Background: an optimization exercise with open tools, aiming at a short achievable clock period and few clock cycles. Do not read the settings as production practice. Where RTL was checked, it was by simulation tests only, not by an equivalence proof against the original. Some runs may be left out. An edit can pass the tests and still lose a function that they never use. Only the layout flow was run in run 2; the RTL was not checked for function there. Power is estimated from default activity; no workload was simulated.

**Run 1: signal metal coverage by tile**

The die is cut into 26 by 26 equal tiles; black is low, pale yellow is high, scaled to the fullest tile. Values are wire area over tile area, all layers added.
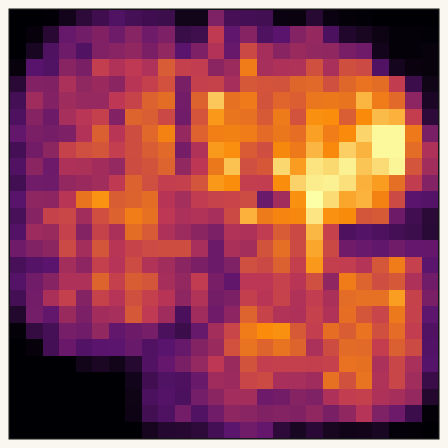
**Run 1: placement view**

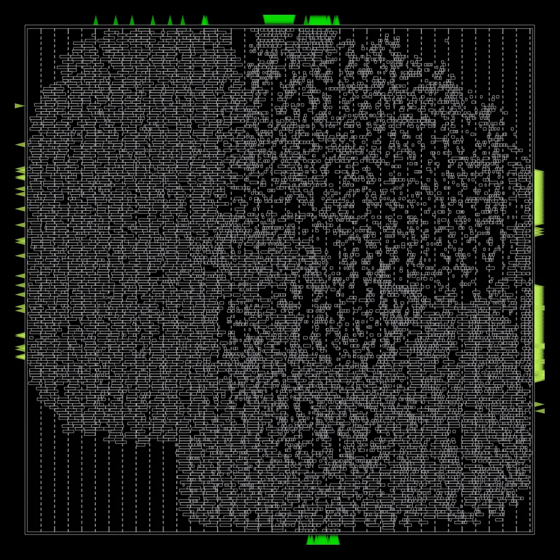
**Run 1: port wiring**

Scale: 1 px per um.
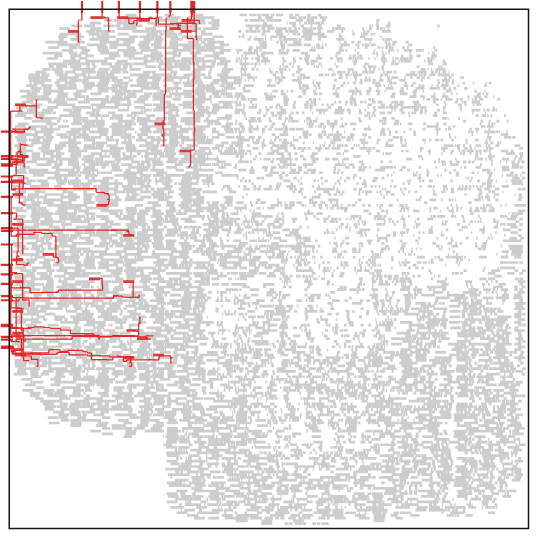
**Run 1: zoomed window**

Region (378, 378) to (398, 398) um. Cells in grey, sequential cells in the stronger grey; small squares are vias.
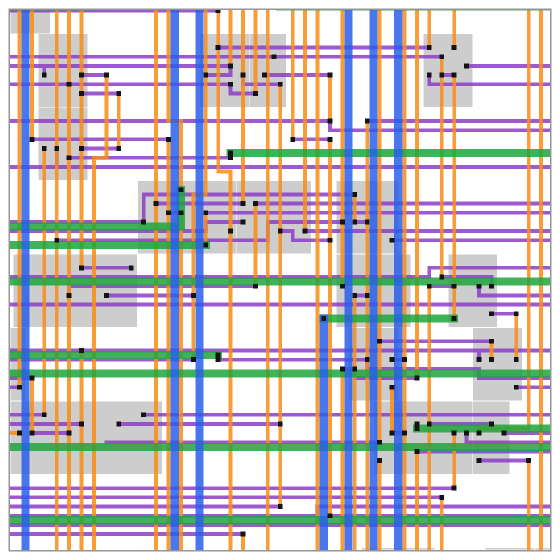
==> design/flow/design.v <==
module CPU(
    input clk,
    input reset,reset_btb,
    input [31:0] idata,    
    output [31:0] iaddr,   
    input [31:0] drdata,   
    output [31:0] daddr,   
    output [31:0] dwdata,  
    output [3:0] we,       
    output [31:0] x31,
    output [31:0] pc    
);  
wire stall;
wire [2:0] pc_sel_ex;
    wire [95:0] wire1;
    wire [193:0] wire2;
    wire [142:0] wire3;
    wire [37:0] wire4;
    reg [95:0] buf1;
    reg [193:0] buf2;
    reg [109:0] buf3;
    reg [37:0] buf4;
assign daddr = buf3[102:71];
    stage1 I1(.clk(clk),.reset(reset),.idata(idata),.idata_out(wire1[63:32]),.reset_btb(reset_btb), 
        .address_predicted(wire1[95:64]),.branch_taken(wire3[110]),.pc_ex(buf2[150:119]),
        .branch_addr(wire3[142:111]),.iaddr(iaddr),.pc(wire1[31:0]),.stall(stall),
        .pc_sel_ex(buf2[153:151]));
    stage2 I2 (.idata(buf1[63:32]),.branch_taken(wire3[110]),.state1(buf2[0]),
        .rd_sel(wire2[155:154]),.pc_sel(wire2[153:151]),.alu_in2_sel(wire2[7]),.op(wire2[6:1]),
        .imm(wire2[39:8]),.ld_st(wire2[161:157]),.rs1(wire2[108:104]),.rs2(wire2[113:109]),.rd(wire2[118:114]),
        .we_rf(wire2[156]),.next_state1(wire2[0]),
        .we_rf_prev(buf2[156]),.rd_sel_prev(buf2[155:154]),.rd_prev(buf2[118:114]),.stall(stall));
    RF R1(.rs1(wire2[108:104]),.rs2(wire2[113:109]),
        .clk(clk),.rv1(wire2[71:40]),.rv2(wire2[103:72]),.x31(x31),
        .rd(wire4[4:0]),.we(wire4[37]),.rwdata(wire4[36:5]));
    stage3 I3(.op(buf2[6:1]),
              .alu_in2_sel(buf2[7]),
              .imm(buf2[39:8]),
              .alu_out(wire3[102:71]),
              .rv1(buf2[71:40]),
              .rv2(buf2[103:72]),
              .rs1(buf2[108:104]),
              .rs2(buf2[113:109]),
              .rd_em(buf3[4:0]),
              .rwdata_em(buf3[36:5]),
              .rd_valid_em(buf3[37]),
              .rd_mw(buf4[4:0]),
              .rwdata_mw(buf4[36:5]),
              .rd_valid_mw(buf4[37]),
              .frv2(wire3[70:39]),
              .we_rf(buf2[156]),
              .rd_sel(buf2[155:154]),
              .rd_valid(wire3[37]),
              .rwdata(wire3[36:5]),
              .pc(buf2[150:119]),
              .pc_sel(buf2[153:151]),
              .branch_taken(wire3[110]),
              .branch_address(wire3[142:111]),
              .address_predicted(buf2[193:162])
              );
    stage4 I4(.rd_sel(buf3[109:108]),
              .rwdata_em(buf3[36:5]),
              .rv2(buf3[70:39]),
              .rwdata(wire4[36:5]),
              .ld_st(buf3[107:103]),
              .drdata(drdata),
              .we(we),
              .daddr(buf3[102:71]),
              .dwdata(dwdata)
              );
assign pc = wire1[31:0];
assign wire2[193:162] = buf1[95:64]; 
assign wire2[150:119] = buf1[31:0]; 
assign wire3[4:0] = buf2[118:114]; 
assign wire3[38] = buf2[156]; 
assign wire3[107:103] = buf2[161:157]; 
assign wire3[109:108] = buf2[155:154]; 
assign wire4[4:0] = buf3[4:0]; 
assign wire4[37] = buf3[38]; 
always @(posedge clk) begin
    if(reset) begin
        buf1 <= 96'd4 << 64;
        buf2 <= 194'd7 << 151;
        buf3 <= 0;
        buf4 <= 0;
    end else begin
        if(stall) begin 
            buf1 <= wire1;
        end
            buf2 <= wire2;
            buf3 <= wire3[109:0];
            buf4 <= wire4;
    end
end
endmodule
module stage1(
    input clk,reset,reset_btb,
    input stall, 
    input [31:0] idata, 
    output [31:0] idata_out, 
    input branch_taken, 
    input [31:0] branch_addr, 
    input [31:0] pc_ex,
    input [2:0] pc_sel_ex,
    output [31:0] iaddr,
    output reg [31:0] pc,
    output [31:0] address_predicted 
);
    reg [31:0] imm;
    wire instr_found;
    wire [31:0] btb_prediction;
    cam btb(
    .clk(clk),
    .reset(reset_btb),
    .we(branch_taken&&(pc_sel_ex==3'b011)), 
    .rkey(pc),
    .wkey(pc_ex),
    .wvalue(branch_addr),
    .instr_found(instr_found),
    .rvalue(btb_prediction)
);
    assign iaddr = pc;
    assign idata_out = idata;
    assign address_predicted = (instr_found&&idata[6:0]==7'b1100011) ? btb_prediction : pc + imm;
    always @(*) begin
        case(idata[6:0])
            7'b1101111 : imm <= {{12{idata[31]}},idata[19:12],idata[20],idata[30:21],1'b0}; 
            7'b1100011 : imm <= {{20{idata[31]}},idata[7],idata[30:25],idata[11:8],1'b0}; 
            default : imm <= 32'h00000004;
        endcase
    end
    always @(posedge clk) begin
        if(reset) begin
            pc <= 0;
        end else begin
            casez ({stall,branch_taken})
                2'b0z : pc <= pc;                
                2'b11 : pc <= branch_addr;       
                2'b10 : pc <= address_predicted; 
            endcase
        end
    end
endmodule
module stage2(
	input [31:0] idata, 
	input branch_taken, state1,  
    output [1:0] rd_sel,
    output reg [2:0] pc_sel,
	output alu_in2_sel,
	output [5:0] op,
	output [31:0] imm,
	output reg [4:0] ld_st,
  	output [4:0] rs1,rs2,rd,
    output reg we_rf,            
	output reg next_state1,
	input we_rf_prev,
	input [1:0] rd_sel_prev,
	input [4:0] rd_prev,
	output reg stall
);
	reg set_nop;
	wire [4:0] ld_st_d; 
	wire we_rf_d;	    
	wire [1:0] pc_sel_d; 
	Decoder dut(.idata(idata),.op(op),.alu_in2_sel(alu_in2_sel),.imm(imm),
			.ld_st(ld_st_d),.rd_sel(rd_sel),.pc_sel(pc_sel_d),.we_rf(we_rf_d));
	assign rs1 = idata[19:15];
	assign rs2 = idata[24:20];
	assign rd  = idata[11:7];
	always @ (*) begin
		case((rd_sel_prev==1)&&(we_rf_prev)&&((rs1==rd_prev)||((alu_in2_sel==0||ld_st_d[1:0]!=0)&&(rs2==rd_prev))))
			1'b0 : stall <= 1;  
			1'b1 : stall <= 0;  
		endcase
		casez({branch_taken,state1}) 
			2'b1z : begin next_state1 <= 1; set_nop <= 1; end
			2'b01 : begin next_state1 <= 0; set_nop <= 1; end
			2'b00 : begin next_state1 <= 0; set_nop <= 0; end		
		endcase
		case({set_nop,stall}) 
			2'b01: begin we_rf<=we_rf_d; ld_st<=ld_st_d;pc_sel<=pc_sel_d; end
			default: begin we_rf<=0; ld_st<=0;pc_sel<=7; end
		endcase
	end
endmodule
module stage3(
    input [5:0] op,
    input alu_in2_sel,
    input [31:0] imm,  
    output [31:0] alu_out,
    input [31:0] rv1, rv2,
    input [4:0] rs1,rs2,
    input [4:0] rd_em,
    input [31:0] rwdata_em,
    input rd_valid_em,  
    input [4:0] rd_mw,
    input [31:0] rwdata_mw,
    input rd_valid_mw,
    output reg [31:0] frv2, 
    input we_rf, 
    input [1:0] rd_sel,
    output reg rd_valid,
    output reg [31:0] rwdata,
    input [31:0] pc,
    input [2:0] pc_sel,
    input [31:0] address_predicted,
    output reg branch_taken,
    output reg [31:0] branch_address
);
    reg [31:0] in2;
    reg [31:0] frv1;
    wire [1:0] rv1_sel,rv2_sel;
    ALU32 a1(.in1(frv1),.in2(in2),.op(op),.out(alu_out));
    forwarder alu_f1(.rs1(rs1),.rs2(rs2),.rd1(rd_em),.rd2(rd_mw),
        .rd_valid1(rd_valid_em),.rd_valid2(rd_valid_mw),
        .rv1_sel(rv1_sel),.rv2_sel(rv2_sel));
    always @(*) begin
        case(rv1_sel)
            1: frv1 <= rwdata_em;
            2: frv1 <= rwdata_mw;
            default: frv1 <= rv1;
        endcase
        case(rv2_sel)
            1: frv2 <= rwdata_em;
            2: frv2 <= rwdata_mw;
            default: frv2 <= rv2;
        endcase
        case(alu_in2_sel)
            1'b0: in2<=frv2;
            1'b1: in2<=imm;
        endcase
        rd_valid <= 0;
        rwdata <= 0;
            case({we_rf,rd_sel})
                3'b100 : begin rd_valid<=1; rwdata<=alu_out; end           
                3'b110 : begin rd_valid<=1; rwdata<=pc+4; end  
                3'b111 : begin rd_valid<=1; rwdata<=pc+imm; end  
            endcase
        branch_taken <= 0;  
        casez(pc_sel)
            3'b000 : begin branch_address <= pc+4; end 
            3'b001 : begin branch_address <= pc+imm; end 
            3'b010 : begin branch_address <= (alu_out)&32'hfffffffe; end  
            default : begin branch_address <= pc+4; end
            3'b011 : case (alu_out[0])
                        1'b0: branch_address <= pc+4;
                        1'b1: branch_address <= pc + imm;
                    endcase
        endcase
        branch_taken <= (pc_sel!=7)&&(branch_address!=address_predicted);
    end
endmodule
module stage4(
	input [1:0] rd_sel,
	input [31:0] rwdata_em,
	input [31:0] rv2,
	output reg [31:0] rwdata,
	input [31:0] daddr,
    input [4:0] ld_st,
	input [31:0] drdata,
	output [3:0] we,
	output [31:0] dwdata
);
	wire [31:0] mod_drdata;
	shifter s1(.rv2(rv2),.mod_drdata(mod_drdata),.ld_st(ld_st),.daddr(daddr),
			   .drdata(drdata),.we(we),.dwdata(dwdata));
	always @(*) begin
		casez(rd_sel)
			2'b01 : rwdata <= mod_drdata;
			default : rwdata <= rwdata_em;
		endcase
	end
endmodule
module cam(
	input clk,
	input reset,
	input we,
	input [31:0] wkey, rkey,
	input [31:0] wvalue,
	output reg instr_found, 
	output reg [31:0] rvalue 
);
parameter ADDR_WIDTH = 3;
parameter LENGTH = 1<<ADDR_WIDTH;
reg instr_found_w;
reg [0:0] is_valid [0:LENGTH-1];
reg [31:0] cam_key [0:LENGTH-1];
reg [31:0] cam_val [0:LENGTH-1];
reg [ADDR_WIDTH-1:0] write_ptr,hit_addr_w;
wire [ADDR_WIDTH-1:0] write_addr;
assign write_addr = (instr_found_w)? hit_addr_w : write_ptr;
integer i;
always @(*) begin
	instr_found <= 0;
	rvalue <= 0;
	for (i = 0; i < LENGTH; i = i + 1) begin
		if(is_valid[i]&&(cam_key[i] == rkey)) begin
			instr_found <= 1;
			rvalue <= cam_val[i];
		end
	end
	instr_found_w <=0;
	hit_addr_w <= 0;
	for (i = 0; i < LENGTH; i = i + 1) begin
		if(is_valid[i]&&(cam_key[i] == wkey)) begin
			instr_found_w <= 1;
			hit_addr_w <= i;
		end
	end
end
always @(posedge clk) begin
	casez ({reset,we})
		2'b1z: begin
				for(i=0;i<LENGTH;i=i+1) begin
					is_valid[i] <=0 ;
				end
				write_ptr <= 1;
			end 
		2'b01: begin
				cam_key[write_addr] <= wkey;
				cam_val[write_addr] <= wvalue;
				is_valid[write_addr] <= 1;
				if(!instr_found_w) begin 
					write_ptr <= write_ptr + 1;
				end
			end
	endcase
end
endmodule
module Decoder (
    input [31:0] idata,
    output reg [5:0] op,         
    output reg alu_in2_sel,
    output reg [31:0] imm,
    output reg [4:0] ld_st,     
    output reg [1:0] rd_sel,
    output we_rf,            
    output reg [1:0] pc_sel     
);
    reg rf_we;
    assign we_rf = rf_we&(idata[11:7]!=0);
    always @(*) begin
        imm<=0;
        op<=0;
        alu_in2_sel<=1; 
        rd_sel<=0;   
        rf_we<=0;    
        pc_sel<=0;   
        ld_st<=0;
        casez (idata[6:0])
            7'b0110111: begin  
                            imm <= idata&32'hfffff000;
                            op <= 15;
                            rf_we<=1;
                        end
            7'b0010111: begin  
                            imm <= idata&32'hfffff000;
                            rd_sel <= 3;
                            rf_we<=1;
                        end 
            7'b1101111: begin   
                            rf_we <= 1;
                            rd_sel <= 2;
                            pc_sel <= 1;
                            imm <= {{12{idata[31]}},idata[19:12],idata[20],idata[30:21],1'b0};
                        end
            7'b1100111: begin  
                            rf_we <= 1;
                            rd_sel <= 2;
                            pc_sel <= 2;  
                            op<=1;        
                            imm <= {{20{idata[31]}},idata[31:20]};
                        end
            7'b1100011: begin
                            imm <= {{20{idata[31]}},idata[7],idata[30:25],idata[11:8],1'b0};
                            case (idata[14:12])
                                3'b000 : op<=11;     
                                3'b001 : op<=12;     
                                3'b100 : op<=9;      
                                3'b101 : op<=13;     
                                3'b110 : op<=10;      
                                3'b111 : op<=14;     
                                default: op<=0;
                            endcase
                            alu_in2_sel<=0;  
                            pc_sel <=3;  
                        end
            7'b0000011: begin 
                        imm <= {{20{idata[31]}},idata[31:20]}; 
                        op<=1 ;  
                        rd_sel<=1;
                        ld_st[4]<=idata[14];  
                        rf_we<=1;  
                        casez (idata[14:12])
                            3'bz00: ld_st[3:2]<=1;  
                            3'bz01: ld_st[3:2]<=2;  
                            3'b010: ld_st[3:2]<=3;    
                            default: begin ld_st[3:2]<=0;
                                        rf_we<=0; 
                                     end
                        endcase
                        end
            7'b0100011: begin  
                        imm <= {{20{idata[31]}},idata[31:25],idata[11:7]};
                        op<=1;
                        case (idata[14:12])
                            3'b000: ld_st[1:0]<=1;
                            3'b001: ld_st[1:0]<=2;
                            3'b010: ld_st[1:0]<=3;
                            default: begin ld_st[1:0]<=0;
                                     end
                        endcase                     
                        end
            7'b0010011: begin
                rf_we <= 1;  
                rd_sel <= 0;  
                alu_in2_sel <=1; 
                casez({idata[31:25],idata[14:12]})
                    10'bzzzzzzz000: begin op<=1;  
                                        imm <= {{20{idata[31]}},idata[31:20]};
                                    end
                    10'bzzzzzzz010: begin op<=9;  
                                        imm <= {{20{idata[31]}},idata[31:20]};
                                    end
                    10'bzzzzzzz011: begin op<=10;  
                                        imm <= {20'b0,idata[31:20]};  
                                    end
                    10'bzzzzzzz100: begin op<=5;  
                                        imm <= {20'b0,idata[31:20]};  
                                    end
                    10'bzzzzzzz110: begin op<=4;  
                                        imm <= {20'b0,idata[31:20]};
                                    end
                    10'bzzzzzzz111: begin op<=3;  
                                        imm <= {20'b0,idata[31:20]};
                                    end
                    10'b0000000001: begin op<=6;  
                                        imm <= {27'b0,idata[24:20]};
                                    end 
                    10'b0000000101: begin op<=7;  
                                        imm <= {27'b0,idata[24:20]};
                                    end
                    10'b0100000101: begin op<=8;  
                                        imm <= {27'b0,idata[24:20]};
                                    end
                    default: rf_we <= 0; 
                endcase
                end
            7'b0110011: begin
                rf_we <= 1;
                rd_sel <= 0;  
                alu_in2_sel <=0;
                case({idata[31:25],idata[14:12]})
                    10'b0000000000: op<=1;  
                    10'b0100000000: op<=2;  
                    17'b0000000001: op<=6;  
                    17'b0000000010: op<=9;  
                    17'b0000000011: op<=10;  
                    17'b0000000100: op<=5;  
                    17'b0000000101: op<=7;  
                    17'b0100000101: op<=8;  
                    17'b0000000110: op<=4;  
                    17'b0000000111: op<=3;  
                    default: rf_we<=0;
                endcase
                end
            default: op<=0;
        endcase
    end
endmodule
module ALU32 (
    in1, in2, op, out
);
    input wire [31:0] in1, in2;
    input wire [5:0] op;
    output reg [31:0] out;
    always @(*) begin
        case(op)
				1: out <= in1+in2;							 
				2: out <= in1-in2;							 
				3: out <= in1&in2;							 
				4: out <= in1|in2;							 
				5: out <= in1^in2;							 
				6: out <= in1<<in2[4:0];					 
				7: out <= in1>>in2[4:0];					 
				8: out <= $signed(in1)>>>in2[4:0];			 
				9: out <= ($signed(in1)<$signed(in2))? 1:0;	 
				10: out <= (in1<in2)? 1:0;					 
				11: out <= (in1==in2) ? 1:0; 					 
				12: out <= (in1!=in2) ? 1:0; 					 
				13: out <= ($signed(in1)>=$signed(in2))? 1:0;	 
				14: out <= (in1>=in2)? 1:0;					 
				15: out <= in2;
				default: out <= 0;
		  endcase
    end
endmodule
module forwarder(
	input [4:0] rs1,rs2,   
	input [4:0] rd1,rd2,		 
	input rd_valid1,rd_valid2,	
	output reg [1:0] rv1_sel,rv2_sel
);
	always @(*) begin
		if (rs1==rd1 && rd_valid1==1)
			rv1_sel<=1;
		else if (rs1==rd2 && rd_valid2==1) 
			rv1_sel<=2;	
		else
			rv1_sel<=0;
		if (rs2==rd1 && rd_valid1==1)
			rv2_sel<=1; 
		else if (rs2==rd2 && rd_valid2==1) 
			rv2_sel<=2; 
		else
			rv2_sel<=0; 
	end
endmodule
module shifter(
    input [31:0] rv2,
    output reg [31:0] mod_drdata,
    input [4:0] ld_st,
    input [31:0] daddr,
    input [31:0] drdata,
    output reg [3:0] we,
    output reg [31:0] dwdata
);
    always @(*) begin
    dwdata<=0;
    mod_drdata<=0;
    we<=0;
    casez({ld_st[1:0],daddr[1:0]}) 
        4'b0100: begin dwdata[7:0]  <=rv2[7:0];  we<=1; end
        4'b0101: begin dwdata[15:8] <=rv2[7:0];  we<=2; end
        4'b0110: begin dwdata[23:16]<=rv2[7:0];  we<=4; end
        4'b0111: begin dwdata[31:24]<=rv2[7:0];  we<=8; end
        4'b100z: begin dwdata[15:0] <=rv2[15:0]; we<=3; end
        4'b101z: begin dwdata[31:16]<=rv2[15:0]; we<=12; end
        4'b11zz: begin dwdata<=rv2; we<=15; end
    endcase
    casez({ld_st[3:2],daddr[1:0]}) 
        4'b0100: mod_drdata <= {{24{ld_st[4]? 1'b0:drdata[7]}},drdata[7:0]};
        4'b0101: mod_drdata <= {{24{ld_st[4]? 1'b0:drdata[15]}},drdata[15:8]};
        4'b0110: mod_drdata <= {{24{ld_st[4]? 1'b0:drdata[23]}},drdata[23:16]};
        4'b0111: mod_drdata <= {{24{ld_st[4]? 1'b0:drdata[31]}},drdata[31:24]};
        4'b100z: mod_drdata <= {{16{ld_st[4]? 1'b0:drdata[15]}},drdata[15:0]};
        4'b101z: mod_drdata <= {{16{ld_st[4]? 1'b0:drdata[31]}},drdata[31:16]};
        4'b11zz: mod_drdata <= drdata;
    endcase
    end
endmodule
module RF (
    input wire [4:0] rs1,rs2,rd,
    input wire we,
    input clk,
    input wire [31:0] rwdata,
    output wire [31:0] rv1,rv2,x31
);
    reg[31:0] rf_mem [0:31];
    assign x31 = rf_mem[5'b11111];
    assign rv1 = (rs1 == 0) ? 32'd0 : rf_mem[rs1];
    assign rv2 = (rs2 == 0) ? 32'd0 : rf_mem[rs2];
    always @(posedge clk) begin
        if (we==1) begin
            if(rd)
                rf_mem[rd]<=rwdata;
            else
                rf_mem[rd]<=0;
        end
    end
endmodule
==> design/flow/run.sh <==
#!/bin/bash
# synth_recipe.tcl (not shown) runs the flow's synth.tcl, then flattens the netlist and writes it again
# the make line also repeats each setting of config.mk as NAME=value (left out here)
make -C /OpenROAD-flow-scripts/flow DESIGN_CONFIG=/design/flow/config.mk WORK_HOME=/design/flow/orfs CLKGATE_MAP_FILE= SYNTH_SCRIPT=/design/flow/synth_recipe.tcl finish
==> design/flow/config.mk <==
export PLATFORM = sky130hd
export DESIGN_NAME = CPU
export DESIGN_NICKNAME = CPU
export VERILOG_FILES = /design/flow/design.v
export SDC_FILE = /design/flow/constraint.sdc
export NUM_CORES = 4
export LEC_CHECK = 0
export CAP_MARGIN = 20
export CORE_MARGIN = 2
export CORE_UTILIZATION = 40
export SLEW_MARGIN = 20
==> design/flow/constraint.sdc <==
create_clock -name core_clock -period 10.0 [get_ports {clk}]
set_input_delay 2.0000 -clock core_clock [delete_from_list [all_inputs] [get_ports {clk}]]
set_output_delay 2.0000 -clock core_clock [all_outputs]
set_load 0.01 [all_outputs]
==> metrics.csv, run 1 <==
stage;metric;value;unit
run_status;status;finished clean;
worst_setup_path;cp-start-kind;flip-flop;
sta;setup_viol;0;
drt;drt-initial-drc-count;11200;
power_and_ir_drop;seq_power;9.25;mW
cells_and_area;layout.core_utilization;46.1;%
clock_network;post_cts_resized;0;
synthesis;synth.distinct_cells;102;
global_routing;grt_max_degree;103;
drt;ant_nets;0;
min_path;hold-path-endpoint;buf2[177];
place;gp_congestion;1.09;
synthesis;synth_edf_count;1539;
place;postPlaceCellArea;114000;um2
sta;grt_setup_unrepaired;false;
sta;drv_slew;0;
clock_network;clockBufferDepth;4;
die;start_util;40.2;%
power_and_ir_drop;p_leak;40.6;nW
cells_and_area;multiInputGateArea;47300;um2
worst_setup_path;worst-r2r-setup-slack;0.42;ns
place;post-place-cells;12100;
place;dp_slack;0.556;ns
sta;fmax;104;MHz
min_path;worstHoldPathType;flip-flop to flip-flop;
worst_setup_path;worstSetupPathType;flip-flop to flip-flop;
die;die_h;518;um
clock_network;root_buffer;clkbuf_16;
worst_setup_path;startpoint;buf4[2];
sta;final.setup.tns;0;ns
synthesis;syn_inst;8642;
cells_and_area;most-common-layout-cells;1539 x edfxtp_1, 605 x nor2_1, 513 x xnor2_1;
cells_and_area;postLayoutCellArea;121000;um2
power_and_ir_drop;power.share.clock;40.0;%
power_and_ir_drop;pg_comb;2.67;mW
synthesis;synthesis.area;106000;um2
power_and_ir_drop;pg_clk;7.95;mW
worst_setup_path;cp_common_cell;buf_4;
sta;fin_crit;9.58;ns
clock_network;hold_buffers;0;
power_and_ir_drop;total_power;19.9;mW
die;core;263000;um2
power_and_ir_drop;power.group.top;sequential cells;
power_and_ir_drop;seqPwrFrac;46.5;%
global_routing;grt_pass1_wl;649;mm
cells_and_area;largest_reg_flops;1024;
die;die-area;268000;um2
clock_network;cts_tree;done;
synthesis;ys.flop_type;edfxtp_1;
drt;drc;0;
synthesis;ys_warn_count;11;
synthesis;ys_seq_area_share;52.8;%
power_and_ir_drop;switching_share;27.2;%
sta;holdWs;0.392;ns
synthesis;synthArstFlopShare;0;%
cells_and_area;drive_above_1_share;17.5;%
synthesis;synth-seq-cells;2015;
sta;slew_headroom;13.0;%
sta;timing.final.ws_setup;0.420;ns
sta;fin_skew;0.139;ns
cells_and_area;final_common_cell;edfxtp_1;
Testbench counts for the RTL of run 1, summed over its fixed seeds: cycles 80,726.
Notes on 'signal metal coverage by tile' above:
mean over tiles = 0.30
densest ninth of the die = middle right
emptiest ninth of the die = lower left
gr usage total: 34.1%
Vias: 81900
drt wl/cell: 37.5 um
final WL: 471 mm

Notes on 'placement view' above:
FF+latch count: 2015
num tapcells: 3515

Notes on 'port wiring' above:
x31 -> red  # direction output, end cells 32, buffers 32, wire 2970 um
# port buffers: 230
top-level I/O count: 231

Notes on 'zoomed window' above:
met3 -> green
met2 -> orange
met4 -> blue
met1 -> purple
cells with their middle in the window = 16
sequential cells in the window = 0
most frequent = o21ai_0 (4), nand3_1 (3), buf_4 (2)

-- run 1: layer usage --
metal  track usage (%)  vias to the layer above  routed length [um]
met5                 0                        -                 180
met2              52.6                     5046              210000
met4              18.8                       28               31100
met1              44.7                    41900              182000
li1                  -                    33700                   -
met3              7.53                     1184               46900
-- run 1: synth_stat cells (all sizes together), types with 40 or more instances --
cell / instances / area, um2
nor2b: 131 / 820
xor2: 134 / 1170
buf: 185 / 916
and3: 40 / 250
o21ai: 286 / 1440
nand3: 246 / 1230
dfxtp: 476 / 9530
xnor2: 514 / 4510
ha: 160 / 2000
a211oi: 93 / 698
mux4: 506 / 11400
a221oi: 74 / 654
mux2i: 314 / 3140
nand4: 161 / 1030
nor2: 685 / 2580
and2: 78 / 488
a31oi: 120 / 875
o221ai: 68 / 596
edfxtp: 1539 / 46200
inv: 156 / 586
or3: 47 / 294
mux2: 88 / 991
a21oi: 501 / 2510
nor3: 169 / 851
nor4: 75 / 469
nand2: 471 / 1770
o22ai: 86 / 538
nand2b: 41 / 257
a21o: 51 / 383
o211ai: 79 / 593
clkbuf: 489 / 1840
-- run 1: layout make-up --
| cell class | instances | area share (%) |
|---|---|---|
| sequential | 2015 | 46.1 |
| tap | 3515 | 3.64 |
| clock buffer | 314 | 5.21 |
| multi-input combinational | 5794 | 39.1 |
| clock inverter | 79 | 0.533 |
| timing repair buffer | 661 | 4.83 |
| antenna | 15 | 0.0310 |
| inverter | 159 | 0.494 |
-- run 1: logic make-up (layout without fill, tap and decap cells) --
kind of cell | Yosys count | in the layout | synth area share [%]
AND/OR/NAND/NOR | 2279 | 2279 | 10.5
flip-flops | 2015 | 2015 | 52.8
AO/OA/AOI/OAI | 1795 | 1795 | 11.5
multiplexers | 908 | 908 | 14.7
buffers and inverters | 833 | 1213 | 3.17
XOR/XNOR | 648 | 648 | 5.38
adder cells (fa/ha/maj) | 164 | 164 | 1.97
other | 0 | 15 | 0
-- run 1: critical path, delay by kind of cell (launching register included) --
| kind | cells | cell delay [ns] |
|---|---|---|
| mux | 2 | 0.89 |
| fa+ha+maj | 1 | 0.42 |
| compound gates | 8 | 2.47 |
| xor+xnor | 1 | 0.22 |
| buf+inv | 5 | 1.08 |
| simple gates | 13 | 3.77 |
| flops | 1 | 0.33 |
**Run 1: met4 routing**

Scale: 1 px per um.
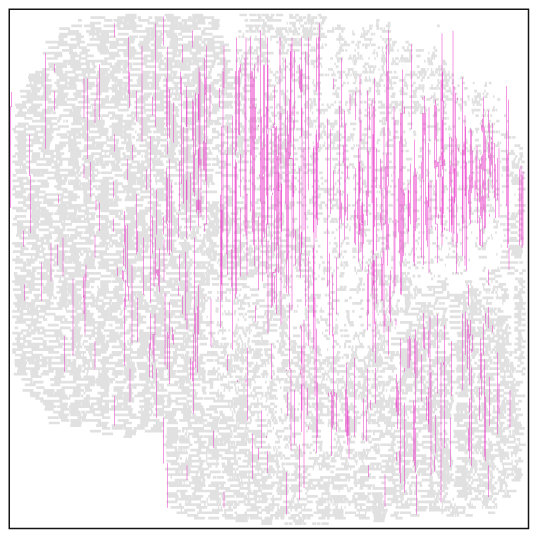

--- run 2 (changed files replaced; the others as in run 1) ---
==> design/flow/design.v <==
module CPU(
    input clk,
    input reset, reset_btb,
    input [31:0] idata,
    output [31:0] iaddr,
    input [31:0] drdata,
    output [31:0] daddr,
    output [31:0] dwdata,
    output [3:0] we,
    output [31:0] x31,
    output [31:0] pc
);
    localparam NB = 16;       
    localparam NBL = 4;
    localparam TW = 12;       
    reg [31:0] pc_f;
    reg        d_v;
    reg [31:0] d_ins;
    reg [31:0] d_pc;
    reg [31:0] d_pn;         
    reg        d_hit;        
    reg [NBL-1:0] d_hidx;
    reg [1:0]  d_ctr;
    reg        e_v;
    reg        e_wen;
    reg [4:0]  e_rd;
    reg        e_ld, e_st, e_br, e_jal, e_jalr;
    reg [2:0]  e_f3;
    reg        e_useimm;
    reg [31:0] e_a, e_b, e_i, e_pre;
    reg        e_fa_em, e_fa_mw, e_fb_em, e_fb_mw;
    reg        e_s_add, e_s_sub, e_s_and, e_s_or, e_s_xor, e_s_sll, e_s_srl, e_s_sra, e_s_slt, e_s_sltu, e_s_pre;
    reg [31:0] e_seq, e_tgt;
    reg        e_m_t, e_m_nt;
    reg [31:0] e_pn;
    reg [31:0] e_pc;
    reg        e_hit;
    reg [NBL-1:0] e_hidx;
    reg [1:0]  e_ctr;
    reg        m_wen;
    reg [4:0]  m_rd;
    reg        m_ld;
    reg [2:0]  m_f3;
    reg [31:0] m_res;
    reg [31:0] m_addr;
    reg [31:0] m_wd;
    reg [3:0]  m_we;
    reg        u_v;
    reg        u_br;
    reg        u_ctl;
    reg        u_tk;
    reg        u_alloc;
    reg [31:0] u_pc;
    reg [31:0] u_tgt;
    reg        u_hit;
    reg [NBL-1:0] u_hidx;
    reg [1:0]  u_ctr;
    reg        w_wen;
    reg [4:0]  w_rd;
    reg [31:0] w_res;
    reg [31:0] rf [1:31];
    assign iaddr = pc_f;
    assign pc = pc_f;
    assign daddr = m_addr;
    assign dwdata = m_wd;
    assign we = m_we;
    assign x31 = rf[31];
    reg [NB-1:0]  b_val;
    reg [TW-1:0]  b_tag [0:NB-1];
    reg [31:0]    b_tgt [0:NB-1];
    reg [1:0]     b_ctr [0:NB-1];
    reg [NBL-1:0] b_ptr;
    reg [NB-1:0] f_hv;
    reg          f_hit;
    reg [NBL-1:0] f_hidx;
    reg [31:0]   f_btgt;
    reg [1:0]    f_ctr;
    integer k;
    always @(*) begin
        f_hit = 1'b0;
        f_hidx = 0;
        f_btgt = 32'd0;
        f_ctr = 2'd0;
        for (k = 0; k < NB; k = k + 1) begin
            f_hv[k] = b_val[k] && (b_tag[k] == pc_f[TW+1:2]);
            if (f_hv[k]) begin
                f_hit = 1'b1;
                f_hidx = k;
            end
            f_btgt = f_btgt | ({32{f_hv[k]}} & b_tgt[k]);
            f_ctr = f_ctr | ({2{f_hv[k]}} & b_ctr[k]);
        end
    end
    wire f_take = f_hit & f_ctr[1];
    wire [31:0] f_seq = pc_f + 32'd4;
    wire [31:0] f_pn = f_take ? f_btgt : f_seq;
    wire [31:0] ins = d_ins;
    wire [6:0] opc = ins[6:0];
    wire [2:0] f3 = ins[14:12];
    wire [6:0] f7 = ins[31:25];
    wire [4:0] rs1 = ins[19:15];
    wire [4:0] rs2 = ins[24:20];
    wire [4:0] rd  = ins[11:7];
    wire o_lui   = opc == 7'b0110111;
    wire o_auipc = opc == 7'b0010111;
    wire o_jal   = opc == 7'b1101111;
    wire o_jalr  = opc == 7'b1100111;
    wire o_br    = opc == 7'b1100011;
    wire o_ld    = opc == 7'b0000011;
    wire o_st    = opc == 7'b0100011;
    wire o_imm   = opc == 7'b0010011;
    wire o_op    = opc == 7'b0110011;
    wire [31:0] imm_i = {{20{ins[31]}}, ins[31:20]};
    wire [31:0] imm_iz = {20'd0, ins[31:20]};
    wire [31:0] imm_s = {{20{ins[31]}}, ins[31:25], ins[11:7]};
    wire [31:0] imm_b = {{20{ins[31]}}, ins[7], ins[30:25], ins[11:8], 1'b0};
    wire [31:0] imm_j = {{12{ins[31]}}, ins[19:12], ins[20], ins[30:21], 1'b0};
    wire [31:0] imm_u = {ins[31:12], 12'd0};
    reg s_add, s_sub, s_and, s_or, s_xor, s_sll, s_srl, s_sra, s_slt, s_sltu, s_pre;
    reg wr, useimm;
    reg [31:0] ialu;
    always @(*) begin
        s_add = 0; s_sub = 0; s_and = 0; s_or = 0; s_xor = 0; s_sll = 0; s_srl = 0; s_sra = 0;
        s_slt = 0; s_sltu = 0; s_pre = 0;
        wr = 0; useimm = 1; ialu = imm_i;
        if (o_lui | o_auipc | o_jal | o_jalr) begin
            s_pre = 1; wr = 1;
        end
        if (o_ld) begin
            s_add = 1;
            wr = (f3 == 3'd0) | (f3 == 3'd1) | (f3 == 3'd2) | (f3 == 3'd4) | (f3 == 3'd5);
        end
        if (o_st) ialu = imm_s;
        if (o_br) useimm = 0;
        if (o_imm) begin
            wr = 1;
            case (f3)
                3'd0: s_add = 1;
                3'd2: s_slt = 1;
                3'd3: begin s_sltu = 1; ialu = imm_iz; end
                3'd4: begin s_xor = 1; ialu = imm_iz; end
                3'd6: begin s_or = 1; ialu = imm_iz; end
                3'd7: begin s_and = 1; ialu = imm_iz; end
                3'd1: begin s_sll = 1; wr = (f7 == 7'h00); end
                default: begin
                    s_srl = (f7 == 7'h00); s_sra = (f7 == 7'h20);
                    wr = (f7 == 7'h00) | (f7 == 7'h20);
                end
            endcase
        end
        if (o_op) begin
            useimm = 0;
            wr = 1;
            case (f3)
                3'd0: begin
                    s_add = (f7 == 7'h00); s_sub = (f7 == 7'h20);
                    wr = (f7 == 7'h00) | (f7 == 7'h20);
                end
                3'd5: begin
                    s_srl = (f7 == 7'h00); s_sra = (f7 == 7'h20);
                    wr = (f7 == 7'h00) | (f7 == 7'h20);
                end
                3'd1: begin s_sll = 1; wr = (f7 == 7'h00); end
                3'd2: begin s_slt = 1; wr = (f7 == 7'h00); end
                3'd3: begin s_sltu = 1; wr = (f7 == 7'h00); end
                3'd4: begin s_xor = 1; wr = (f7 == 7'h00); end
                3'd6: begin s_or = 1; wr = (f7 == 7'h00); end
                default: begin s_and = 1; wr = (f7 == 7'h00); end
            endcase
        end
    end
    wire wen_d = wr & (rd != 5'd0);
    wire use1 = ~(o_lui | o_auipc | o_jal);
    wire use2 = o_br | o_st | o_op;
    wire [31:0] d_seq = d_pc + 32'd4;
    wire [31:0] timm = o_jal ? imm_j : o_br ? imm_b : imm_u;
    wire [31:0] d_tg = d_pc + timm;
    wire [31:0] pre_d = o_lui ? imm_u : o_auipc ? d_tg : d_seq;
    wire stall = d_v & e_v & e_ld & e_wen &
                 ((use1 & (rs1 == e_rd)) | (use2 & (rs2 == e_rd)));
    reg st_take;
    always @(*) begin
        st_take = 1'b0;
        if (o_jal) st_take = 1'b1;
        if (o_br) begin
            if (rs1 == rs2)
                st_take = (f3 == 3'd0) | (f3 == 3'd5) | (f3 == 3'd7);
            else
                st_take = ins[31] | (f3 == 3'd1);
        end
    end
    wire id_redir_c = d_v & ~d_hit & st_take;
    wire ex_mis;
    wire [31:0] ex_tgt;
    wire id_redir = id_redir_c & ~stall & ~ex_mis;
    wire [31:0] pn_d = (~d_hit & st_take) ? d_tg : d_pn;
    wire [31:0] rv1 = (rs1 == 5'd0) ? 32'd0 : (w_wen && w_rd == rs1) ? w_res : rf[rs1];
    wire [31:0] rv2 = (rs2 == 5'd0) ? 32'd0 : (w_wen && w_rd == rs2) ? w_res : rf[rs2];
    wire fa_em = e_v & e_wen & (e_rd == rs1);
    wire fa_mw = ~fa_em & m_wen & (m_rd == rs1);
    wire fb_em = e_v & e_wen & (e_rd == rs2);
    wire fb_mw = ~fb_em & m_wen & (m_rd == rs2);
    wire [31:0] fa = e_fa_em ? m_res : e_fa_mw ? w_res : e_a;
    wire [31:0] fb = e_fb_em ? m_res : e_fb_mw ? w_res : e_b;
    wire [31:0] in2 = e_useimm ? e_i : fb;
    wire [31:0] sum = fa + in2;
    wire [31:0] dif = fa - in2;
    wire lt  = $signed(fa) < $signed(in2);
    wire ltu = fa < in2;
    wire eq  = fa == in2;
    wire [31:0] sh_l = fa << in2[4:0];
    wire [31:0] sh_r = fa >> in2[4:0];
    wire [31:0] sh_a = $signed(fa) >>> in2[4:0];
    wire [31:0] res = ({32{e_s_add}} & sum) | ({32{e_s_sub}} & dif) |
                      ({32{e_s_and}} & (fa & in2)) | ({32{e_s_or}} & (fa | in2)) |
                      ({32{e_s_xor}} & (fa ^ in2)) |
                      ({32{e_s_sll}} & sh_l) | ({32{e_s_srl}} & sh_r) | ({32{e_s_sra}} & sh_a) |
                      {31'd0, (e_s_slt & lt) | (e_s_sltu & ltu)} |
                      ({32{e_s_pre}} & e_pre);
    reg cond;
    always @(*) begin
        case (e_f3)
            3'd0: cond = eq;
            3'd1: cond = ~eq;
            3'd4: cond = lt;
            3'd5: cond = ~lt;
            3'd6: cond = ltu;
            3'd7: cond = ~ltu;
            default: cond = 1'b0;
        endcase
    end
    wire take = e_jal | (e_br & cond);
    wire [31:0] jp = {e_pn[31:1], fa[0] ^ e_i[0]};
    wire [31:0] jk = {(fa[30:0] & e_i[30:0]) | ((fa[30:0] | e_i[30:0]) & ~jp[30:0]), 1'b0};
    wire jalr_ok = ((fa ^ e_i ^ jp) == jk);
    assign ex_mis = e_v & (e_jalr ? ~jalr_ok : (take ? e_m_t : e_m_nt));
    assign ex_tgt = e_jalr ? {sum[31:1], 1'b0} : (take ? e_tgt : e_seq);
    reg [31:0] wd;
    reg [3:0] wm;
    always @(*) begin
        wd = fb;
        wm = 4'd0;
        case (e_f3[1:0])
            2'd0: begin wd = {4{fb[7:0]}}; wm = 4'b0001 << sum[1:0]; end
            2'd1: begin wd = {2{fb[15:0]}}; wm = sum[1] ? 4'b1100 : 4'b0011; end
            2'd2: begin wd = fb; wm = 4'b1111; end
            default: begin wd = fb; wm = 4'b0000; end
        endcase
        if (!(e_v & e_st) | e_f3[2]) wm = 4'd0;
    end
    reg [31:0] ldv;
    always @(*) begin
        case (m_f3[1:0])
            2'd0: begin
                case (m_addr[1:0])
                    2'd0: ldv = {{24{~m_f3[2] & drdata[7]}}, drdata[7:0]};
                    2'd1: ldv = {{24{~m_f3[2] & drdata[15]}}, drdata[15:8]};
                    2'd2: ldv = {{24{~m_f3[2] & drdata[23]}}, drdata[23:16]};
                    default: ldv = {{24{~m_f3[2] & drdata[31]}}, drdata[31:24]};
                endcase
            end
            2'd1: ldv = m_addr[1] ? {{16{~m_f3[2] & drdata[31]}}, drdata[31:16]}
                                  : {{16{~m_f3[2] & drdata[15]}}, drdata[15:0]};
            default: ldv = drdata;
        endcase
    end
    wire [31:0] m_out = m_ld ? ldv : m_res;
    wire [31:0] pc_next = ex_mis ? ex_tgt : stall ? pc_f : id_redir ? d_tg : f_pn;
    always @(posedge clk) begin
        if (reset) begin
            pc_f <= 32'd0;
            d_v <= 1'b0;
            e_v <= 1'b0;
            e_wen <= 1'b0;
            m_wen <= 1'b0;
            m_we <= 4'd0;
            w_wen <= 1'b0;
            u_v <= 1'b0;
        end else begin
            pc_f <= pc_next;
            if (ex_mis | id_redir) d_v <= 1'b0;
            else if (!stall) d_v <= 1'b1;
            e_v <= d_v & ~stall & ~ex_mis;
            e_wen <= d_v & ~stall & ~ex_mis & wen_d;
            m_wen <= e_v & e_wen;
            m_we <= wm;
            w_wen <= m_wen;
            u_v <= e_v & (e_br | e_jal | e_jalr | e_hit);
        end
        if (!stall) begin
            d_ins <= idata;
            d_pc <= pc_f;
            d_pn <= f_pn;
            d_hit <= f_hit;
            d_hidx <= f_hidx;
            d_ctr <= f_ctr;
        end
        e_rd <= rd;
        e_ld <= o_ld;
        e_st <= o_st;
        e_br <= o_br;
        e_jal <= o_jal;
        e_jalr <= o_jalr;
        e_f3 <= f3;
        e_useimm <= useimm;
        e_a <= rv1;
        e_b <= rv2;
        e_i <= ialu;
        e_pre <= pre_d;
        e_fa_em <= fa_em & use1;
        e_fa_mw <= fa_mw & use1;
        e_fb_em <= fb_em & use2;
        e_fb_mw <= fb_mw & use2;
        e_s_add <= s_add; e_s_sub <= s_sub; e_s_and <= s_and; e_s_or <= s_or; e_s_xor <= s_xor;
        e_s_sll <= s_sll; e_s_srl <= s_srl; e_s_sra <= s_sra; e_s_slt <= s_slt; e_s_sltu <= s_sltu;
        e_s_pre <= s_pre;
        e_seq <= d_seq;
        e_tgt <= d_tg;
        e_m_t <= pn_d != d_tg;
        e_m_nt <= o_jal ? (pn_d != d_tg) : (pn_d != d_seq);
        e_pn <= pn_d;
        e_pc <= d_pc;
        e_hit <= d_hit;
        e_hidx <= d_hidx;
        e_ctr <= d_ctr;
        m_rd <= e_rd;
        m_ld <= e_ld;
        m_f3 <= e_f3;
        m_res <= res;
        m_addr <= sum;
        m_wd <= wd;
        u_br <= e_br;
        u_ctl <= e_br | e_jal | e_jalr;
        u_tk <= take | e_jalr;
        u_alloc <= ~e_hit & (take | e_jalr | ex_mis);
        u_pc <= e_pc;
        u_tgt <= e_jalr ? {sum[31:1], 1'b0} : e_tgt;
        u_hit <= e_hit;
        u_hidx <= e_hidx;
        u_ctr <= e_ctr;
        w_rd <= m_rd;
        w_res <= m_out;
        if (w_wen) rf[w_rd] <= w_res;
    end
    wire [1:0] ctr_inc = (u_ctr == 2'd3) ? 2'd3 : u_ctr + 2'd1;
    wire [1:0] ctr_dec = (u_ctr == 2'd0) ? 2'd0 : u_ctr - 2'd1;
    always @(posedge clk) begin
        if (reset_btb) begin
            b_val <= 0;
            b_ptr <= 0;
        end else if (u_v & ~reset) begin
            if (u_hit) begin
                if (!u_ctl) b_val[u_hidx] <= 1'b0;
                else begin
                    b_ctr[u_hidx] <= !u_br ? 2'd3 : u_tk ? ctr_inc : ctr_dec;
                    if (u_tk) b_tgt[u_hidx] <= u_tgt;
                end
            end else if (u_alloc) begin
                b_val[b_ptr] <= 1'b1;
                b_tag[b_ptr] <= u_pc[TW+1:2];
                b_tgt[b_ptr] <= u_tgt;
                b_ctr[b_ptr] <= !u_br ? 2'd3 : u_tk ? 2'd2 : 2'd1;
                b_ptr <= b_ptr + 1'b1;
            end
        end
    end
endmodule
**Run 2: met4 routing**

Scale: 1 px per um.
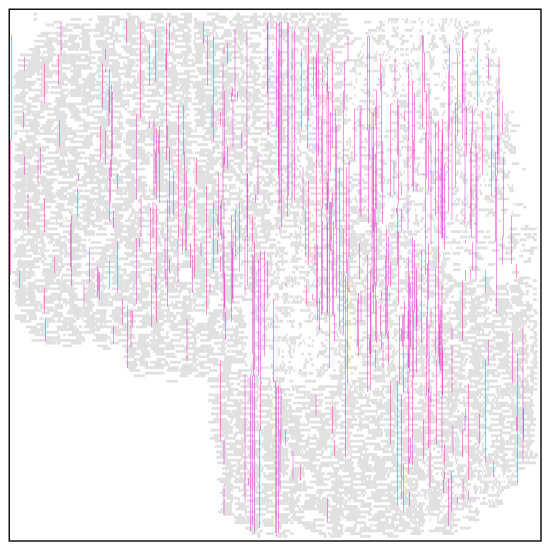
share of all routed wire = 5.7%
longest straight run = 254 um
nets with wire on the layer = 260
main direction = vertical
wire length on this layer = 24.6 mm

**Run 2: placement view**

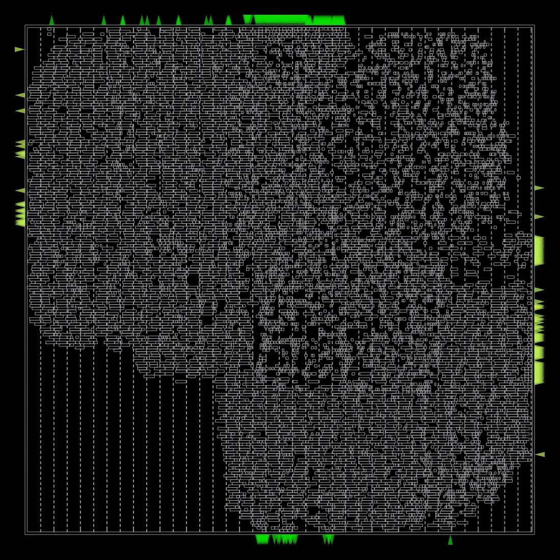
post-layout util: 45.8%
CORE AREA: 276000 um2
Filler Cells Inserted: 24400
FF+latch count: 2343
Finished Layout Cells: 12500

**Run 2: zoomed window**

Region (388, 388) to (408, 408) um. Cells in grey, sequential cells in the stronger grey; small squares are vias.
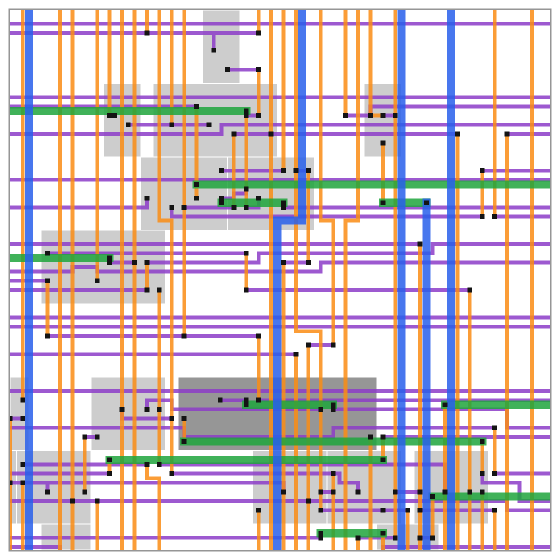
met3 -> green
met2 -> orange
met1 -> purple
met4 -> blue
sequential cells in the window = 1
most frequent = a21o_1 (5), inv_1 (2), ha_1 (2)
cells with their middle in the window = 13
netlist names of flops here include = m_res (1)

==> metrics.csv, run 2 <==
stage;metric;value;unit;change
run_status;status;finished clean;;
power_and_ir_drop;total_power;23.6;mW;+19%
drt;wl_met1;173;mm;-5.0%
global_routing;gr-total-overflow;0;;
cells_and_area;fin_nets;8828;;
global_routing;grt_pass1_vias;74500;;
sta;worstMarginPinSlew;1.27;ns;
clock_network;cts_tree;done;;
sta;fmax;135;MHz;+30%
power_and_ir_drop;peakVddDrop;0.000169;V;
global_routing;grt_pass1_wl;594;mm;-8.5%
die;die_x;530;um;
synthesis;synth.distinct_cells;99;;-2.9%
sta;timing.final.ws_setup;2.62;ns;+2.20 ns
cells_and_area;postLayoutCellArea;126000;um2;+4.6%
die;core.rowCount;193;;
drt;drt-total-wl;430;mm;-8.5%
sta;drv_slew;0;;unchanged
global_routing;grt_max_degree;94;;-8.7%
drt;vias;78500;;-4.1%
worst_setup_path;worst-r2r-setup-slack;2.62;ns;+2.20 ns
clock_network;clkSinkCount;2343;;
worst_setup_path;cp.required;10.83;ns;
cells_and_area;syn_to_final_growth;14.1;%;
worst_setup_path;r2r_end;e_m_nt;;
min_path;worstHoldPathType;flip-flop to flip-flop;;
worst_setup_path;r2r-start;d_ins[5];;
die;die_h;530;um;+2.4%
synthesis;yosysTopAreaCell;edfxtp_1;;
synthesis;synth-seq-cells;2343;;+16%
cells_and_area;multiInputGateArea;42900;um2;-9.4%
worst_setup_path;cp-start-kind;flip-flop;;
worst_setup_path;worstPathArrival;8.21;ns;
sta;final-hold-violation-count;0;;
worst_setup_path;r2r_cells;18;;
worst_setup_path;worstSetupPathType;flip-flop to flip-flop;;
synthesis;ys.flop_type;edfxtp_1;;
sta;fin_crit_sh;73.8;%;
place;portBuffers;230;;unchanged
synthesis;ys_seq_area_share;58.9;%;+6.1 points
clock_network;cts.clk_slew.worst_paths;0.07;ns;
drt;wire_per_inst;34.4;um;-8.2%
synthesis;synthArstFlopShare;0;%;unchanged
cells_and_area;most-common-layout-cells;1831 x edfxtp_1, 557 x nor2_1, 505 x nand2_1;;
clock_network;post_cts_resized;0;;unchanged
sta;grt_setup_unrepaired;false;;
drt;vias_per_cell;6.27;;
clock_network;clk_latency;0.94;ns;
die;start_util;40.1;%;-0.062 points
cells_and_area;top_register;rf;;
power_and_ir_drop;p_leak;43.9;nW;+8.0%
synthesis;yosys-top-cells-count;1831 x edfxtp_1, 601 x nor2_1, 512 x dfxtp_1, 505 x nand2_1, 476 x a21oi_1;;
sta;final.setup.tns;0;ns;unchanged
place;dp_slack;2.78;ns;+2.23 ns
synthesis;ys_warn_count;1;;-10
die;die-area;281000;um2;+4.9%
clock_network;cts_setup_buffers;0;;
clock_network;htreeDepth;4;;
sta;fin_skew;0.0796;ns;-0.0590 ns
synthesis;synth_edf_count;1831;;+19%
clock_network;clockBufferDepth;4;;unchanged
cells_and_area;reg_top3;rf (992), b_tgt (512), b_tag (192);;
place;dp_hpwl;290;mm;
place;postPlaceCellArea;118000;um2;+3.9%
drt;highest_layer;met5;;
worst_setup_path;crit_end;e_m_nt;;
clock_network;root_buffer;clkbuf_16;;
synthesis;syn_avg_cell_area;13.1;um2;
place;post-place-cells;12000;;-0.77%
cells_and_area;largest_reg_flops;992;;-3.1%
drt;first_pass_iters;6;;
synthesis;synth.area.top_cells;edfxtp_1 50%, dfxtp_1 9.2%, mux4_2 8.7%;;
global_routing;track_usage;29.8;%;-4.3 points
worst_setup_path;crit_slowest_cell;a211oi_1;;
drt;dr_wl_met3;37.6;mm;-20%
sta;slew_headroom;15.1;%;+2.2 points
clock_network;hold_buffers;0;;unchanged
synthesis;yosysMostFrequentCell;edfxtp_1;;
job;drv_cap;0;;
cells_and_area;final_common_cell;edfxtp_1;;
drt;ant_nets;0;;unchanged
place;gp_congestion;1.00;;-7.9%
worst_setup_path;crit_fanout;52;;
worst_setup_path;end_kind;flip-flop;;
die;ios;231;;unchanged
worst_setup_path;cp_common_cell;a21oi_1;;
worst_setup_path;startpoint;d_ins[5];;
worst_setup_path;critical_path_depth;18;;-40%
global_routing;grt_antenna_before_repair;32;;
drt;met2WireLength;195;mm;-7.2%
worst_setup_path;critical_path.top_delay_family;simple AND/OR/NAND/NOR gates;;
sta;fin_crit;7.38;ns;-2.20 ns
synthesis;yosysTopAreaCellShare;49.6;%;+5.8 points
drt;drc;0;;unchanged
sta;holdWs;0.306;ns;-0.0868 ns
drt;drt-initial-drc-count;10700;;-4.2%
power_and_ir_drop;power.density;186;nW/um2;
sta;setup_viol;0;;unchanged
cells_and_area;regArea;65300;um2;
clock_network;cts_buffers;244;;
synthesis;syn_inst;8432;;-2.4%
synthesis;synthesis.area;111000;um2;+5.0%
worst_setup_path;path_buf_inv;2;;-3
worst_setup_path;path_cells;buf_4 > and3b_1 > nand3_1 > clkinv_1 > and2_1 > a21o_1 > ha_1 > nand2_1 > nor2_1 > a21oi_1 > a21oi_1 > o21ai_0 > a211oi_1 > xor2_1 > or4_1 > nor3_1 > a41oi_1 > o21a_1;;
cells_and_area;drive_above_1_share;14.9;%;-2.6 points
worst_setup_path;max_stage_delay;0.93;ns;
## run 2: per-layer routing
layer / vias up / track usage (%)
met5: - / 0
met4: 22 / 14.9
met3: 882 / 4.67
met2: 4543 / 46.2
met1: 40200 / 40.7
li1: 32800 / -
## run 2: how the worst min path moves through the flow
stage,start,to,depth (start not counted)
after global routing,d_ctr[1],e_ctr[1],0
after floorplan,e_ctr[0],u_ctr[0],0
after CTS,d_ctr[1],e_ctr[1],0
after detailed placement,e_pc[10],u_pc[10],0
after global placement,e_pc[9],u_pc[9],0
final,d_ctr[1],e_ctr[1],0
## run 2: cell type report
type | instances | area share (%)
Clock buffer | 328 | 5.39
Clock inverter | 127 | 1.12
Multi-Input combinational cell | 5254 | 33.9
Antenna cell | 10 | 0.0198
Timing Repair Buffer | 518 | 3.62
Sequential cell | 2343 | 51.6
Inverter | 230 | 0.685
Tap cell | 3705 | 3.67
## run 2: cells by family (layout without fill, tap and decap cells)
group                      Yosys count  in the layout  synth area share [%]
buffers and inverters              835           1203                  2.99
adders and majority gates          171            171                  2.14
muxes                              939            939                  13.4
AOI/OAI and AO/OA                 1879           1879                  11.4
other                                0             10                     0
DFF                               2343           2343                  58.9
and+or+nand+nor                   1814           1814                  7.59
xor gates and xnor gates           451            451                  3.61
## run 2: power by group
| part | switching [mW] | internal, mW | total, mW |
|---|---|---|---|
| combinational | 2.00 | 1.06 | 3.06 |
| clock | 3.99 | 5.39 | 9.38 |
| sequential | 0.350 | 10.8 | 11.1 |
## run 2: worst reg2reg max path: stages, from the launching register on
cell and delay (ns):
edfxtp_1 0.36, buf_4 0.34, and3b_1 0.31, nand3_1 0.75, clkinv_1 0.64, and2_1 0.51
a21o_1 0.23, ha_1 0.53, nand2_1 0.10, nor2_1 0.45, a21oi_1 0.25, a21oi_1 0.40
o21ai_0 0.14, a211oi_1 0.93, xor2_1 0.18, or4_1 0.58, nor3_1 0.20, a41oi_1 0.18
o21a_1 0.21
**Run 2: port wiring**

Scale: 1 px per um.
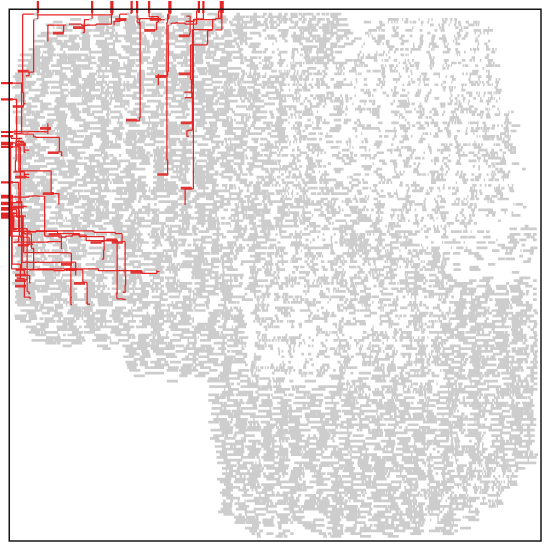

==> run 3: a larger rewrite; changed files in full <==
removed: design/flow/run.sh
==> design/flow/design.v <==
module CPU(
    input clk,
    input reset, reset_btb,
    input [31:0] idata,
    output [31:0] iaddr,
    input [31:0] drdata,
    output [31:0] daddr,
    output [31:0] dwdata,
    output [3:0] we,
    output [31:0] x31,
    output [31:0] pc
);
    localparam NB = 8;        
    localparam NBL = 3;
    localparam TW = 12;       
    reg [31:0] pc_f;
    reg        d_v;
    reg [31:0] d_ins;
    reg [31:0] d_pc;
    reg [31:0] d_pn;         
    reg [21:0] d_jlo;        
    reg [13:0] d_blo;        
    reg [31:0] d_seq;        
    reg        d_hit;
    reg [NBL-1:0] d_hidx;
    reg [1:0]  d_ctr;
    reg        e_v;
    reg        e_wen;
    reg [4:0]  e_rd;
    reg        e_ld, e_st, e_br, e_jal, e_jalr;
    reg [2:0]  e_f3;
    reg [31:0] e_a, e_b, e_sd, e_i, e_pre;
    reg        e_s_add, e_s_sub, e_s_and, e_s_or, e_s_xor, e_s_sll, e_s_srl, e_s_sra, e_s_slt, e_s_sltu, e_s_pre;
    reg [31:0] e_seq, e_tgt;
    reg        e_m_t, e_m_nt;
    reg [31:0] e_pn;
    reg [31:0] e_pc;
    reg        e_hit;
    reg [NBL-1:0] e_hidx;
    reg [1:0]  e_ctr;
    reg        m_wen;
    reg [4:0]  m_rd;
    reg        m_ld;
    reg [2:0]  m_f3;
    reg [31:0] m_res;
    reg [31:0] m_addr;
    reg [31:0] m_wd;
    reg [3:0]  m_we;
    reg        u_v;
    reg        u_br;
    reg        u_ctl;
    reg        u_tk;
    reg        u_alloc;
    reg [31:0] u_pc;
    reg [31:0] u_tgt;
    reg        u_hit;
    reg [NBL-1:0] u_hidx;
    reg [1:0]  u_ctr;
    reg        w_wen;
    reg [4:0]  w_rd;
    reg [31:0] w_res;
    reg [31:0] rf [1:31];
    assign iaddr = pc_f;
    assign pc = pc_f;
    assign daddr = m_addr;
    assign dwdata = m_wd;
    assign we = m_we;
    assign x31 = rf[31];
    reg [NB-1:0]  b_val;
    reg [TW-1:0]  b_tag [0:NB-1];
    reg [31:0]    b_tgt [0:NB-1];
    reg [1:0]     b_ctr [0:NB-1];
    reg [NBL-1:0] b_ptr;
    reg [NB-1:0] f_hv;
    reg          f_hit;
    reg [NBL-1:0] f_hidx;
    reg [31:0]   f_btgt;
    reg [1:0]    f_ctr;
    integer k;
    always @(*) begin
        f_hit = 1'b0;
        f_hidx = 0;
        f_btgt = 32'd0;
        f_ctr = 2'd0;
        for (k = 0; k < NB; k = k + 1) begin
            f_hv[k] = b_val[k] && (b_tag[k] == pc_f[TW+1:2]);
            if (f_hv[k]) begin
                f_hit = 1'b1;
                f_hidx = k;
            end
            f_btgt = f_btgt | ({32{f_hv[k]}} & b_tgt[k]);
            f_ctr = f_ctr | ({2{f_hv[k]}} & b_ctr[k]);
        end
    end
    wire [21:0] f_jlo;
    wire [13:0] f_blo;
    ifadd u_ifadd(.pc(pc_f[20:0]), .ins(idata), .jlo(f_jlo), .blo(f_blo));
    wire [31:0] f_seq = pc_f + 32'd4;
    wire [31:0] f_pn = (f_hit & f_ctr[1]) ? f_btgt : f_seq;
    wire [31:0] ins = d_ins;
    wire [6:0] opc = ins[6:0];
    wire [2:0] f3 = ins[14:12];
    wire [6:0] f7 = ins[31:25];
    wire [4:0] rs1 = ins[19:15];
    wire [4:0] rs2 = ins[24:20];
    wire [4:0] rd  = ins[11:7];
    wire o_lui   = opc == 7'b0110111;
    wire o_auipc = opc == 7'b0010111;
    wire o_jal   = opc == 7'b1101111;
    wire o_jalr  = opc == 7'b1100111;
    wire o_br    = opc == 7'b1100011;
    wire o_ld    = opc == 7'b0000011;
    wire o_st    = opc == 7'b0100011;
    wire o_imm   = opc == 7'b0010011;
    wire o_op    = opc == 7'b0110011;
    wire [31:0] imm_i = {{20{ins[31]}}, ins[31:20]};
    wire [31:0] imm_iz = {20'd0, ins[31:20]};
    wire [31:0] imm_s = {{20{ins[31]}}, ins[31:25], ins[11:7]};
    wire [31:0] imm_u = {ins[31:12], 12'd0};
    reg s_add, s_sub, s_and, s_or, s_xor, s_sll, s_srl, s_sra, s_slt, s_sltu, s_pre;
    reg wr, useimm;
    reg [31:0] ialu;
    always @(*) begin
        s_add = 0; s_sub = 0; s_and = 0; s_or = 0; s_xor = 0; s_sll = 0; s_srl = 0; s_sra = 0;
        s_slt = 0; s_sltu = 0; s_pre = 0;
        wr = 0; useimm = 1; ialu = imm_i;
        if (o_lui | o_auipc | o_jal | o_jalr) begin
            s_pre = 1; wr = 1;
        end
        if (o_ld) begin
            s_add = 1;
            wr = (f3 == 3'd0) | (f3 == 3'd1) | (f3 == 3'd2) | (f3 == 3'd4) | (f3 == 3'd5);
        end
        if (o_st) ialu = imm_s;
        if (o_br) useimm = 0;
        if (o_imm) begin
            wr = 1;
            case (f3)
                3'd0: s_add = 1;
                3'd2: s_slt = 1;
                3'd3: begin s_sltu = 1; ialu = imm_iz; end
                3'd4: begin s_xor = 1; ialu = imm_iz; end
                3'd6: begin s_or = 1; ialu = imm_iz; end
                3'd7: begin s_and = 1; ialu = imm_iz; end
                3'd1: begin s_sll = 1; wr = (f7 == 7'h00); end
                default: begin
                    s_srl = (f7 == 7'h00); s_sra = (f7 == 7'h20);
                    wr = (f7 == 7'h00) | (f7 == 7'h20);
                end
            endcase
        end
        if (o_op) begin
            useimm = 0;
            wr = 1;
            case (f3)
                3'd0: begin
                    s_add = (f7 == 7'h00); s_sub = (f7 == 7'h20);
                    wr = (f7 == 7'h00) | (f7 == 7'h20);
                end
                3'd5: begin
                    s_srl = (f7 == 7'h00); s_sra = (f7 == 7'h20);
                    wr = (f7 == 7'h00) | (f7 == 7'h20);
                end
                3'd1: begin s_sll = 1; wr = (f7 == 7'h00); end
                3'd2: begin s_slt = 1; wr = (f7 == 7'h00); end
                3'd3: begin s_sltu = 1; wr = (f7 == 7'h00); end
                3'd4: begin s_xor = 1; wr = (f7 == 7'h00); end
                3'd6: begin s_or = 1; wr = (f7 == 7'h00); end
                default: begin s_and = 1; wr = (f7 == 7'h00); end
            endcase
        end
    end
    wire wen_d = wr & (rd != 5'd0);
    wire use1 = ~(o_lui | o_auipc | o_jal);
    wire use2 = o_br | o_st | o_op;
    wire [31:0] d_au = {d_pc[31:12] + ins[31:12], d_pc[11:0]};
    wire [31:0] d_tgj, d_tgb;
    hisel #(11) u_hj(.hi(d_pc[31:21]), .c(d_jlo[21]), .s(ins[31]), .o(d_tgj[31:21]));
    hisel #(19) u_hb(.hi(d_pc[31:13]), .c(d_blo[13]), .s(ins[31]), .o(d_tgb[31:13]));
    assign d_tgj[20:0] = d_jlo[20:0];
    assign d_tgb[12:0] = d_blo[12:0];
    wire [31:0] d_tg = o_jal ? d_tgj : d_tgb;
    wire [31:0] pre_d = o_lui ? imm_u : o_auipc ? d_au : d_seq;
    wire d_st = o_jal | (o_br & ((rs1 == rs2) ? ((f3 == 3'd0) | (f3 == 3'd5) | (f3 == 3'd7))
                                              : (ins[31] | (f3 == 3'd1))));
    wire d_red = ~d_hit & d_st;
    wire stall = d_v & e_v & e_ld & e_wen &
                 ((use1 & (rs1 == e_rd)) | (use2 & (rs2 == e_rd)));
    wire [31:0] m_out;
    wire [31:0] rv1 = (rs1 == 5'd0) ? 32'd0 :
                      (m_wen && m_rd == rs1) ? m_out :
                      (w_wen && w_rd == rs1) ? w_res : rf[rs1];
    wire [31:0] rv2 = (rs2 == 5'd0) ? 32'd0 :
                      (m_wen && m_rd == rs2) ? m_out :
                      (w_wen && w_rd == rs2) ? w_res : rf[rs2];
    wire fa_em = e_v & e_wen & (e_rd == rs1) & use1;
    wire fb_em = e_v & e_wen & (e_rd == rs2) & use2;
    wire [31:0] res;
    wire [31:0] fa = e_a;
    wire [31:0] in2 = e_b;
    wire [31:0] sd = e_sd;
    wire [31:0] sum;
    wire cond;
    alu u_alu(.a(fa), .b(in2), .f3(e_f3),
              .s_add(e_s_add), .s_sub(e_s_sub), .s_and(e_s_and), .s_or(e_s_or), .s_xor(e_s_xor),
              .s_sll(e_s_sll), .s_srl(e_s_srl), .s_sra(e_s_sra), .s_slt(e_s_slt), .s_sltu(e_s_sltu),
              .s_pre(e_s_pre), .pre(e_pre), .res(res), .sum(sum), .cond(cond));
    wire take = e_jal | (e_br & cond);
    wire [31:0] jp = {e_pn[31:1], fa[0] ^ e_i[0]};
    wire [31:0] jk = {(fa[30:0] & e_i[30:0]) | ((fa[30:0] | e_i[30:0]) & ~jp[30:0]), 1'b0};
    wire jalr_ok = ((fa ^ e_i ^ jp) == jk);
    wire ex_mis = e_v & (e_jalr ? ~jalr_ok : (take ? e_m_t : e_m_nt));
    wire [31:0] ex_tgt = e_jalr ? {sum[31:1], 1'b0} : (take ? e_tgt : e_seq);
    reg [31:0] wd;
    reg [3:0] wm;
    always @(*) begin
        wd = sd;
        wm = 4'd0;
        case (e_f3[1:0])
            2'd0: begin wd = {4{sd[7:0]}}; wm = 4'b0001 << sum[1:0]; end
            2'd1: begin wd = {2{sd[15:0]}}; wm = sum[1] ? 4'b1100 : 4'b0011; end
            2'd2: begin wd = sd; wm = 4'b1111; end
            default: begin wd = sd; wm = 4'b0000; end
        endcase
        if (!(e_v & e_st) | e_f3[2]) wm = 4'd0;
    end
    reg [31:0] ldv;
    always @(*) begin
        case (m_f3[1:0])
            2'd0: begin
                case (m_addr[1:0])
                    2'd0: ldv = {{24{~m_f3[2] & drdata[7]}}, drdata[7:0]};
                    2'd1: ldv = {{24{~m_f3[2] & drdata[15]}}, drdata[15:8]};
                    2'd2: ldv = {{24{~m_f3[2] & drdata[23]}}, drdata[23:16]};
                    default: ldv = {{24{~m_f3[2] & drdata[31]}}, drdata[31:24]};
                endcase
            end
            2'd1: ldv = m_addr[1] ? {{16{~m_f3[2] & drdata[31]}}, drdata[31:16]}
                                  : {{16{~m_f3[2] & drdata[15]}}, drdata[15:0]};
            default: ldv = drdata;
        endcase
    end
    assign m_out = m_ld ? ldv : m_res;
    wire id_redir = d_v & d_red & ~stall & ~ex_mis;
    wire [31:0] pc_next = ex_mis ? ex_tgt : stall ? pc_f : id_redir ? d_tg : f_pn;
    always @(posedge clk) begin
        if (reset) begin
            pc_f <= 32'd0;
            d_v <= 1'b0;
            e_v <= 1'b0;
            e_wen <= 1'b0;
            m_wen <= 1'b0;
            m_we <= 4'd0;
            w_wen <= 1'b0;
            u_v <= 1'b0;
        end else begin
            pc_f <= pc_next;
            if (ex_mis | id_redir) d_v <= 1'b0;
            else if (!stall) d_v <= 1'b1;
            e_v <= d_v & ~stall & ~ex_mis;
            e_wen <= d_v & ~stall & ~ex_mis & wen_d;
            m_wen <= e_v & e_wen;
            m_we <= wm;
            w_wen <= m_wen;
            u_v <= e_v & (e_br | e_jal | e_jalr | e_hit);
        end
        if (!stall) begin
            d_ins <= idata;
            d_pc <= pc_f;
            d_pn <= f_pn;
            d_jlo <= f_jlo;
            d_blo <= f_blo;
            d_seq <= f_seq;
            d_hit <= f_hit;
            d_hidx <= f_hidx;
            d_ctr <= f_ctr;
        end
        e_rd <= rd;
        e_ld <= o_ld;
        e_st <= o_st;
        e_br <= o_br;
        e_jal <= o_jal;
        e_jalr <= o_jalr;
        e_f3 <= f3;
        e_a <= fa_em ? res : rv1;
        e_b <= useimm ? ialu : fb_em ? res : rv2;
        e_sd <= fb_em ? res : rv2;
        e_i <= ialu;
        e_pre <= pre_d;
        e_s_add <= s_add; e_s_sub <= s_sub; e_s_and <= s_and; e_s_or <= s_or; e_s_xor <= s_xor;
        e_s_sll <= s_sll; e_s_srl <= s_srl; e_s_sra <= s_sra; e_s_slt <= s_slt; e_s_sltu <= s_sltu;
        e_s_pre <= s_pre;
        e_seq <= d_seq;
        e_tgt <= d_tg;
        e_m_t <= ~d_red & (d_pn != d_tg);
        e_m_nt <= o_jal ? ~d_red & (d_pn != d_tg) : d_red ? (d_tg != d_seq) : (d_pn != d_seq);
        e_pn <= d_pn;
        e_pc <= d_pc;
        e_hit <= d_hit;
        e_hidx <= d_hidx;
        e_ctr <= d_ctr;
        m_rd <= e_rd;
        m_ld <= e_ld;
        m_f3 <= e_f3;
        m_res <= res;
        m_addr <= sum;
        m_wd <= wd;
        u_br <= e_br;
        u_ctl <= e_br | e_jal | e_jalr;
        u_tk <= take | e_jalr;
        u_alloc <= ~e_hit & (take | e_jalr | ex_mis);
        u_pc <= e_pc;
        u_tgt <= e_jalr ? {sum[31:1], 1'b0} : e_tgt;
        u_hit <= e_hit;
        u_hidx <= e_hidx;
        u_ctr <= e_ctr;
        w_rd <= m_rd;
        w_res <= m_out;
        if (w_wen) rf[w_rd] <= w_res;
    end
    wire [1:0] ctr_inc = (u_ctr == 2'd3) ? 2'd3 : u_ctr + 2'd1;
    wire [1:0] ctr_dec = (u_ctr == 2'd0) ? 2'd0 : u_ctr - 2'd1;
    always @(posedge clk) begin
        if (reset_btb) begin
            b_val <= 0;
            b_ptr <= 0;
        end else if (u_v) begin
            if (u_hit) begin
                if (!u_ctl) b_val[u_hidx] <= 1'b0;
                else begin
                    b_ctr[u_hidx] <= !u_br ? 2'd3 : u_tk ? ctr_inc : ctr_dec;
                    if (u_tk) b_tgt[u_hidx] <= u_tgt;
                end
            end else if (u_alloc) begin
                b_val[b_ptr] <= 1'b1;
                b_tag[b_ptr] <= u_pc[TW+1:2];
                b_tgt[b_ptr] <= u_tgt;
                b_ctr[b_ptr] <= !u_br ? 2'd3 : u_tk ? 2'd2 : 2'd1;
                b_ptr <= b_ptr + 1'b1;
            end
        end
    end
endmodule
module hisel #(parameter W = 8) (
    input [W-1:0] hi,
    input c, s,
    output [W-1:0] o
);
    wire [W-1:0] hp = hi + 1'b1;
    wire [W-1:0] hm = hi - 1'b1;
    wire p = c & ~s;
    wire m = ~c & s;
    assign o = ({W{p}} & hp) | ({W{m}} & hm) | ({W{~(p | m)}} & hi);
endmodule
module ifadd(
    input [20:0] pc,
    input [31:0] ins,
    output [21:0] jlo,
    output [13:0] blo
);
    assign jlo = {1'b0, pc[20:0]} + {1'b0, ins[31], ins[19:12], ins[20], ins[30:21], 1'b0};
    assign blo = {1'b0, pc[12:0]} + {1'b0, ins[31], ins[7], ins[30:25], ins[11:8], 1'b0};
endmodule
module alu(
    input [31:0] a, b,
    input [2:0] f3,
    input s_add, s_sub, s_and, s_or, s_xor, s_sll, s_srl, s_sra, s_slt, s_sltu, s_pre,
    input [31:0] pre,
    output [31:0] res,
    output [31:0] sum,
    output reg cond
);
    assign sum = a + b;
    wire [31:0] dif = a - b;
    wire lt  = $signed(a) < $signed(b);
    wire ltu = a < b;
    wire eq  = a == b;
    wire [31:0] sh_l = a << b[4:0];
    wire [31:0] sh_r = a >> b[4:0];
    wire [31:0] sh_a = $signed(a) >>> b[4:0];
    assign res = ({32{s_add}} & sum) | ({32{s_sub}} & dif) |
                 ({32{s_and}} & (a & b)) | ({32{s_or}} & (a | b)) |
                 ({32{s_xor}} & (a ^ b)) |
                 ({32{s_sll}} & sh_l) | ({32{s_srl}} & sh_r) | ({32{s_sra}} & sh_a) |
                 {31'd0, (s_slt & lt) | (s_sltu & ltu)} |
                 ({32{s_pre}} & pre);
    always @(*) begin
        case (f3)
            3'd0: cond = eq;
            3'd1: cond = ~eq;
            3'd4: cond = lt;
            3'd5: cond = ~lt;
            3'd6: cond = ltu;
            3'd7: cond = ~ltu;
            default: cond = 1'b0;
        endcase
    end
endmodule
==> design/flow/flow/run.sh <==
#!/bin/bash
set -euo pipefail
cd "$(dirname "$0")/.."
MARGIN=6.5
bash standard.sh synth > synth.log 2>&1
sed "s/\"\${@:-finish}\"/SETUP_SLACK_MARGIN=$MARGIN \"\${@:-finish}\"/" standard.sh > standard_margin.sh
grep -q "SETUP_SLACK_MARGIN=$MARGIN" standard_margin.sh
bash standard_margin.sh finish > layout.log 2>&1
test -f out/final.def
==> design/flow/standard.sh <==
#!/bin/bash
# synth_recipe.tcl (not shown) runs the flow's synth.tcl, then flattens the netlist and writes it again
# the make line also repeats each setting of config.mk as NAME=value (left out here)
make -C /OpenROAD-flow-scripts/flow DESIGN_CONFIG=/design/flow/config.mk WORK_HOME=/design/flow/orfs CLKGATE_MAP_FILE= SYNTH_SCRIPT=/design/flow/synth_recipe.tcl "${@:-finish}"
==> design/flow/config.mk <==
export PLATFORM = sky130hd
export DESIGN_NAME = CPU
export DESIGN_NICKNAME = CPU
export VERILOG_FILES = /design/flow/design.v
export SDC_FILE = /design/flow/constraint.sdc
export NUM_CORES = 4
export LEC_CHECK = 0
export CAP_MARGIN = 20
export CORE_MARGIN = 2
export CORE_UTILIZATION = 40
export SLEW_MARGIN = 20
export SYNTH_HIERARCHICAL = 1
**Run 3: port wiring**

Scale: 1 px per um.
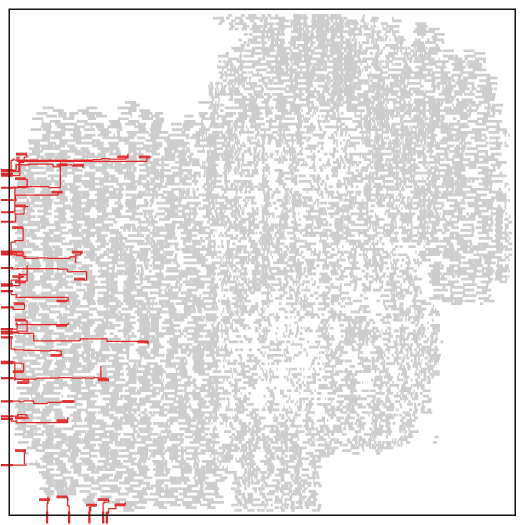
x31 -> red  # direction output, end cells 32, buffers 32, wire 1870 um

**Run 3: signal metal coverage by tile**

The die is cut into 25 by 25 equal tiles; black is low, pale yellow is high, scaled to the fullest tile. Values are wire area over tile area, all layers added.
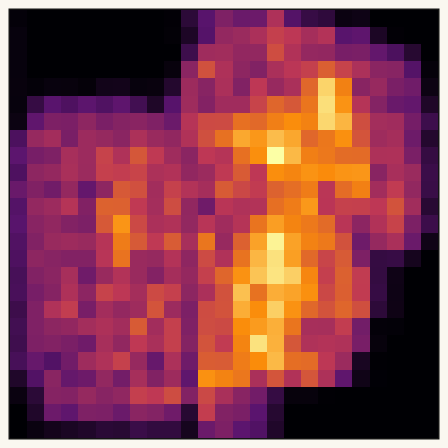
mean over tiles = 0.26
emptiest ninth of the die = upper left
tiles over half the peak = 29%
final WL: 389 mm
gr usage total: 29.5%

==> metrics.csv, run 3 <==
stage;metric;value;unit;change
worst_setup_path;crit_slowest_cell;or4_4;;
synthesis;yosysTopAreaCellShare;45.8;%;-3.8 points
worst_setup_path;worstSetupPathType;flip-flop to flip-flop;;
clock_network;cts_tree;done;;
synthesis;synthArstFlopShare;0;%;unchanged
clock_network;clockBufferDepth;3;;-1
clock_network;cts_buffers;214;;-12%
cells_and_area;fin_nets;8254;;-6.5%
global_routing;grt_pass1_vias;69400;;-6.9%
synthesis;syn_avg_cell_area;13.6;um2;+3.2%
sta;slew_headroom;7.18;%;-7.9 points
place;gp_congestion;1.05;;+4.7%
cells_and_area;drive_above_1_share;31.4;%;+16 points
synthesis;synth_edf_count;1528;;-17%
synthesis;synth.distinct_cells;125;;+26%
cells_and_area;reg_top3;rf (992), b_tgt (256), b_tag (96);;
place;portBuffers;230;;unchanged
worst_setup_path;r2r_cells;19;;+1
worst_setup_path;r2r-start;e_a[0];;
global_routing;grt_pass1_wl;537;mm;-9.5%
synthesis;synth-compound-area-share;11.2;%;-0.24 points
die;core;249000;um2;-9.8%
cells_and_area;final_cell_count_no_fill;11500;;-7.9%
worst_setup_path;r2r_end;e_wen;;
die;die-area;255000;um2;-9.5%
worst_setup_path;max_stage_delay;0.54;ns;-0.39 ns
worst_setup_path;worstPathArrival;4.93;ns;-3.28 ns
clock_network;hold_buffers;0;;unchanged
drt;first_pass_iters;8;;+2
synthesis;synth-seq-cells;2067;;-12%
min_path;hold-path-endpoint;u_pc[5];;
clock_network;htreeDepth;4;;unchanged
sta;fin_skew;0.103;ns;+0.0238 ns
sta;worstMarginPinSlew;1.38;ns;+0.113 ns
global_routing;grt_antenna_before_repair;26;;-19%
synthesis;synth.area.top_cells;edfxtp_1 46%, mux4_2 13%, dfxtp_1 11%;;
place;dp_hpwl;251;mm;-14%
power_and_ir_drop;total_power;21.9;mW;-7.1%
cells_and_area;final_common_cell;edfxtp_1;;
synthesis;ys.flop_type;edfxtp_1;;
synthesis;synth_top_family_by_area;multiplexers;;
global_routing;grt_max_degree;82;;-13%
cells_and_area;fill_cells;21200;;-13%
die;die_h;505;um;-4.9%
drt;ant_nets;0;;unchanged
cells_and_area;multiInputGateArea;43800;um2;+2.1%
worst_setup_path;path_cells;clkinvlp_4 > buf_4 > ha_4 > or4_4 > nor4_4 > xnor2_1 > o31ai_1 > a21oi_2 > nand3_4 > a21o_4 > buf_12 > nor2_4 > nor2_2 > o21ai_2 > a31oi_4 > buf_12 > nor3_4 > and2_4 > o311a_1;;
min_path;holdPathStages;0;;unchanged
synthesis;ys_warn_count;8;;+7
drt;vias_per_cell;6.26;;-0.16%
cells_and_area;largest_reg_flops;992;;unchanged
sta;grt_setup_unrepaired;true;;
die;core.rowCount;183;;-5.2%
synthesis;yosysTopAreaCell;edfxtp_1;;
power_and_ir_drop;p_leak;43.3;nW;-1.2%
worst_setup_path;startpoint;e_a[0];;
worst_setup_path;crit_end;e_wen;;
cells_and_area;regArea;57000;um2;-13%
cells_and_area;most-common-layout-cells;1528 x edfxtp_1, 559 x mux4_2, 489 x buf_4;;
worst_setup_path;end_kind;flip-flop;;
worst_setup_path;worst-r2r-setup-slack;5.88;ns;+3.26 ns
synthesis;synth_mux_area_share;16.4;%;+3.0 points
die;die_x;505;um;-4.9%
power_and_ir_drop;power.density;178;nW/um2;-4.7%
place;post-place-cells;10600;;-12%
sta;final-hold-violation-count;0;;unchanged
sta;drv_slew;0;;unchanged
synthesis;synth_xor_area_share;3.03;%;-0.58 points
drt;drc;0;;unchanged
synthesis;syn_inst;7391;;-12%
worst_setup_path;cp-start-kind;flip-flop;;
job;drv_cap;0;;unchanged
min_path;worstHoldPathType;flip-flop to flip-flop;;
worst_setup_path;cp_common_cell;buf_12;;
synthesis;yosysMostFrequentCell;edfxtp_1;;
cells_and_area;syn_to_final_growth;23.0;%;
sta;setup_viol;0;;unchanged
worst_setup_path;crit_fanout;7;;-87%
global_routing;gr-total-overflow;0;;unchanged
die;ios;231;;unchanged
min_path;worstHoldStart;e_pc[5];;
sta;fin_crit_sh;41.2;%;-33 points
clock_network;clkSinkCount;2067;;-12%
synthesis;synthAdderAreaFrac;2.71;%;+0.57 points
run_status;status;finished clean;;
drt;drt-initial-drc-count;9820;;-8.1%
drt;wire_per_inst;33.7;um;-1.9%
sta;fin_crit;4.12;ns;-3.26 ns
drt;vias;72200;;-8.0%
synthesis;ys_seq_area_share;56.6;%;-2.3 points
synthesis;synthesis.area;100000;um2;-9.6%
synthesis;yosys.area_share.simple;6.54;%;-1.0 points
die;start_util;40.3;%;+0.11 points
power_and_ir_drop;peakVddDrop;0.000168;V;-0.17%
sta;final.setup.tns;0;ns;unchanged
synthesis;yosys-top-cells-count;1528 x edfxtp_1, 559 x mux4_2, 539 x dfxtp_1, 474 x nor2_1, 455 x a21oi_1;;
clock_network;root_buffer;clkbuf_16;;
cells_and_area;top_register;rf;;
clock_network;cts.clk_slew.worst_paths;0.06;ns;about the same
worst_setup_path;cp.required;10.81;ns;-0.02 ns
sta;fmax;243;MHz;+79%
clock_network;clk_latency;0.91;ns;-0.03 ns
Testbench counts for the RTL of run 3, summed over its fixed seeds: cycles 80,066.
**Run 3: zoomed window**

Region (368, 368) to (388, 388) um. Cells in grey, sequential cells in the stronger grey; small squares are vias.
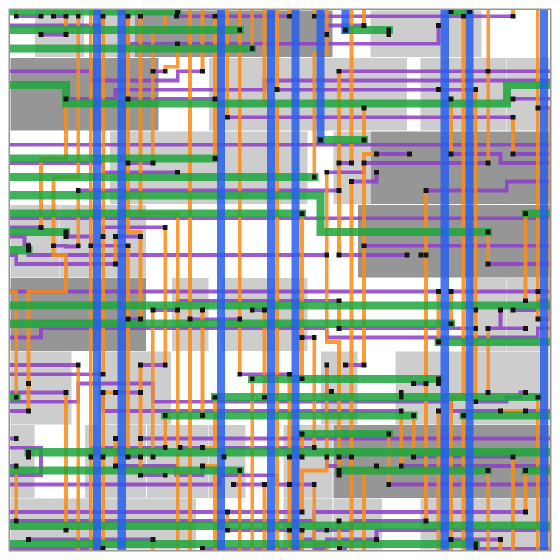
met3 -> green
met4 -> blue
met1 -> purple
met2 -> orange
netlist names of flops here include = e_tgt (2), pc_f (2)
sequential cells in the window = 6
cells with their middle in the window = 34
most frequent = a21oi_1 (4), buf_12 (4)

## run 3: changes by cell type in the layout (fill, tap and decap cells not counted), moves of 77 or more
cell and delta:
buf_4 +211, o21ai_0 -99, a21oi_2 +77, nor2_1 -149, mux4_2 +129, nand3_1 -88, nand2_1 -111, buf_6 +121
xnor2_1 -139, a21oi_1 -103, mux2i_1 -234, clkdlybuf4s50_1 -185, edfxtp_1 -303
## run 3: metrics by stage
step | utilization, % | area (um2) | hold slack [ns] | worst slack, ns
final | 49.5 | 123000 | 0.293 | 5.88
after global routing | 49.5 | 123000 | 0.304 | 5.82
after CTS | 48.2 | 120000 | 0.304 | 5.91
after detailed placement | 42.8 | 107000 | 0.313 | 3.55
after global placement | 42.8 | 106000 | 0.312 | 3.63
after floorplan | - | 101000 | 0.310 | 5.98
## run 3: worst max-delay path, delay by kind of cell (launching register included)
kind | cells | cell delay [ns]
xor gates and xnor gates | 1 | 0.16
DFF | 1 | 0.39
and+or+nand+nor | 7 | 1.56
adders and majority gates | 1 | 0.31
buffers and inverters | 4 | 0.66
AOI/OAI and AO/OA | 6 | 0.99
## run 3: routing by layer
metal | track usage [%] | wire length, um
met1 | 39.3 | 150000
met5 | 0 | 112
met2 | 44.5 | 173000
met3 | 6.31 | 38900
met4 | 17.1 | 26500
## run 3: power breakdown
part / switching, mW / internal [mW] / leakage [nW]
clock network: 3.61 / 4.84 / 3.64
logic: 2.02 / 1.43 / 20.8
registers: 0.432 / 9.57 / 18.9
total: 6.07 / 15.8 / 43.3
## run 3: timing repair
action                                   CTS  global route
endpoints found under the setup margin   957           630
buffers inserted                         292           184
gates cloned                              28             8
pin swaps                                117           126
gates resized for setup                 1332           359
## run 3: final cells by class
| cell class | instances | area share (%) |
|---|---|---|
| inverters | 282 | 0.954 |
| multi-input cells | 4501 | 35.5 |
| flip-flops and latches | 2067 | 46.2 |
| well taps | 3330 | 3.38 |
| repair buffers | 924 | 7.75 |
| clock buffers | 262 | 4.64 |
| diodes | 15 | 0.0305 |
| clock inverters | 146 | 1.45 |
| repair inverters | 2 | 0.0112 |
## run 3: logic make-up (layout without fill, tap and decap cells)
family | after synthesis | after routing
mux | 928 | 928
xor+xnor | 347 | 347
buf+inv | 826 | 1616
other cells | 0 | 15
flops | 2067 | 2067
fa+ha+maj | 196 | 196
simple gates | 1379 | 1381
compound gates | 1648 | 1649
**Run 3: placement view**

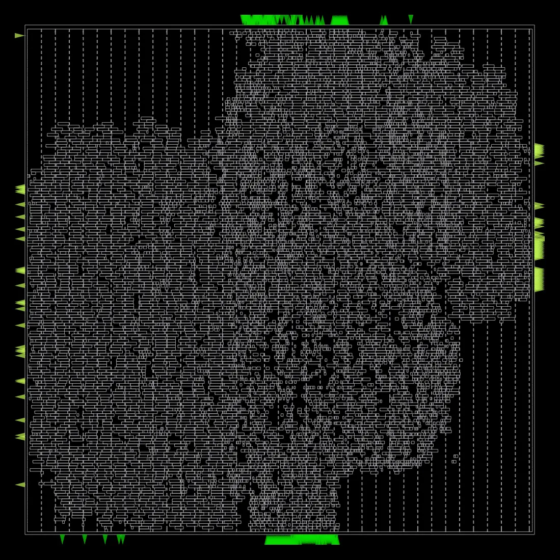

==> run 3 -> run 4 <==
--- a/design/flow/design.v
+++ b/design/flow/design.v
@@ -60,12 +60,17 @@
     reg [4:0]  w_rd;
     reg [31:0] w_res;
     reg [31:0] rf [1:31];
-    assign iaddr = pc_f;
-    assign pc = pc_f;
-    assign daddr = m_addr;
+    wire [31:0] pc_next, sum;
+    wire [31:0] pc_q, daddr_q, x31_q;
+    oreg u_opc(.clk(clk), .d(reset ? 32'd0 : pc_next), .q(pc_q));
+    oreg u_odaddr(.clk(clk), .d(sum), .q(daddr_q));
+    oreg u_ox31(.clk(clk), .d((w_wen && w_rd == 5'd31) ? w_res : x31_q), .q(x31_q));
+    assign iaddr = pc_q;
+    assign pc = pc_q;
+    assign daddr = daddr_q;
     assign dwdata = m_wd;
     assign we = m_we;
-    assign x31 = rf[31];
+    assign x31 = x31_q;
     reg [NB-1:0]  b_val;
     reg [TW-1:0]  b_tag [0:NB-1];
     reg [31:0]    b_tgt [0:NB-1];
@@ -199,18 +204,21 @@
     wire [31:0] fa = e_a;
     wire [31:0] in2 = e_b;
     wire [31:0] sd = e_sd;
-    wire [31:0] sum;
-    wire cond;
-    alu u_alu(.a(fa), .b(in2), .f3(e_f3),
+    wire id_redir_c = d_v & d_red & ~stall;
+    wire [31:0] pc_early = stall ? pc_f : id_redir_c ? d_tg : f_pn;
+    wire dv_early = ~id_redir_c & (stall ? d_v : 1'b1);
+    wire ev_early = d_v & ~stall;
+    wire ewen_early = d_v & ~stall & wen_d;
+    wire take, ex_mis, dv_next, ev_next, ewen_next;
+    exu u_exu(.a(fa), .b(in2), .f3(e_f3),
               .s_add(e_s_add), .s_sub(e_s_sub), .s_and(e_s_and), .s_or(e_s_or), .s_xor(e_s_xor),
               .s_sll(e_s_sll), .s_srl(e_s_srl), .s_sra(e_s_sra), .s_slt(e_s_slt), .s_sltu(e_s_sltu),
-              .s_pre(e_s_pre), .pre(e_pre), .res(res), .sum(sum), .cond(cond));
-    wire take = e_jal | (e_br & cond);
-    wire [31:0] jp = {e_pn[31:1], fa[0] ^ e_i[0]};
-    wire [31:0] jk = {(fa[30:0] & e_i[30:0]) | ((fa[30:0] | e_i[30:0]) & ~jp[30:0]), 1'b0};
-    wire jalr_ok = ((fa ^ e_i ^ jp) == jk);
-    wire ex_mis = e_v & (e_jalr ? ~jalr_ok : (take ? e_m_t : e_m_nt));
-    wire [31:0] ex_tgt = e_jalr ? {sum[31:1], 1'b0} : (take ? e_tgt : e_seq);
+              .s_pre(e_s_pre), .pre(e_pre),
+              .v(e_v), .br(e_br), .jal(e_jal), .jalr(e_jalr), .m_t(e_m_t), .m_nt(e_m_nt),
+              .imm(e_i), .pn(e_pn), .tgt(e_tgt), .seq(e_seq),
+              .pc_early(pc_early), .dv_early(dv_early), .ev_early(ev_early), .ewen_early(ewen_early),
+              .res(res), .sum(sum), .take(take), .mis(ex_mis), .pc_next(pc_next),
+              .dv_next(dv_next), .ev_next(ev_next), .ewen_next(ewen_next));
     reg [31:0] wd;
     reg [3:0] wm;
     always @(*) begin
@@ -241,8 +249,6 @@
         endcase
     end
     assign m_out = m_ld ? ldv : m_res;
-    wire id_redir = d_v & d_red & ~stall & ~ex_mis;
-    wire [31:0] pc_next = ex_mis ? ex_tgt : stall ? pc_f : id_redir ? d_tg : f_pn;
     always @(posedge clk) begin
         if (reset) begin
             pc_f <= 32'd0;
@@ -255,10 +261,9 @@
             u_v <= 1'b0;
         end else begin
             pc_f <= pc_next;
-            if (ex_mis | id_redir) d_v <= 1'b0;
-            else if (!stall) d_v <= 1'b1;
-            e_v <= d_v & ~stall & ~ex_mis;
-            e_wen <= d_v & ~stall & ~ex_mis & wen_d;
+            d_v <= dv_next;
+            e_v <= ev_next;
+            e_wen <= ewen_next;
             m_wen <= e_v & e_wen;
             m_we <= wm;
             w_wen <= m_wen;
@@ -361,14 +366,21 @@
     assign jlo = {1'b0, pc[20:0]} + {1'b0, ins[31], ins[19:12], ins[20], ins[30:21], 1'b0};
     assign blo = {1'b0, pc[12:0]} + {1'b0, ins[31], ins[7], ins[30:25], ins[11:8], 1'b0};
 endmodule
-module alu(
+module exu(
     input [31:0] a, b,
     input [2:0] f3,
     input s_add, s_sub, s_and, s_or, s_xor, s_sll, s_srl, s_sra, s_slt, s_sltu, s_pre,
     input [31:0] pre,
+    input v, br, jal, jalr, m_t, m_nt,
+    input [31:0] imm, pn, tgt, seq,
+    input [31:0] pc_early,
+    input dv_early, ev_early, ewen_early,
     output [31:0] res,
     output [31:0] sum,
-    output reg cond
+    output take,
+    output mis,
+    output [31:0] pc_next,
+    output dv_next, ev_next, ewen_next
 );
     assign sum = a + b;
     wire [31:0] dif = a - b;
@@ -384,6 +396,7 @@
                  ({32{s_sll}} & sh_l) | ({32{s_srl}} & sh_r) | ({32{s_sra}} & sh_a) |
                  {31'd0, (s_slt & lt) | (s_sltu & ltu)} |
                  ({32{s_pre}} & pre);
+    reg cond;
     always @(*) begin
         case (f3)
             3'd0: cond = eq;
@@ -395,4 +408,21 @@
             default: cond = 1'b0;
         endcase
     end
+    assign take = jal | (br & cond);
+    wire [31:0] jp = {pn[31:1], a[0] ^ imm[0]};
+    wire [31:0] jk = {(a[30:0] & imm[30:0]) | ((a[30:0] | imm[30:0]) & ~jp[30:0]), 1'b0};
+    wire jalr_ok = ((a ^ imm ^ jp) == jk);
+    assign mis = v & (jalr ? ~jalr_ok : (take ? m_t : m_nt));
+    wire [31:0] ex_tgt = jalr ? {sum[31:1], 1'b0} : (take ? tgt : seq);
+    assign pc_next = mis ? ex_tgt : pc_early;
+    assign dv_next = ~mis & dv_early;
+    assign ev_next = ~mis & ev_early;
+    assign ewen_next = ~mis & ewen_early;
+endmodule
+module oreg(
+    input clk,
+    input [31:0] d,
+    output reg [31:0] q
+);
+    always @(posedge clk) q <= d;
 endmodule
**Run 4: placement view**

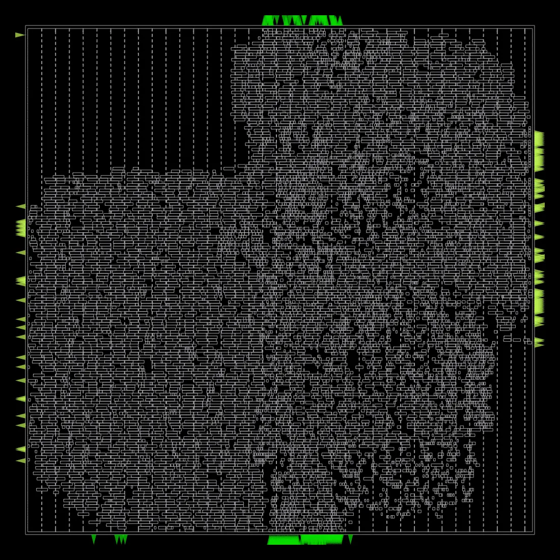
num tapcells: 3366
Filler Cells Inserted: 21800
Cell Rows: 185

**Run 4: port wiring**

Scale: 1 px per um.
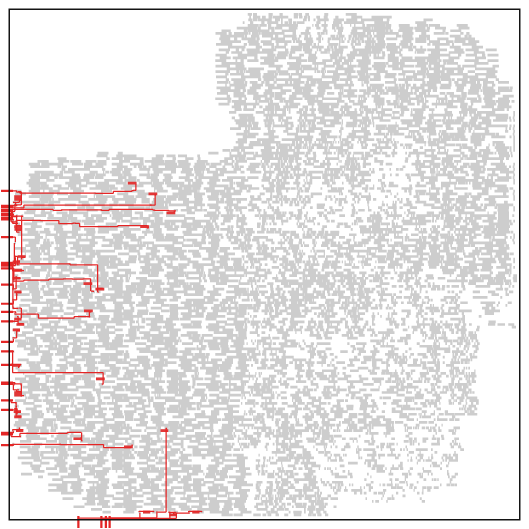
x31 -> red  # direction output, end cells 32, buffers 32, wire 2250 um

==> metrics.csv, run 4 <==
stage;metric;value;unit;change
run_status;status;finished clean;;
worst_setup_path;worstSetupPathType;flip-flop to flip-flop;;
cells_and_area;final_common_cell;edfxtp_1;;
synthesis;syn_inst;7444;;+0.72%
global_routing;gr-total-overflow;0;;unchanged
clock_network;hold_buffers;0;;unchanged
synthesis;syn_avg_cell_area;13.7;um2;+1.1%
clock_network;htreeDepth;4;;unchanged
clock_network;root_buffer;clkbuf_16;;
sta;fmax;247;MHz;+1.7%
worst_setup_path;cp.required;10.75;ns;-0.06 ns
worst_setup_path;crit_slowest_cell;nor4_1;;
job;drv_cap;0;;unchanged
cells_and_area;postLayoutCellArea;123000;um2;-0.42%
global_routing;grt_pass1_vias;69700;;+0.45%
power_and_ir_drop;peakVddDrop;0.000167;V;-0.62%
sta;final-hold-violation-count;0;;unchanged
global_routing;grt_antenna_before_repair;21;;-19%
cells_and_area;syn_to_final_growth;20.3;%;
cells_and_area;top_register;rf;;
sta;setup_viol;0;;unchanged
die;die-area;259000;um2;+1.8%
cells_and_area;regArea;58300;um2;+2.3%
die;die_x;509;um;+0.89%
clock_network;clockBufferDepth;3;;unchanged
drt;wire_per_inst;34.6;um;+2.5%
drt;drt-total-wl;396;mm;+1.9%
min_path;worstHoldPathType;flip-flop to flip-flop;;
die;ios;231;;unchanged
worst_setup_path;worstPathArrival;4.80;ns;-0.13 ns
cells_and_area;multiInputGateArea;44000;um2;+0.51%
worst_setup_path;path_cells;buf_12 > inv_1 > ha_1 > nor4_1 > nand3_2 > xor2_2 > nor4b_2 > a311o_2 > buf_12 > mux2i_4 > a21oi_4 > buf_8 > buf_16 > mux2_4 > nor2b_1;;
cells_and_area;most-common-layout-cells;1528 x edfxtp_1, 562 x mux4_2, 471 x dfxtp_1;;
clock_network;cts.clk_slew.worst_paths;0.06;ns;about the same
drt;vias;72100;;-0.062%
cells_and_area;layout.core_utilization;48.3;%;-1.2 points
cells_and_area;largest_reg_flops;992;;unchanged
drt;drc;0;;unchanged
place;post-place-cells;10700;;+0.91%
place;dp_slack;4.19;ns;+0.640 ns
power_and_ir_drop;total_power;22.3;mW;+1.9%
worst_setup_path;path_buf_inv;5;;+1
cells_and_area;reg_top3;rf (992), b_tgt (256), b_tag (96);;
sta;fin_crit_sh;40.5;%;-0.69 points
sta;final.setup.tns;0;ns;unchanged
place;portBuffers;230;;unchanged
sta;timing.final.ws_setup;5.95;ns;+0.0685 ns
cells_and_area;drive_above_1_share;30.6;%;-0.80 points
die;die_h;509;um;+0.89%
die;start_util;40.2;%;-0.090 points
worst_setup_path;cp_common_cell;buf_12;;
sta;grt_setup_unrepaired;true;;
worst_setup_path;critical_path.top_delay_family;simple AND/OR/NAND/NOR gates;;
global_routing;track_usage;29.8;%;+0.35 points
sta;fin_skew;0.116;ns;+0.0129 ns
sta;fin_crit;4.05;ns;-0.0685 ns
global_routing;grt_max_degree;81;;-1.2%
die;core;254000;um2;+2.0%
cells_and_area;fin_nets;8142;;-1.4%
clock_network;clkSinkCount;2133;;+3.2%
drt;drt-initial-drc-count;9072;;-7.6%
clock_network;clk_latency;0.93;ns;+0.02 ns
synthesis;ys_warn_count;9;;+1
place;postPlaceCellArea;108000;um2;+1.7%
place;gp_congestion;0.989;;-6.0%
sta;drv_slew;0;;unchanged
sta;worstMarginPinSlew;1.25;ns;-0.133 ns
power_and_ir_drop;power.density;182;nW/um2;+2.3%
synthesis;synthesis.area;102000;um2;+1.8%
drt;first_pass_iters;8;;unchanged
clock_network;cts_buffers;218;;+1.9%
worst_setup_path;end_kind;flip-flop;;
worst_setup_path;cp-start-kind;flip-flop;;
global_routing;grt_pass1_wl;546;mm;+1.6%
place;dp_hpwl;253;mm;+1.1%
worst_setup_path;max_stage_delay;0.55;ns;about the same
power_and_ir_drop;p_leak;42.9;nW;-0.95%
worst_setup_path;crit_fanout;7;;unchanged
cells_and_area;final_cell_count_no_fill;11500;;-0.64%
clock_network;cts_tree;done;;
drt;vias_per_cell;6.30;;+0.58%
drt;ant_nets;0;;unchanged
sta;slew_headroom;16.7;%;+9.5 points
sta;holdWs;0.325;ns;+0.0316 ns
Testbench counts for the RTL of run 4, summed over its fixed seeds: cycles 80,066.
**Run 4: signal metal coverage by tile**

The die is cut into 25 by 25 equal tiles; black is low, pale yellow is high, scaled to the fullest tile. Values are wire area over tile area, all layers added.
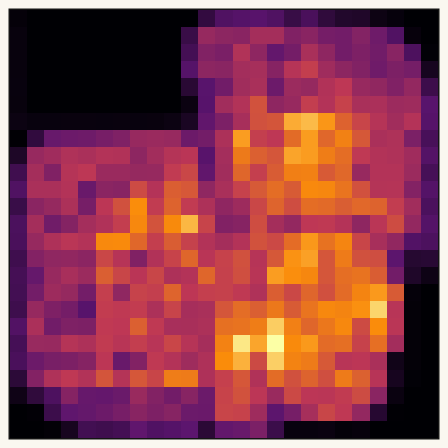
fullest tile = 0.68
emptiest ninth of the die = upper left
nearly empty tiles = 15%
tiles over half the peak = 31%
mean over tiles = 0.26

==> run 4: cell types whose count changed in the layout (fill, tap and decap cells not counted), sizes merged, moves of 29 or more <==
cell | before | now
a21oi | 459 | 369
a22o | 87 | 123
a22oi | 103 | 36
buf | 781 | 619
clkbuf | 275 | 310
dfxtp | 539 | 605
mux2 | 101 | 161
nand2 | 406 | 355
nor2 | 477 | 532
nor2b | 34 | 65
o22ai | 58 | 29
==> run 4: area by class of cell <==
type	instances	area share, %
flip-flops and latches	2133	47.5
inverters	265	0.887
diodes	14	0.0286
repair inverters	3	0.0336
multi-input cells	4506	35.9
clock inverters	119	1.32
repair buffers	754	5.91
clock buffers	295	4.99
well taps	3366	3.43
==> run 4: timing repair <==
action                                  in CTS  in global routing
endpoints found under the setup margin     921                439
setup buffers                              222                 87
pin swaps                                  137                131
gates resized for setup                   1299                242
gates cloned                                24                  5
==> run 4: power breakdown <==
part	internal [mW]	switching, mW	leakage (nW)	total [mW]
Sequential	9.84	0.396	19.3	10.2
Clock	5.01	3.67	3.76	8.68
Combinational	1.35	2.04	19.9	3.39
Total	16.2	6.11	42.9	22.3
==> run 4: worst paths after layout <==
kind | start | end | slack, ns | cells after the start
setup / recovery | e_b[0] | u_opc.q[23] | 5.95 | 15
hold / removal | e_pc[2] | u_pc[2] | 0.32 | 0
setup reg to reg | e_b[0] | u_opc.q[23] | 5.95 | 15
hold reg to reg | e_pc[2] | u_pc[2] | 0.32 | 0
==> run 4: layer usage <==
metal / vias up / GRT usage, % / wire length [um]
met5: - / 0 / 46
met4: 8 / 16.0 / 24200
met3: 792 / 5.29 / 34300
met2: 3959 / 46.0 / 181000
met1: 37600 / 40.1 / 157000
li1: 29800 / - / -
**Run 4: met4 routing**

Scale: 1 px per um.
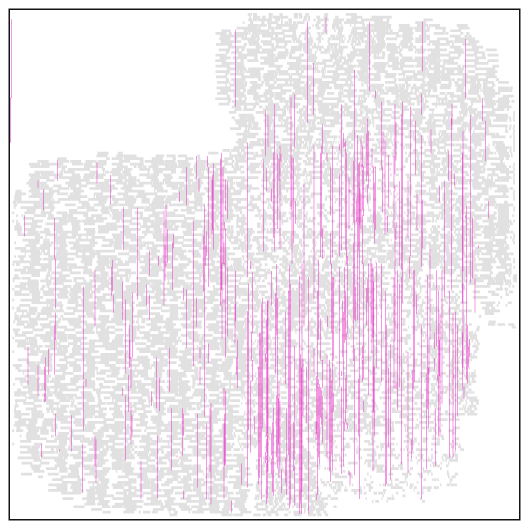

==> run 4 -> run 5 <==
--- a/design/flow/design.v
+++ b/design/flow/design.v
@@ -204,8 +204,16 @@
     wire [31:0] fa = e_a;
     wire [31:0] in2 = e_b;
     wire [31:0] sd = e_sd;
-    wire id_redir_c = d_v & d_red & ~stall;
-    wire [31:0] pc_early = stall ? pc_f : id_redir_c ? d_tg : f_pn;
+    wire z_src = o_br & (f3[2:1] == 2'b00) & (rs2 == 5'd0) & (rs1 != 5'd0) &
+                 e_v & e_wen & (e_rd == rs1) & e_s_add & ~e_ld;
+    wire z_zero = ((e_a ^ e_b) == {e_a[30:0] | e_b[30:0], 1'b0});
+    wire z_tk = f3[0] ? ~z_zero : z_zero;
+    wire pn_tg = d_pn == d_tg;
+    wire pn_seq = d_pn == d_seq;
+    wire d_redir = z_src ? (z_tk ? ~pn_tg : ~pn_seq) : d_red;
+    wire [31:0] d_rtgt = (z_src & ~z_tk) ? d_seq : d_tg;
+    wire id_redir_c = d_v & d_redir & ~stall;
+    wire [31:0] pc_early = stall ? pc_f : id_redir_c ? d_rtgt : f_pn;
     wire dv_early = ~id_redir_c & (stall ? d_v : 1'b1);
     wire ev_early = d_v & ~stall;
     wire ewen_early = d_v & ~stall & wen_d;
@@ -297,8 +305,8 @@
         e_s_pre <= s_pre;
         e_seq <= d_seq;
         e_tgt <= d_tg;
-        e_m_t <= ~d_red & (d_pn != d_tg);
-        e_m_nt <= o_jal ? ~d_red & (d_pn != d_tg) : d_red ? (d_tg != d_seq) : (d_pn != d_seq);
+        e_m_t <= ~z_src & ~d_red & ~pn_tg;
+        e_m_nt <= ~z_src & (o_jal ? ~d_red & ~pn_tg : d_red ? (d_tg != d_seq) : ~pn_seq);
         e_pn <= d_pn;
         e_pc <= d_pc;
         e_hit <= d_hit;
**Run 5: met4 routing**

Scale: 1 px per um.
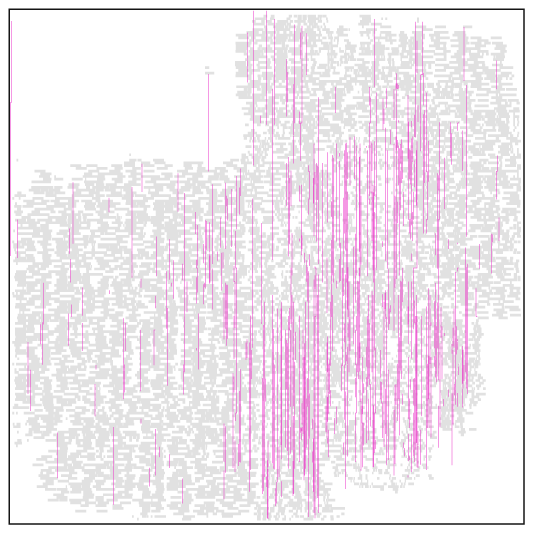
longest straight run = 246 um
nets with wire on the layer = 336
share of all routed wire = 6.4%
wire length on this layer = 25.1 mm
main direction = vertical

**Run 5: placement view**

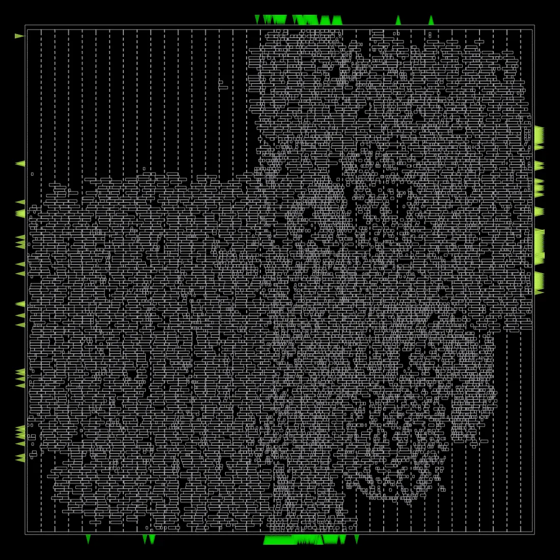
sequential share of cell area: 46.6%
FF+latch count: 2133

**Run 5: port wiring**

Scale: 1 px per um.
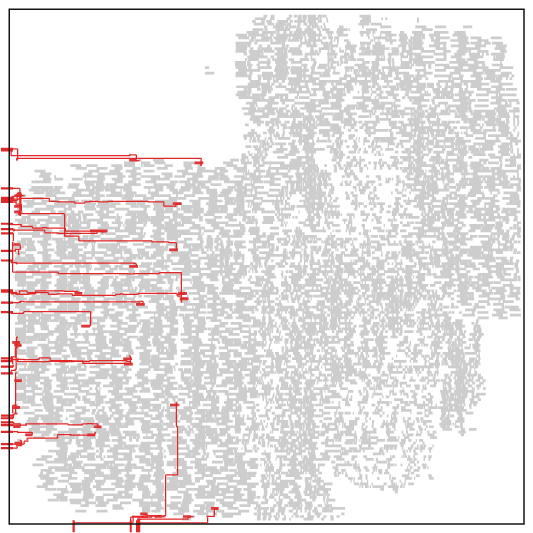
x31 -> red  # direction output, end cells 32, buffers 32, wire 3090 um

==> metrics.csv, run 5 <==
stage;metric;value;unit;change
run_status;status;finished clean;;
power_and_ir_drop;seqPwrFrac;45.9;%;about the same
global_routing;grt_max_degree;113;;+40%
place;portBuffers;230;;unchanged
worst_setup_path;r2r_cells;17;;+2
drt;wire_per_inst;33.2;um;-4.1%
global_routing;track_usage;28.8;%;-1.0 points
cells_and_area;reg_top3;rf (992), b_tgt (256), b_tag (96);;
worst_setup_path;crit_end;u_opc.q[28];;
power_and_ir_drop;switching_share;27.5;%;+0.18 points
clock_network;cts_tree;done;;
cells_and_area;most-common-layout-cells;1528 x edfxtp_1, 565 x mux4_2, 474 x dfxtp_1;;
cells_and_area;fill_cells;22000;;+1.0%
synthesis;syn_inst;7772;;+4.4%
sta;drv_slew;0;;unchanged
clock_network;htreeDepth;4;;unchanged
worst_setup_path;worstSetupPathType;flip-flop to flip-flop;;
power_and_ir_drop;peakVddDrop;0.000188;V;+12%
worst_setup_path;critical_path_depth;17;;+2
power_and_ir_drop;netSwitchingPower;6.17;mW;+0.99%
job;drv_cap;0;;unchanged
worst_setup_path;path_cells;buf_4 > ha_4 > nand3_1 > nor3_2 > nand3_1 > xor2_1 > o221ai_1 > mux2i_1 > xnor2_1 > nor4_4 > o31a_4 > buf_12 > buf_4 > a21bo_2 > a221o_1 > mux2_4 > nor2b_4;;
worst_setup_path;cp-start-kind;flip-flop;;
clock_network;root_buffer;clkbuf_16;;
die;die-area;263000;um2;+1.7%
drt;drt-total-wl;392;mm;-0.97%
place;post-place-cells;11000;;+3.1%
drt;first_pass_iters;6;;-2
worst_setup_path;worst-r2r-setup-slack;5.39;ns;-0.56 ns
global_routing;grt_antenna_before_repair;24;;+14%
drt;ant_nets;0;;unchanged
place;dp_slack;4.60;ns;+0.408 ns
sta;setup_viol;0;;unchanged
die;core.rowCount;186;;+0.54%
sta;fin_crit;4.61;ns;+0.559 ns
sta;slew_headroom;11.4;%;-5.3 points
die;ios;231;;unchanged
clock_network;cts_buffers;219;;+0.46%
cells_and_area;drive_above_1_share;30.0;%;-0.63 points
worst_setup_path;max_stage_delay;0.50;ns;-0.05 ns
die;start_util;40.3;%;+0.14 points
worst_setup_path;cp.required;10.72;ns;-0.03 ns
cells_and_area;fin_nets;8526;;+4.7%
clock_network;clockBufferDepth;3;;unchanged
min_path;holdPathStages;0;;unchanged
cells_and_area;syn_to_final_growth;20.6;%;
sta;final.setup.tns;0;ns;unchanged
drt;drt-initial-drc-count;10100;;+11%
worst_setup_path;path_buf_inv;3;;-2
worst_setup_path;r2r-start;d_pc[13];;
sta;grt_setup_unrepaired;true;;
clock_network;cts.clk_slew.worst_paths;0.06;ns;about the same
global_routing;grt_pass1_vias;71600;;+2.6%
synthesis;syn_avg_cell_area;13.4;um2;-2.6%
sta;holdWs;0.290;ns;-0.0349 ns
place;dp_hpwl;248;mm;-2.1%
power_and_ir_drop;power.density;179;nW/um2;-1.6%
worst_setup_path;worstPathArrival;5.33;ns;+0.53 ns
synthesis;synthesis.area;104000;um2;+1.7%
worst_setup_path;end_kind;flip-flop;;
sta;fmax;217;MHz;-12%
global_routing;grt_pass1_wl;544;mm;-0.31%
sta;worstMarginPinSlew;1.33;ns;+0.0788 ns
place;gp_congestion;1.04;;+5.3%
worst_setup_path;critical_path.top_delay_family;compound AO/OA/AOI/OAI gates;;
worst_setup_path;crit_slowest_cell;edfxtp_1;;
worst_setup_path;startpoint;d_pc[13];;
cells_and_area;top_register;rf;;
clock_network;clkSinkCount;2133;;unchanged
worst_setup_path;crit_fanout;8;;+1
cells_and_area;final_cell_count_no_fill;11800;;+3.2%
global_routing;gr-total-overflow;0;;unchanged
sta;timing.final.ws_setup;5.39;ns;-0.559 ns
synthesis;ys_warn_count;9;;unchanged
cells_and_area;final_common_cell;edfxtp_1;;
drt;vias;74300;;+3.0%
sta;fin_skew;0.0952;ns;-0.0211 ns
power_and_ir_drop;power.share.clock;38.7;%;-0.2 points
clock_network;clk_latency;0.91;ns;-0.02 ns
sta;final-hold-violation-count;0;;unchanged
die;die_h;513;um;+0.85%
die;die_x;513;um;+0.85%
drt;vias_per_cell;6.29;;-0.20%
clock_network;hold_buffers;0;;unchanged
power_and_ir_drop;pwr-share-comb;15.5;%;+0.3 points
die;core;257000;um2;+1.4%
sta;fin_crit_sh;46.1;%;+5.6 points
drt;drc;0;;unchanged
worst_setup_path;r2r_end;u_opc.q[28];;
min_path;worstHoldPathType;flip-flop to flip-flop;;
power_and_ir_drop;intPower;16.2;mW;about the same
cells_and_area;largest_reg_flops;992;;unchanged
power_and_ir_drop;p_leak;45.1;nW;+5.1%
power_and_ir_drop;total_power;22.4;mW;+0.34%
Testbench counts for the RTL of run 5, summed over its fixed seeds: cycles 79,097.
-- run 5: changes by cell type in the layout (fill, tap and decap cells not counted), sizes merged, moves of 46 or more --
cell,previous run,this run
xnor2,216,265
nand2,355,469
o21ai,288,353
inv,260,321
nor2,532,479
mux2i,291,244
nand3,90,137
a22o,123,42
xor2,132,188
a22oi,36,82
-- run 5: final cells by class --
cell class                 instances  area, um2  area share (%)
timing repair buffer             789       7720            6.17
inverter                         320       1270            1.02
antenna                            8       20.0          0.0160
timing repair inverter             3       25.0          0.0200
clock buffer                     292       6290            5.03
tap                             3384       4230            3.38
multi-input combinational       4768      45700            36.6
clock inverter                   126       1490            1.19
sequential                      2133      58300            46.6
-- run 5: metal layers --
| layer | vias to the layer above | global-route usage [%] | share of wire [%] |
|---|---|---|---|
| met5 | - | 0 | 0.015 |
| met3 | 974 | 5.39 | 9.7 |
| met4 | 10 | 15.6 | 6.4 |
| met2 | 4495 | 44.0 | 45 |
| met1 | 38100 | 39.0 | 39 |
| li1 | 30800 | - | - |
-- run 5: power by group through the flow --
| stage | clock, mW | combinational [mW] | sequential (mW) |
|---|---|---|---|
| 4_1_cts | 8.74 | 3.19 | 10.3 |
| 3_3_place_gp | 0 | 2.73 | 10.5 |
| 3_5_place_dp | 0 | 2.73 | 10.5 |
| 5_1_grt | 9.09 | 3.58 | 10.3 |
| 6_report | 8.65 | 3.47 | 10.3 |
| 2_1_floorplan | 0 | 1.60 | 10.3 |
-- run 5: worst min-delay path by stage --
stage	from	endpoint	slack, ns
after floorplan	e_ctr[0]	u_ctr[0]	0.31
after global placement	e_ctr[0]	u_ctr[0]	0.31
after detailed placement	e_pc[12]	u_pc[12]	0.31
after CTS	e_pc[12]	u_pc[12]	0.29
after global routing	e_pc[12]	u_pc[12]	0.30
final	e_pc[12]	u_pc[12]	0.29
-- run 5: timing repair --
item | 4_1_cts | 5_1_grt
endpoints found under the hold margin | 0 | 0
cloned | 22 | 5
buffers inserted | 263 | 89
resized for setup | 1162 | 321
endpoints found under the setup margin | 986 | 418
pin swaps | 147 | 135
-- run 5: metrics by stage --
step	util, %	instance area, um2
finish	48.6	125000
detailed placement	42.9	110000
floorplan	-	104000
global placement	42.9	110000
CTS	47.8	123000
global route	48.6	125000
**Run 5: signal metal coverage by tile**

The die is cut into 26 by 26 equal tiles; black is low, pale yellow is high, scaled to the fullest tile. Values are wire area over tile area, all layers added.
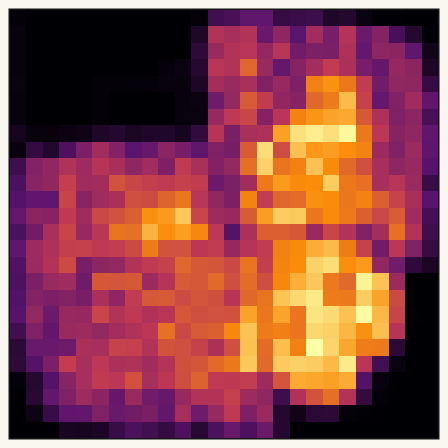

--- run 6: outline of the changes from run 5 ---
design/flow/design.v: 436 -> 532 lines; modules unchanged: 1
  CPU: edited, 356 -> 383 lines
  addw: new, 6 lines
  exalu: new, 34 lines
  pcfin: new, 24 lines
  mux2w: new, 7 lines
  ao4w: new, 7 lines
  incdec: new, 7 lines
  sel3: new, 9 lines
  eqsum: new, 7 lines
  regw: new, 7 lines
  csel: new, 6 lines
  bcond: new, 20 lines
  jalrchk: new, 8 lines
  removed: hisel, ifadd, exu
==> module bcond as of run 6 <==
module bcond(
    input [31:0] a, b,
    input [2:0] f3,
    output reg cond
);
    wire lt  = $signed(a) < $signed(b);
    wire ltu = a < b;
    wire eq  = a == b;
    always @(*) begin
        case (f3)
            3'd0: cond = eq;
            3'd1: cond = ~eq;
            3'd4: cond = lt;
            3'd5: cond = ~lt;
            3'd6: cond = ltu;
            3'd7: cond = ~ltu;
            default: cond = 1'b0;
        endcase
    end
endmodule
==> module exalu as of run 6 <==
module exalu(
    input [31:0] a, b,
    input [2:0] f3,
    input s_add, s_sub, s_and, s_or, s_xor, s_sll, s_srl, s_sra, s_slt, s_sltu, s_pre,
    input [31:0] pre, imm, pn,
    input [31:0] ash,
    input [4:0] bsh,
    input [31:0] rv1, rv2, ialu,
    input fa_em, fb_em, useimm,
    output [31:0] res,
    output [31:0] sum,
    output cond,
    output jalr_ok,
    output [31:0] a_d, b_d, sd_d
);
    assign sum = a + b;
    wire [31:0] dif = a - b;
    wire lt  = $signed(a) < $signed(b);
    wire ltu = a < b;
    wire [31:0] sh_l = ash << bsh;
    wire [31:0] sh_r = ash >> bsh;
    wire [31:0] sh_a = $signed(ash) >>> bsh;
    assign res = ({32{s_add}} & sum) | ({32{s_sub}} & dif) |
                 ({32{s_and}} & (a & b)) | ({32{s_or}} & (a | b)) |
                 ({32{s_xor}} & (a ^ b)) |
                 ({32{s_sll}} & sh_l) | ({32{s_srl}} & sh_r) | ({32{s_sra}} & sh_a) |
                 {31'd0, (s_slt & lt) | (s_sltu & ltu)} |
                 ({32{s_pre}} & pre);
    bcond u_bc(.a(a), .b(b), .f3(f3), .cond(cond));
    jalrchk u_jc(.a(a), .imm(imm), .pn(pn), .ok(jalr_ok));
    assign a_d = fa_em ? res : rv1;
    assign b_d = useimm ? ialu : fb_em ? res : rv2;
    assign sd_d = fb_em ? res : rv2;
endmodule
==> module mux2w as of run 6 <==
module mux2w #(parameter W = 32) (
    input s,
    input [W-1:0] a, b,
    output [W-1:0] o
);
    assign o = s ? a : b;
endmodule
==> module incdec as of run 6 <==
module incdec #(parameter W = 8) (
    input [W-1:0] x,
    output [W-1:0] p, m
);
    assign p = x + 1'b1;
    assign m = x - 1'b1;
endmodule
==> module csel as of run 6 <==
module csel(
    input br, c, t, n, x,
    output o
);
    assign o = br ? (c ? t : n) : x;
endmodule
==> module addw as of run 6 <==
module addw #(parameter W = 8) (
    input [W-1:0] a, b,
    output [W:0] s
);
    assign s = {1'b0, a} + {1'b0, b};
endmodule
==> module eqsum as of run 6 <==
module eqsum(
    input [31:0] a, b, c,
    output eq
);
    wire [31:0] k = {(a[30:0] & b[30:0]) | ((a[30:0] | b[30:0]) & ~c[30:0]), 1'b0};
    assign eq = (a ^ b ^ c) == k;
endmodule
==> module ao4w as of run 6 <==
module ao4w #(parameter W = 32) (
    input s0, s1, s2, s3,
    input [W-1:0] d0, d1, d2, d3,
    output [W-1:0] o
);
    assign o = ({W{s0}} & d0) | ({W{s1}} & d1) | ({W{s2}} & d2) | ({W{s3}} & d3);
endmodule
==> module regw as of run 6 <==
module regw #(parameter W = 32) (
    input clk,
    input [W-1:0] d,
    output reg [W-1:0] q
);
    always @(posedge clk) q <= d;
endmodule
**Run 6: signal metal coverage by tile**

The die is cut into 27 by 27 equal tiles; black is low, pale yellow is high, scaled to the fullest tile. Values are wire area over tile area, all layers added.
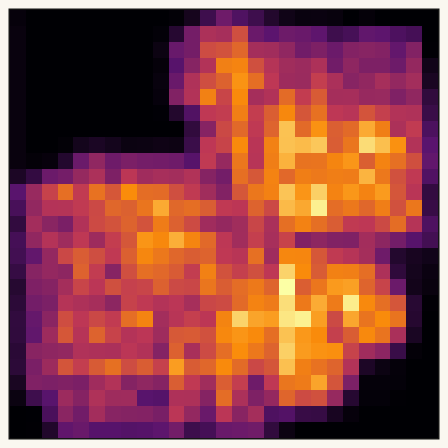
tiles over half the peak = 40%
densest ninth of the die = centre
mean over tiles = 0.25
emptiest ninth of the die = upper left
nearly empty tiles = 17%
drt wl/cell: 32.9 um
Vias: 77100
gr usage total: 28.2%
final WL: 409 mm

**Run 6: placement view**

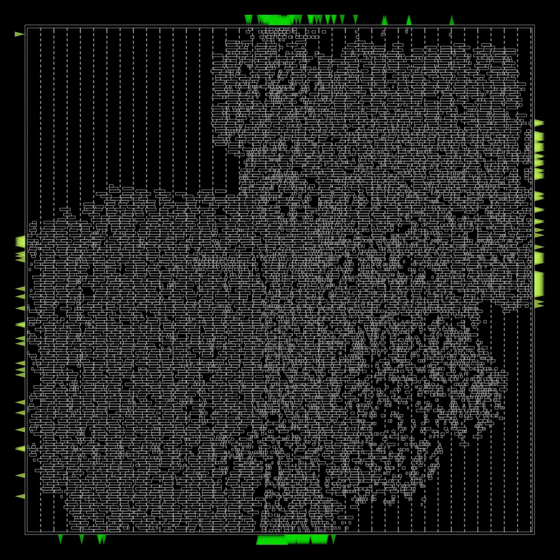
post-layout util: 47.3%
Cell Rows: 193
FF+latch count: 2230
Filler Cells Inserted: 24100

**Run 6: zoomed window**

Region (388, 388) to (408, 408) um. Cells in grey, sequential cells in the stronger grey; small squares are vias.
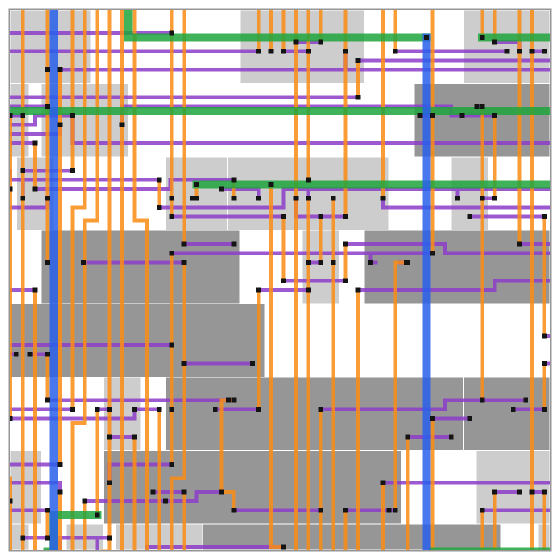
met4 -> blue
met3 -> green
met1 -> purple
met2 -> orange
cells with their middle in the window = 15
netlist names of flops here include = d_seq (2), e_seq (2)
sequential cells in the window = 5
most frequent = nor2_1 (5), edfxtp_1 (3), dfxtp_1 (2)

==> metrics.csv, run 6 <==
stage;metric;value;unit;change
drt;vias_per_cell;6.21;;-1.3%
worst_setup_path;crit_fanout;2;;-6
drt;first_pass_iters;9;;+3
global_routing;grt_max_degree;85;;-25%
sta;grt_setup_unrepaired;true;;
clock_network;cts.clk_slew.worst_paths;0.06;ns;about the same
power_and_ir_drop;total_power;23.2;mW;+3.6%
die;start_util;40.2;%;-0.13 points
sta;fin_crit_sh;36.3;%;-9.8 points
global_routing;grt_pass1_vias;75000;;+4.8%
clock_network;clk_latency;0.95;ns;+0.04 ns
drt;drt-initial-drc-count;10300;;+2.3%
sta;timing.final.ws_setup;6.37;ns;+0.977 ns
sta;fmax;275;MHz;+27%
synthesis;syn_avg_cell_area;13.6;um2;+1.9%
drt;drc;0;;unchanged
global_routing;grt_pass1_wl;569;mm;+4.6%
worst_setup_path;cp.required;10.80;ns;+0.08 ns
job;drv_cap;0;;unchanged
sta;worstMarginPinSlew;1.33;ns;+0.000592 ns
sta;setup_viol;0;;unchanged
power_and_ir_drop;power.density;177;nW/um2;-0.90%
power_and_ir_drop;power.share.clock;38.9;%;+0.2 points
place;dp_slack;4.22;ns;-0.375 ns
cells_and_area;largest_reg_flops;992;;unchanged
global_routing;grt_antenna_before_repair;28;;+17%
worst_setup_path;crit_slowest_cell;a222oi_1;;
clock_network;root_buffer;clkbuf_16;;
cells_and_area;final_common_cell;edfxtp_1;;
clock_network;hold_buffers;0;;unchanged
place;portBuffers;230;;unchanged
clock_network;clockBufferDepth;4;;+1
power_and_ir_drop;seqPwrFrac;46.6;%;+0.7 points
sta;fin_crit;3.63;ns;-0.977 ns
cells_and_area;most-common-layout-cells;1588 x edfxtp_1, 583 x mux4_2, 502 x dfxtp_1;;
global_routing;gr-total-overflow;0;;unchanged
sta;final.setup.tns;0;ns;unchanged
worst_setup_path;worstPathArrival;4.44;ns;-0.89 ns
worst_setup_path;worst-r2r-setup-slack;6.40;ns;+1.01 ns
clock_network;cts_tree;done;;
clock_network;cts_buffers;235;;+7.3%
sta;fin_skew;0.123;ns;+0.0283 ns
synthesis;synthesis.area;111000;um2;+7.0%
synthesis;ys_warn_count;11;;+2
sta;holdWs;0.314;ns;+0.0237 ns
power_and_ir_drop;peakVddDrop;0.000148;V;-21%
worst_setup_path;cp_common_cell;nor2_1;;
power_and_ir_drop;switching_share;27.2;%;-0.38 points
sta;final-hold-violation-count;0;;unchanged
clock_network;htreeDepth;4;;unchanged
power_and_ir_drop;intPower;16.9;mW;+4.1%
sta;drv_slew;0;;unchanged
power_and_ir_drop;netSwitchingPower;6.30;mW;+2.1%
die;die_x;531;um;+3.4%
power_and_ir_drop;pwr-share-comb;14.5;%;-1.0 points
place;gp_congestion;0.970;;-6.9%
min_path;worstHoldPathType;flip-flop to flip-flop;;
cells_and_area;syn_to_final_growth;17.8;%;
sta;slew_headroom;11.4;%;-0.039 points
cells_and_area;drive_above_1_share;29.4;%;-0.59 points
place;dp_hpwl;263;mm;+6.1%
cells_and_area;reg_top3;rf (992), b_tgt (256), b_tag (96);;
power_and_ir_drop;p_leak;46.8;nW;+3.7%
die;core;276000;um2;+7.3%
worst_setup_path;path_cells;clkdlybuf4s50_1 > a222oi_1 > nor2_1 > a21oi_2 > o22ai_1 > nor2_1 > a21oi_1 > mux2_4;;
die;die_h;531;um;+3.4%
worst_setup_path;end_kind;flip-flop;;
die;die-area;282000;um2;+6.9%
drt;ant_nets;0;;unchanged
cells_and_area;fin_nets;8824;;+3.5%
cells_and_area;top_register;rf;;
worst_setup_path;max_stage_delay;0.95;ns;+0.45 ns
worst_setup_path;worstSetupPathType;input pin to flip-flop;;
clock_network;clkSinkCount;2230;;+4.5%
worst_setup_path;cp-start-kind;input pin;;
synthesis;syn_inst;8162;;+5.0%
die;ios;231;;unchanged
run_status;status;finished clean;;
Testbench counts for the RTL of run 6, summed over its fixed seeds: cycles 80,066.
## run 6: path summary, 6_finish.rpt
kind | from | endpoint | cells after the start
setup / recovery | drdata[4] | u_bsh.q[4] | 8
hold / removal | e_pc[8] | u_pc[8] | 0
setup reg to reg | d_ins[5] | u_opc.q[18] | 20
hold reg to reg | e_pc[8] | u_pc[8] | 0
## run 6: routing by layer
metal,wire length [um],share of wire [%],vias to the layer above,track usage (%)
met3,38500,9.4,892,5.02
met2,186000,46,4329,43.8
met4,24600,6.0,10,14.7
met1,159000,39,39800,37.8
li1,-,-,32100,-
met5,73,0.018,-,0
## run 6: through the flow
step | instance area, um2 | cells
after floorplan | 111000 | 8165
after global placement | 117000 | 11700
after detailed placement | 117000 | 11700
after CTS | 129000 | 12300
after global routing | 131000 | 12400
final | 131000 | 12400
## run 6: cell type report
cell class / count / area (um2) / share of cell area, %
clock inverter: 100 / 1050 / 0.806
multi-input combinational: 5000 / 48800 / 37.4
timing repair buffer: 657 / 6910 / 5.28
timing repair inverter: 2 / 32.5 / 0.0249
inverter: 367 / 1420 / 1.08
clock buffer: 342 / 6990 / 5.34
tap: 3705 / 4640 / 3.55
sequential: 2230 / 60900 / 46.5
antenna: 15 / 37.5 / 0.0287
## run 6: what timing repair did
action,4_1_cts,5_1_grt
endpoints found under the hold margin,0,0
gates cloned,30,10
resized for setup,1109,269
pin swaps,72,99
setup buffers,121,78
endpoints found under the setup margin,1030,234
## run 6: power groups by stage
stage	clock (mW)	combinational, mW	sequential [mW]
4_1_cts	9.13	3.15	10.8
6_report	9.03	3.36	10.8
3_5_place_dp	0	2.94	11.0
2_1_floorplan	0	1.79	10.8
5_1_grt	9.49	3.50	10.8
3_3_place_gp	0	2.92	11.0
## run 6: critical path, delay by kind of cell
kind / cells / cell delay (ns)
compound gates: 4 / 1.34
buf+inv: 1 / 0.45
mux: 1 / 0.32
simple gates: 2 / 0.32

re-timing with driven ports:
Ports are ideal in the flow. The routed layouts listed here were re-timed in OpenROAD. Step 1 (the two cells are an assumption about what drives the block):
set clk [get_ports {clk}]
set_driving_cell -lib_cell sky130_fd_sc_hd__clkbuf_16 $clk
set_driving_cell -lib_cell sky130_fd_sc_hd__buf_2 [delete_from_list [all_inputs] $clk]
Step 2 moves the port delays by t, midway between the first and last clock arrival at a register: inputs arrive t later, outputs are due t later. That takes back most of the time a late clock gives input paths. Three values: no drivers, after step 1, after step 2; two values: the first two.
run	t (ns)	setup slack, ns	slew at the worst register clock pin (ns)	worst slew at a driven data input, ns	cell pins on the clock port's net
run 1	0.951	0.420 / 0.420 / 0.420	0.07 / 0.07	0.06	1
run 2	1.003	2.617 / 2.617 / 2.617	0.08 / 0.08	0.06	1
run 3	0.956	5.881 / 5.881 / 5.398	0.07 / 0.07	0.07	1
run 4	0.965	5.949 / 5.949 / 5.513	0.07 / 0.07	0.12	1
run 5	0.960	5.390 / 5.390 / 5.390	0.07 / 0.07	0.15	1
run 6	0.986	6.368 / 6.401 / 5.458	0.07 / 0.07	0.24	1
After both steps setup and hold are still met in every run listed. For run 6, which loses most, drivers alone change the setup slack by +0.033 ns; drivers and shift together by -0.910 ns.
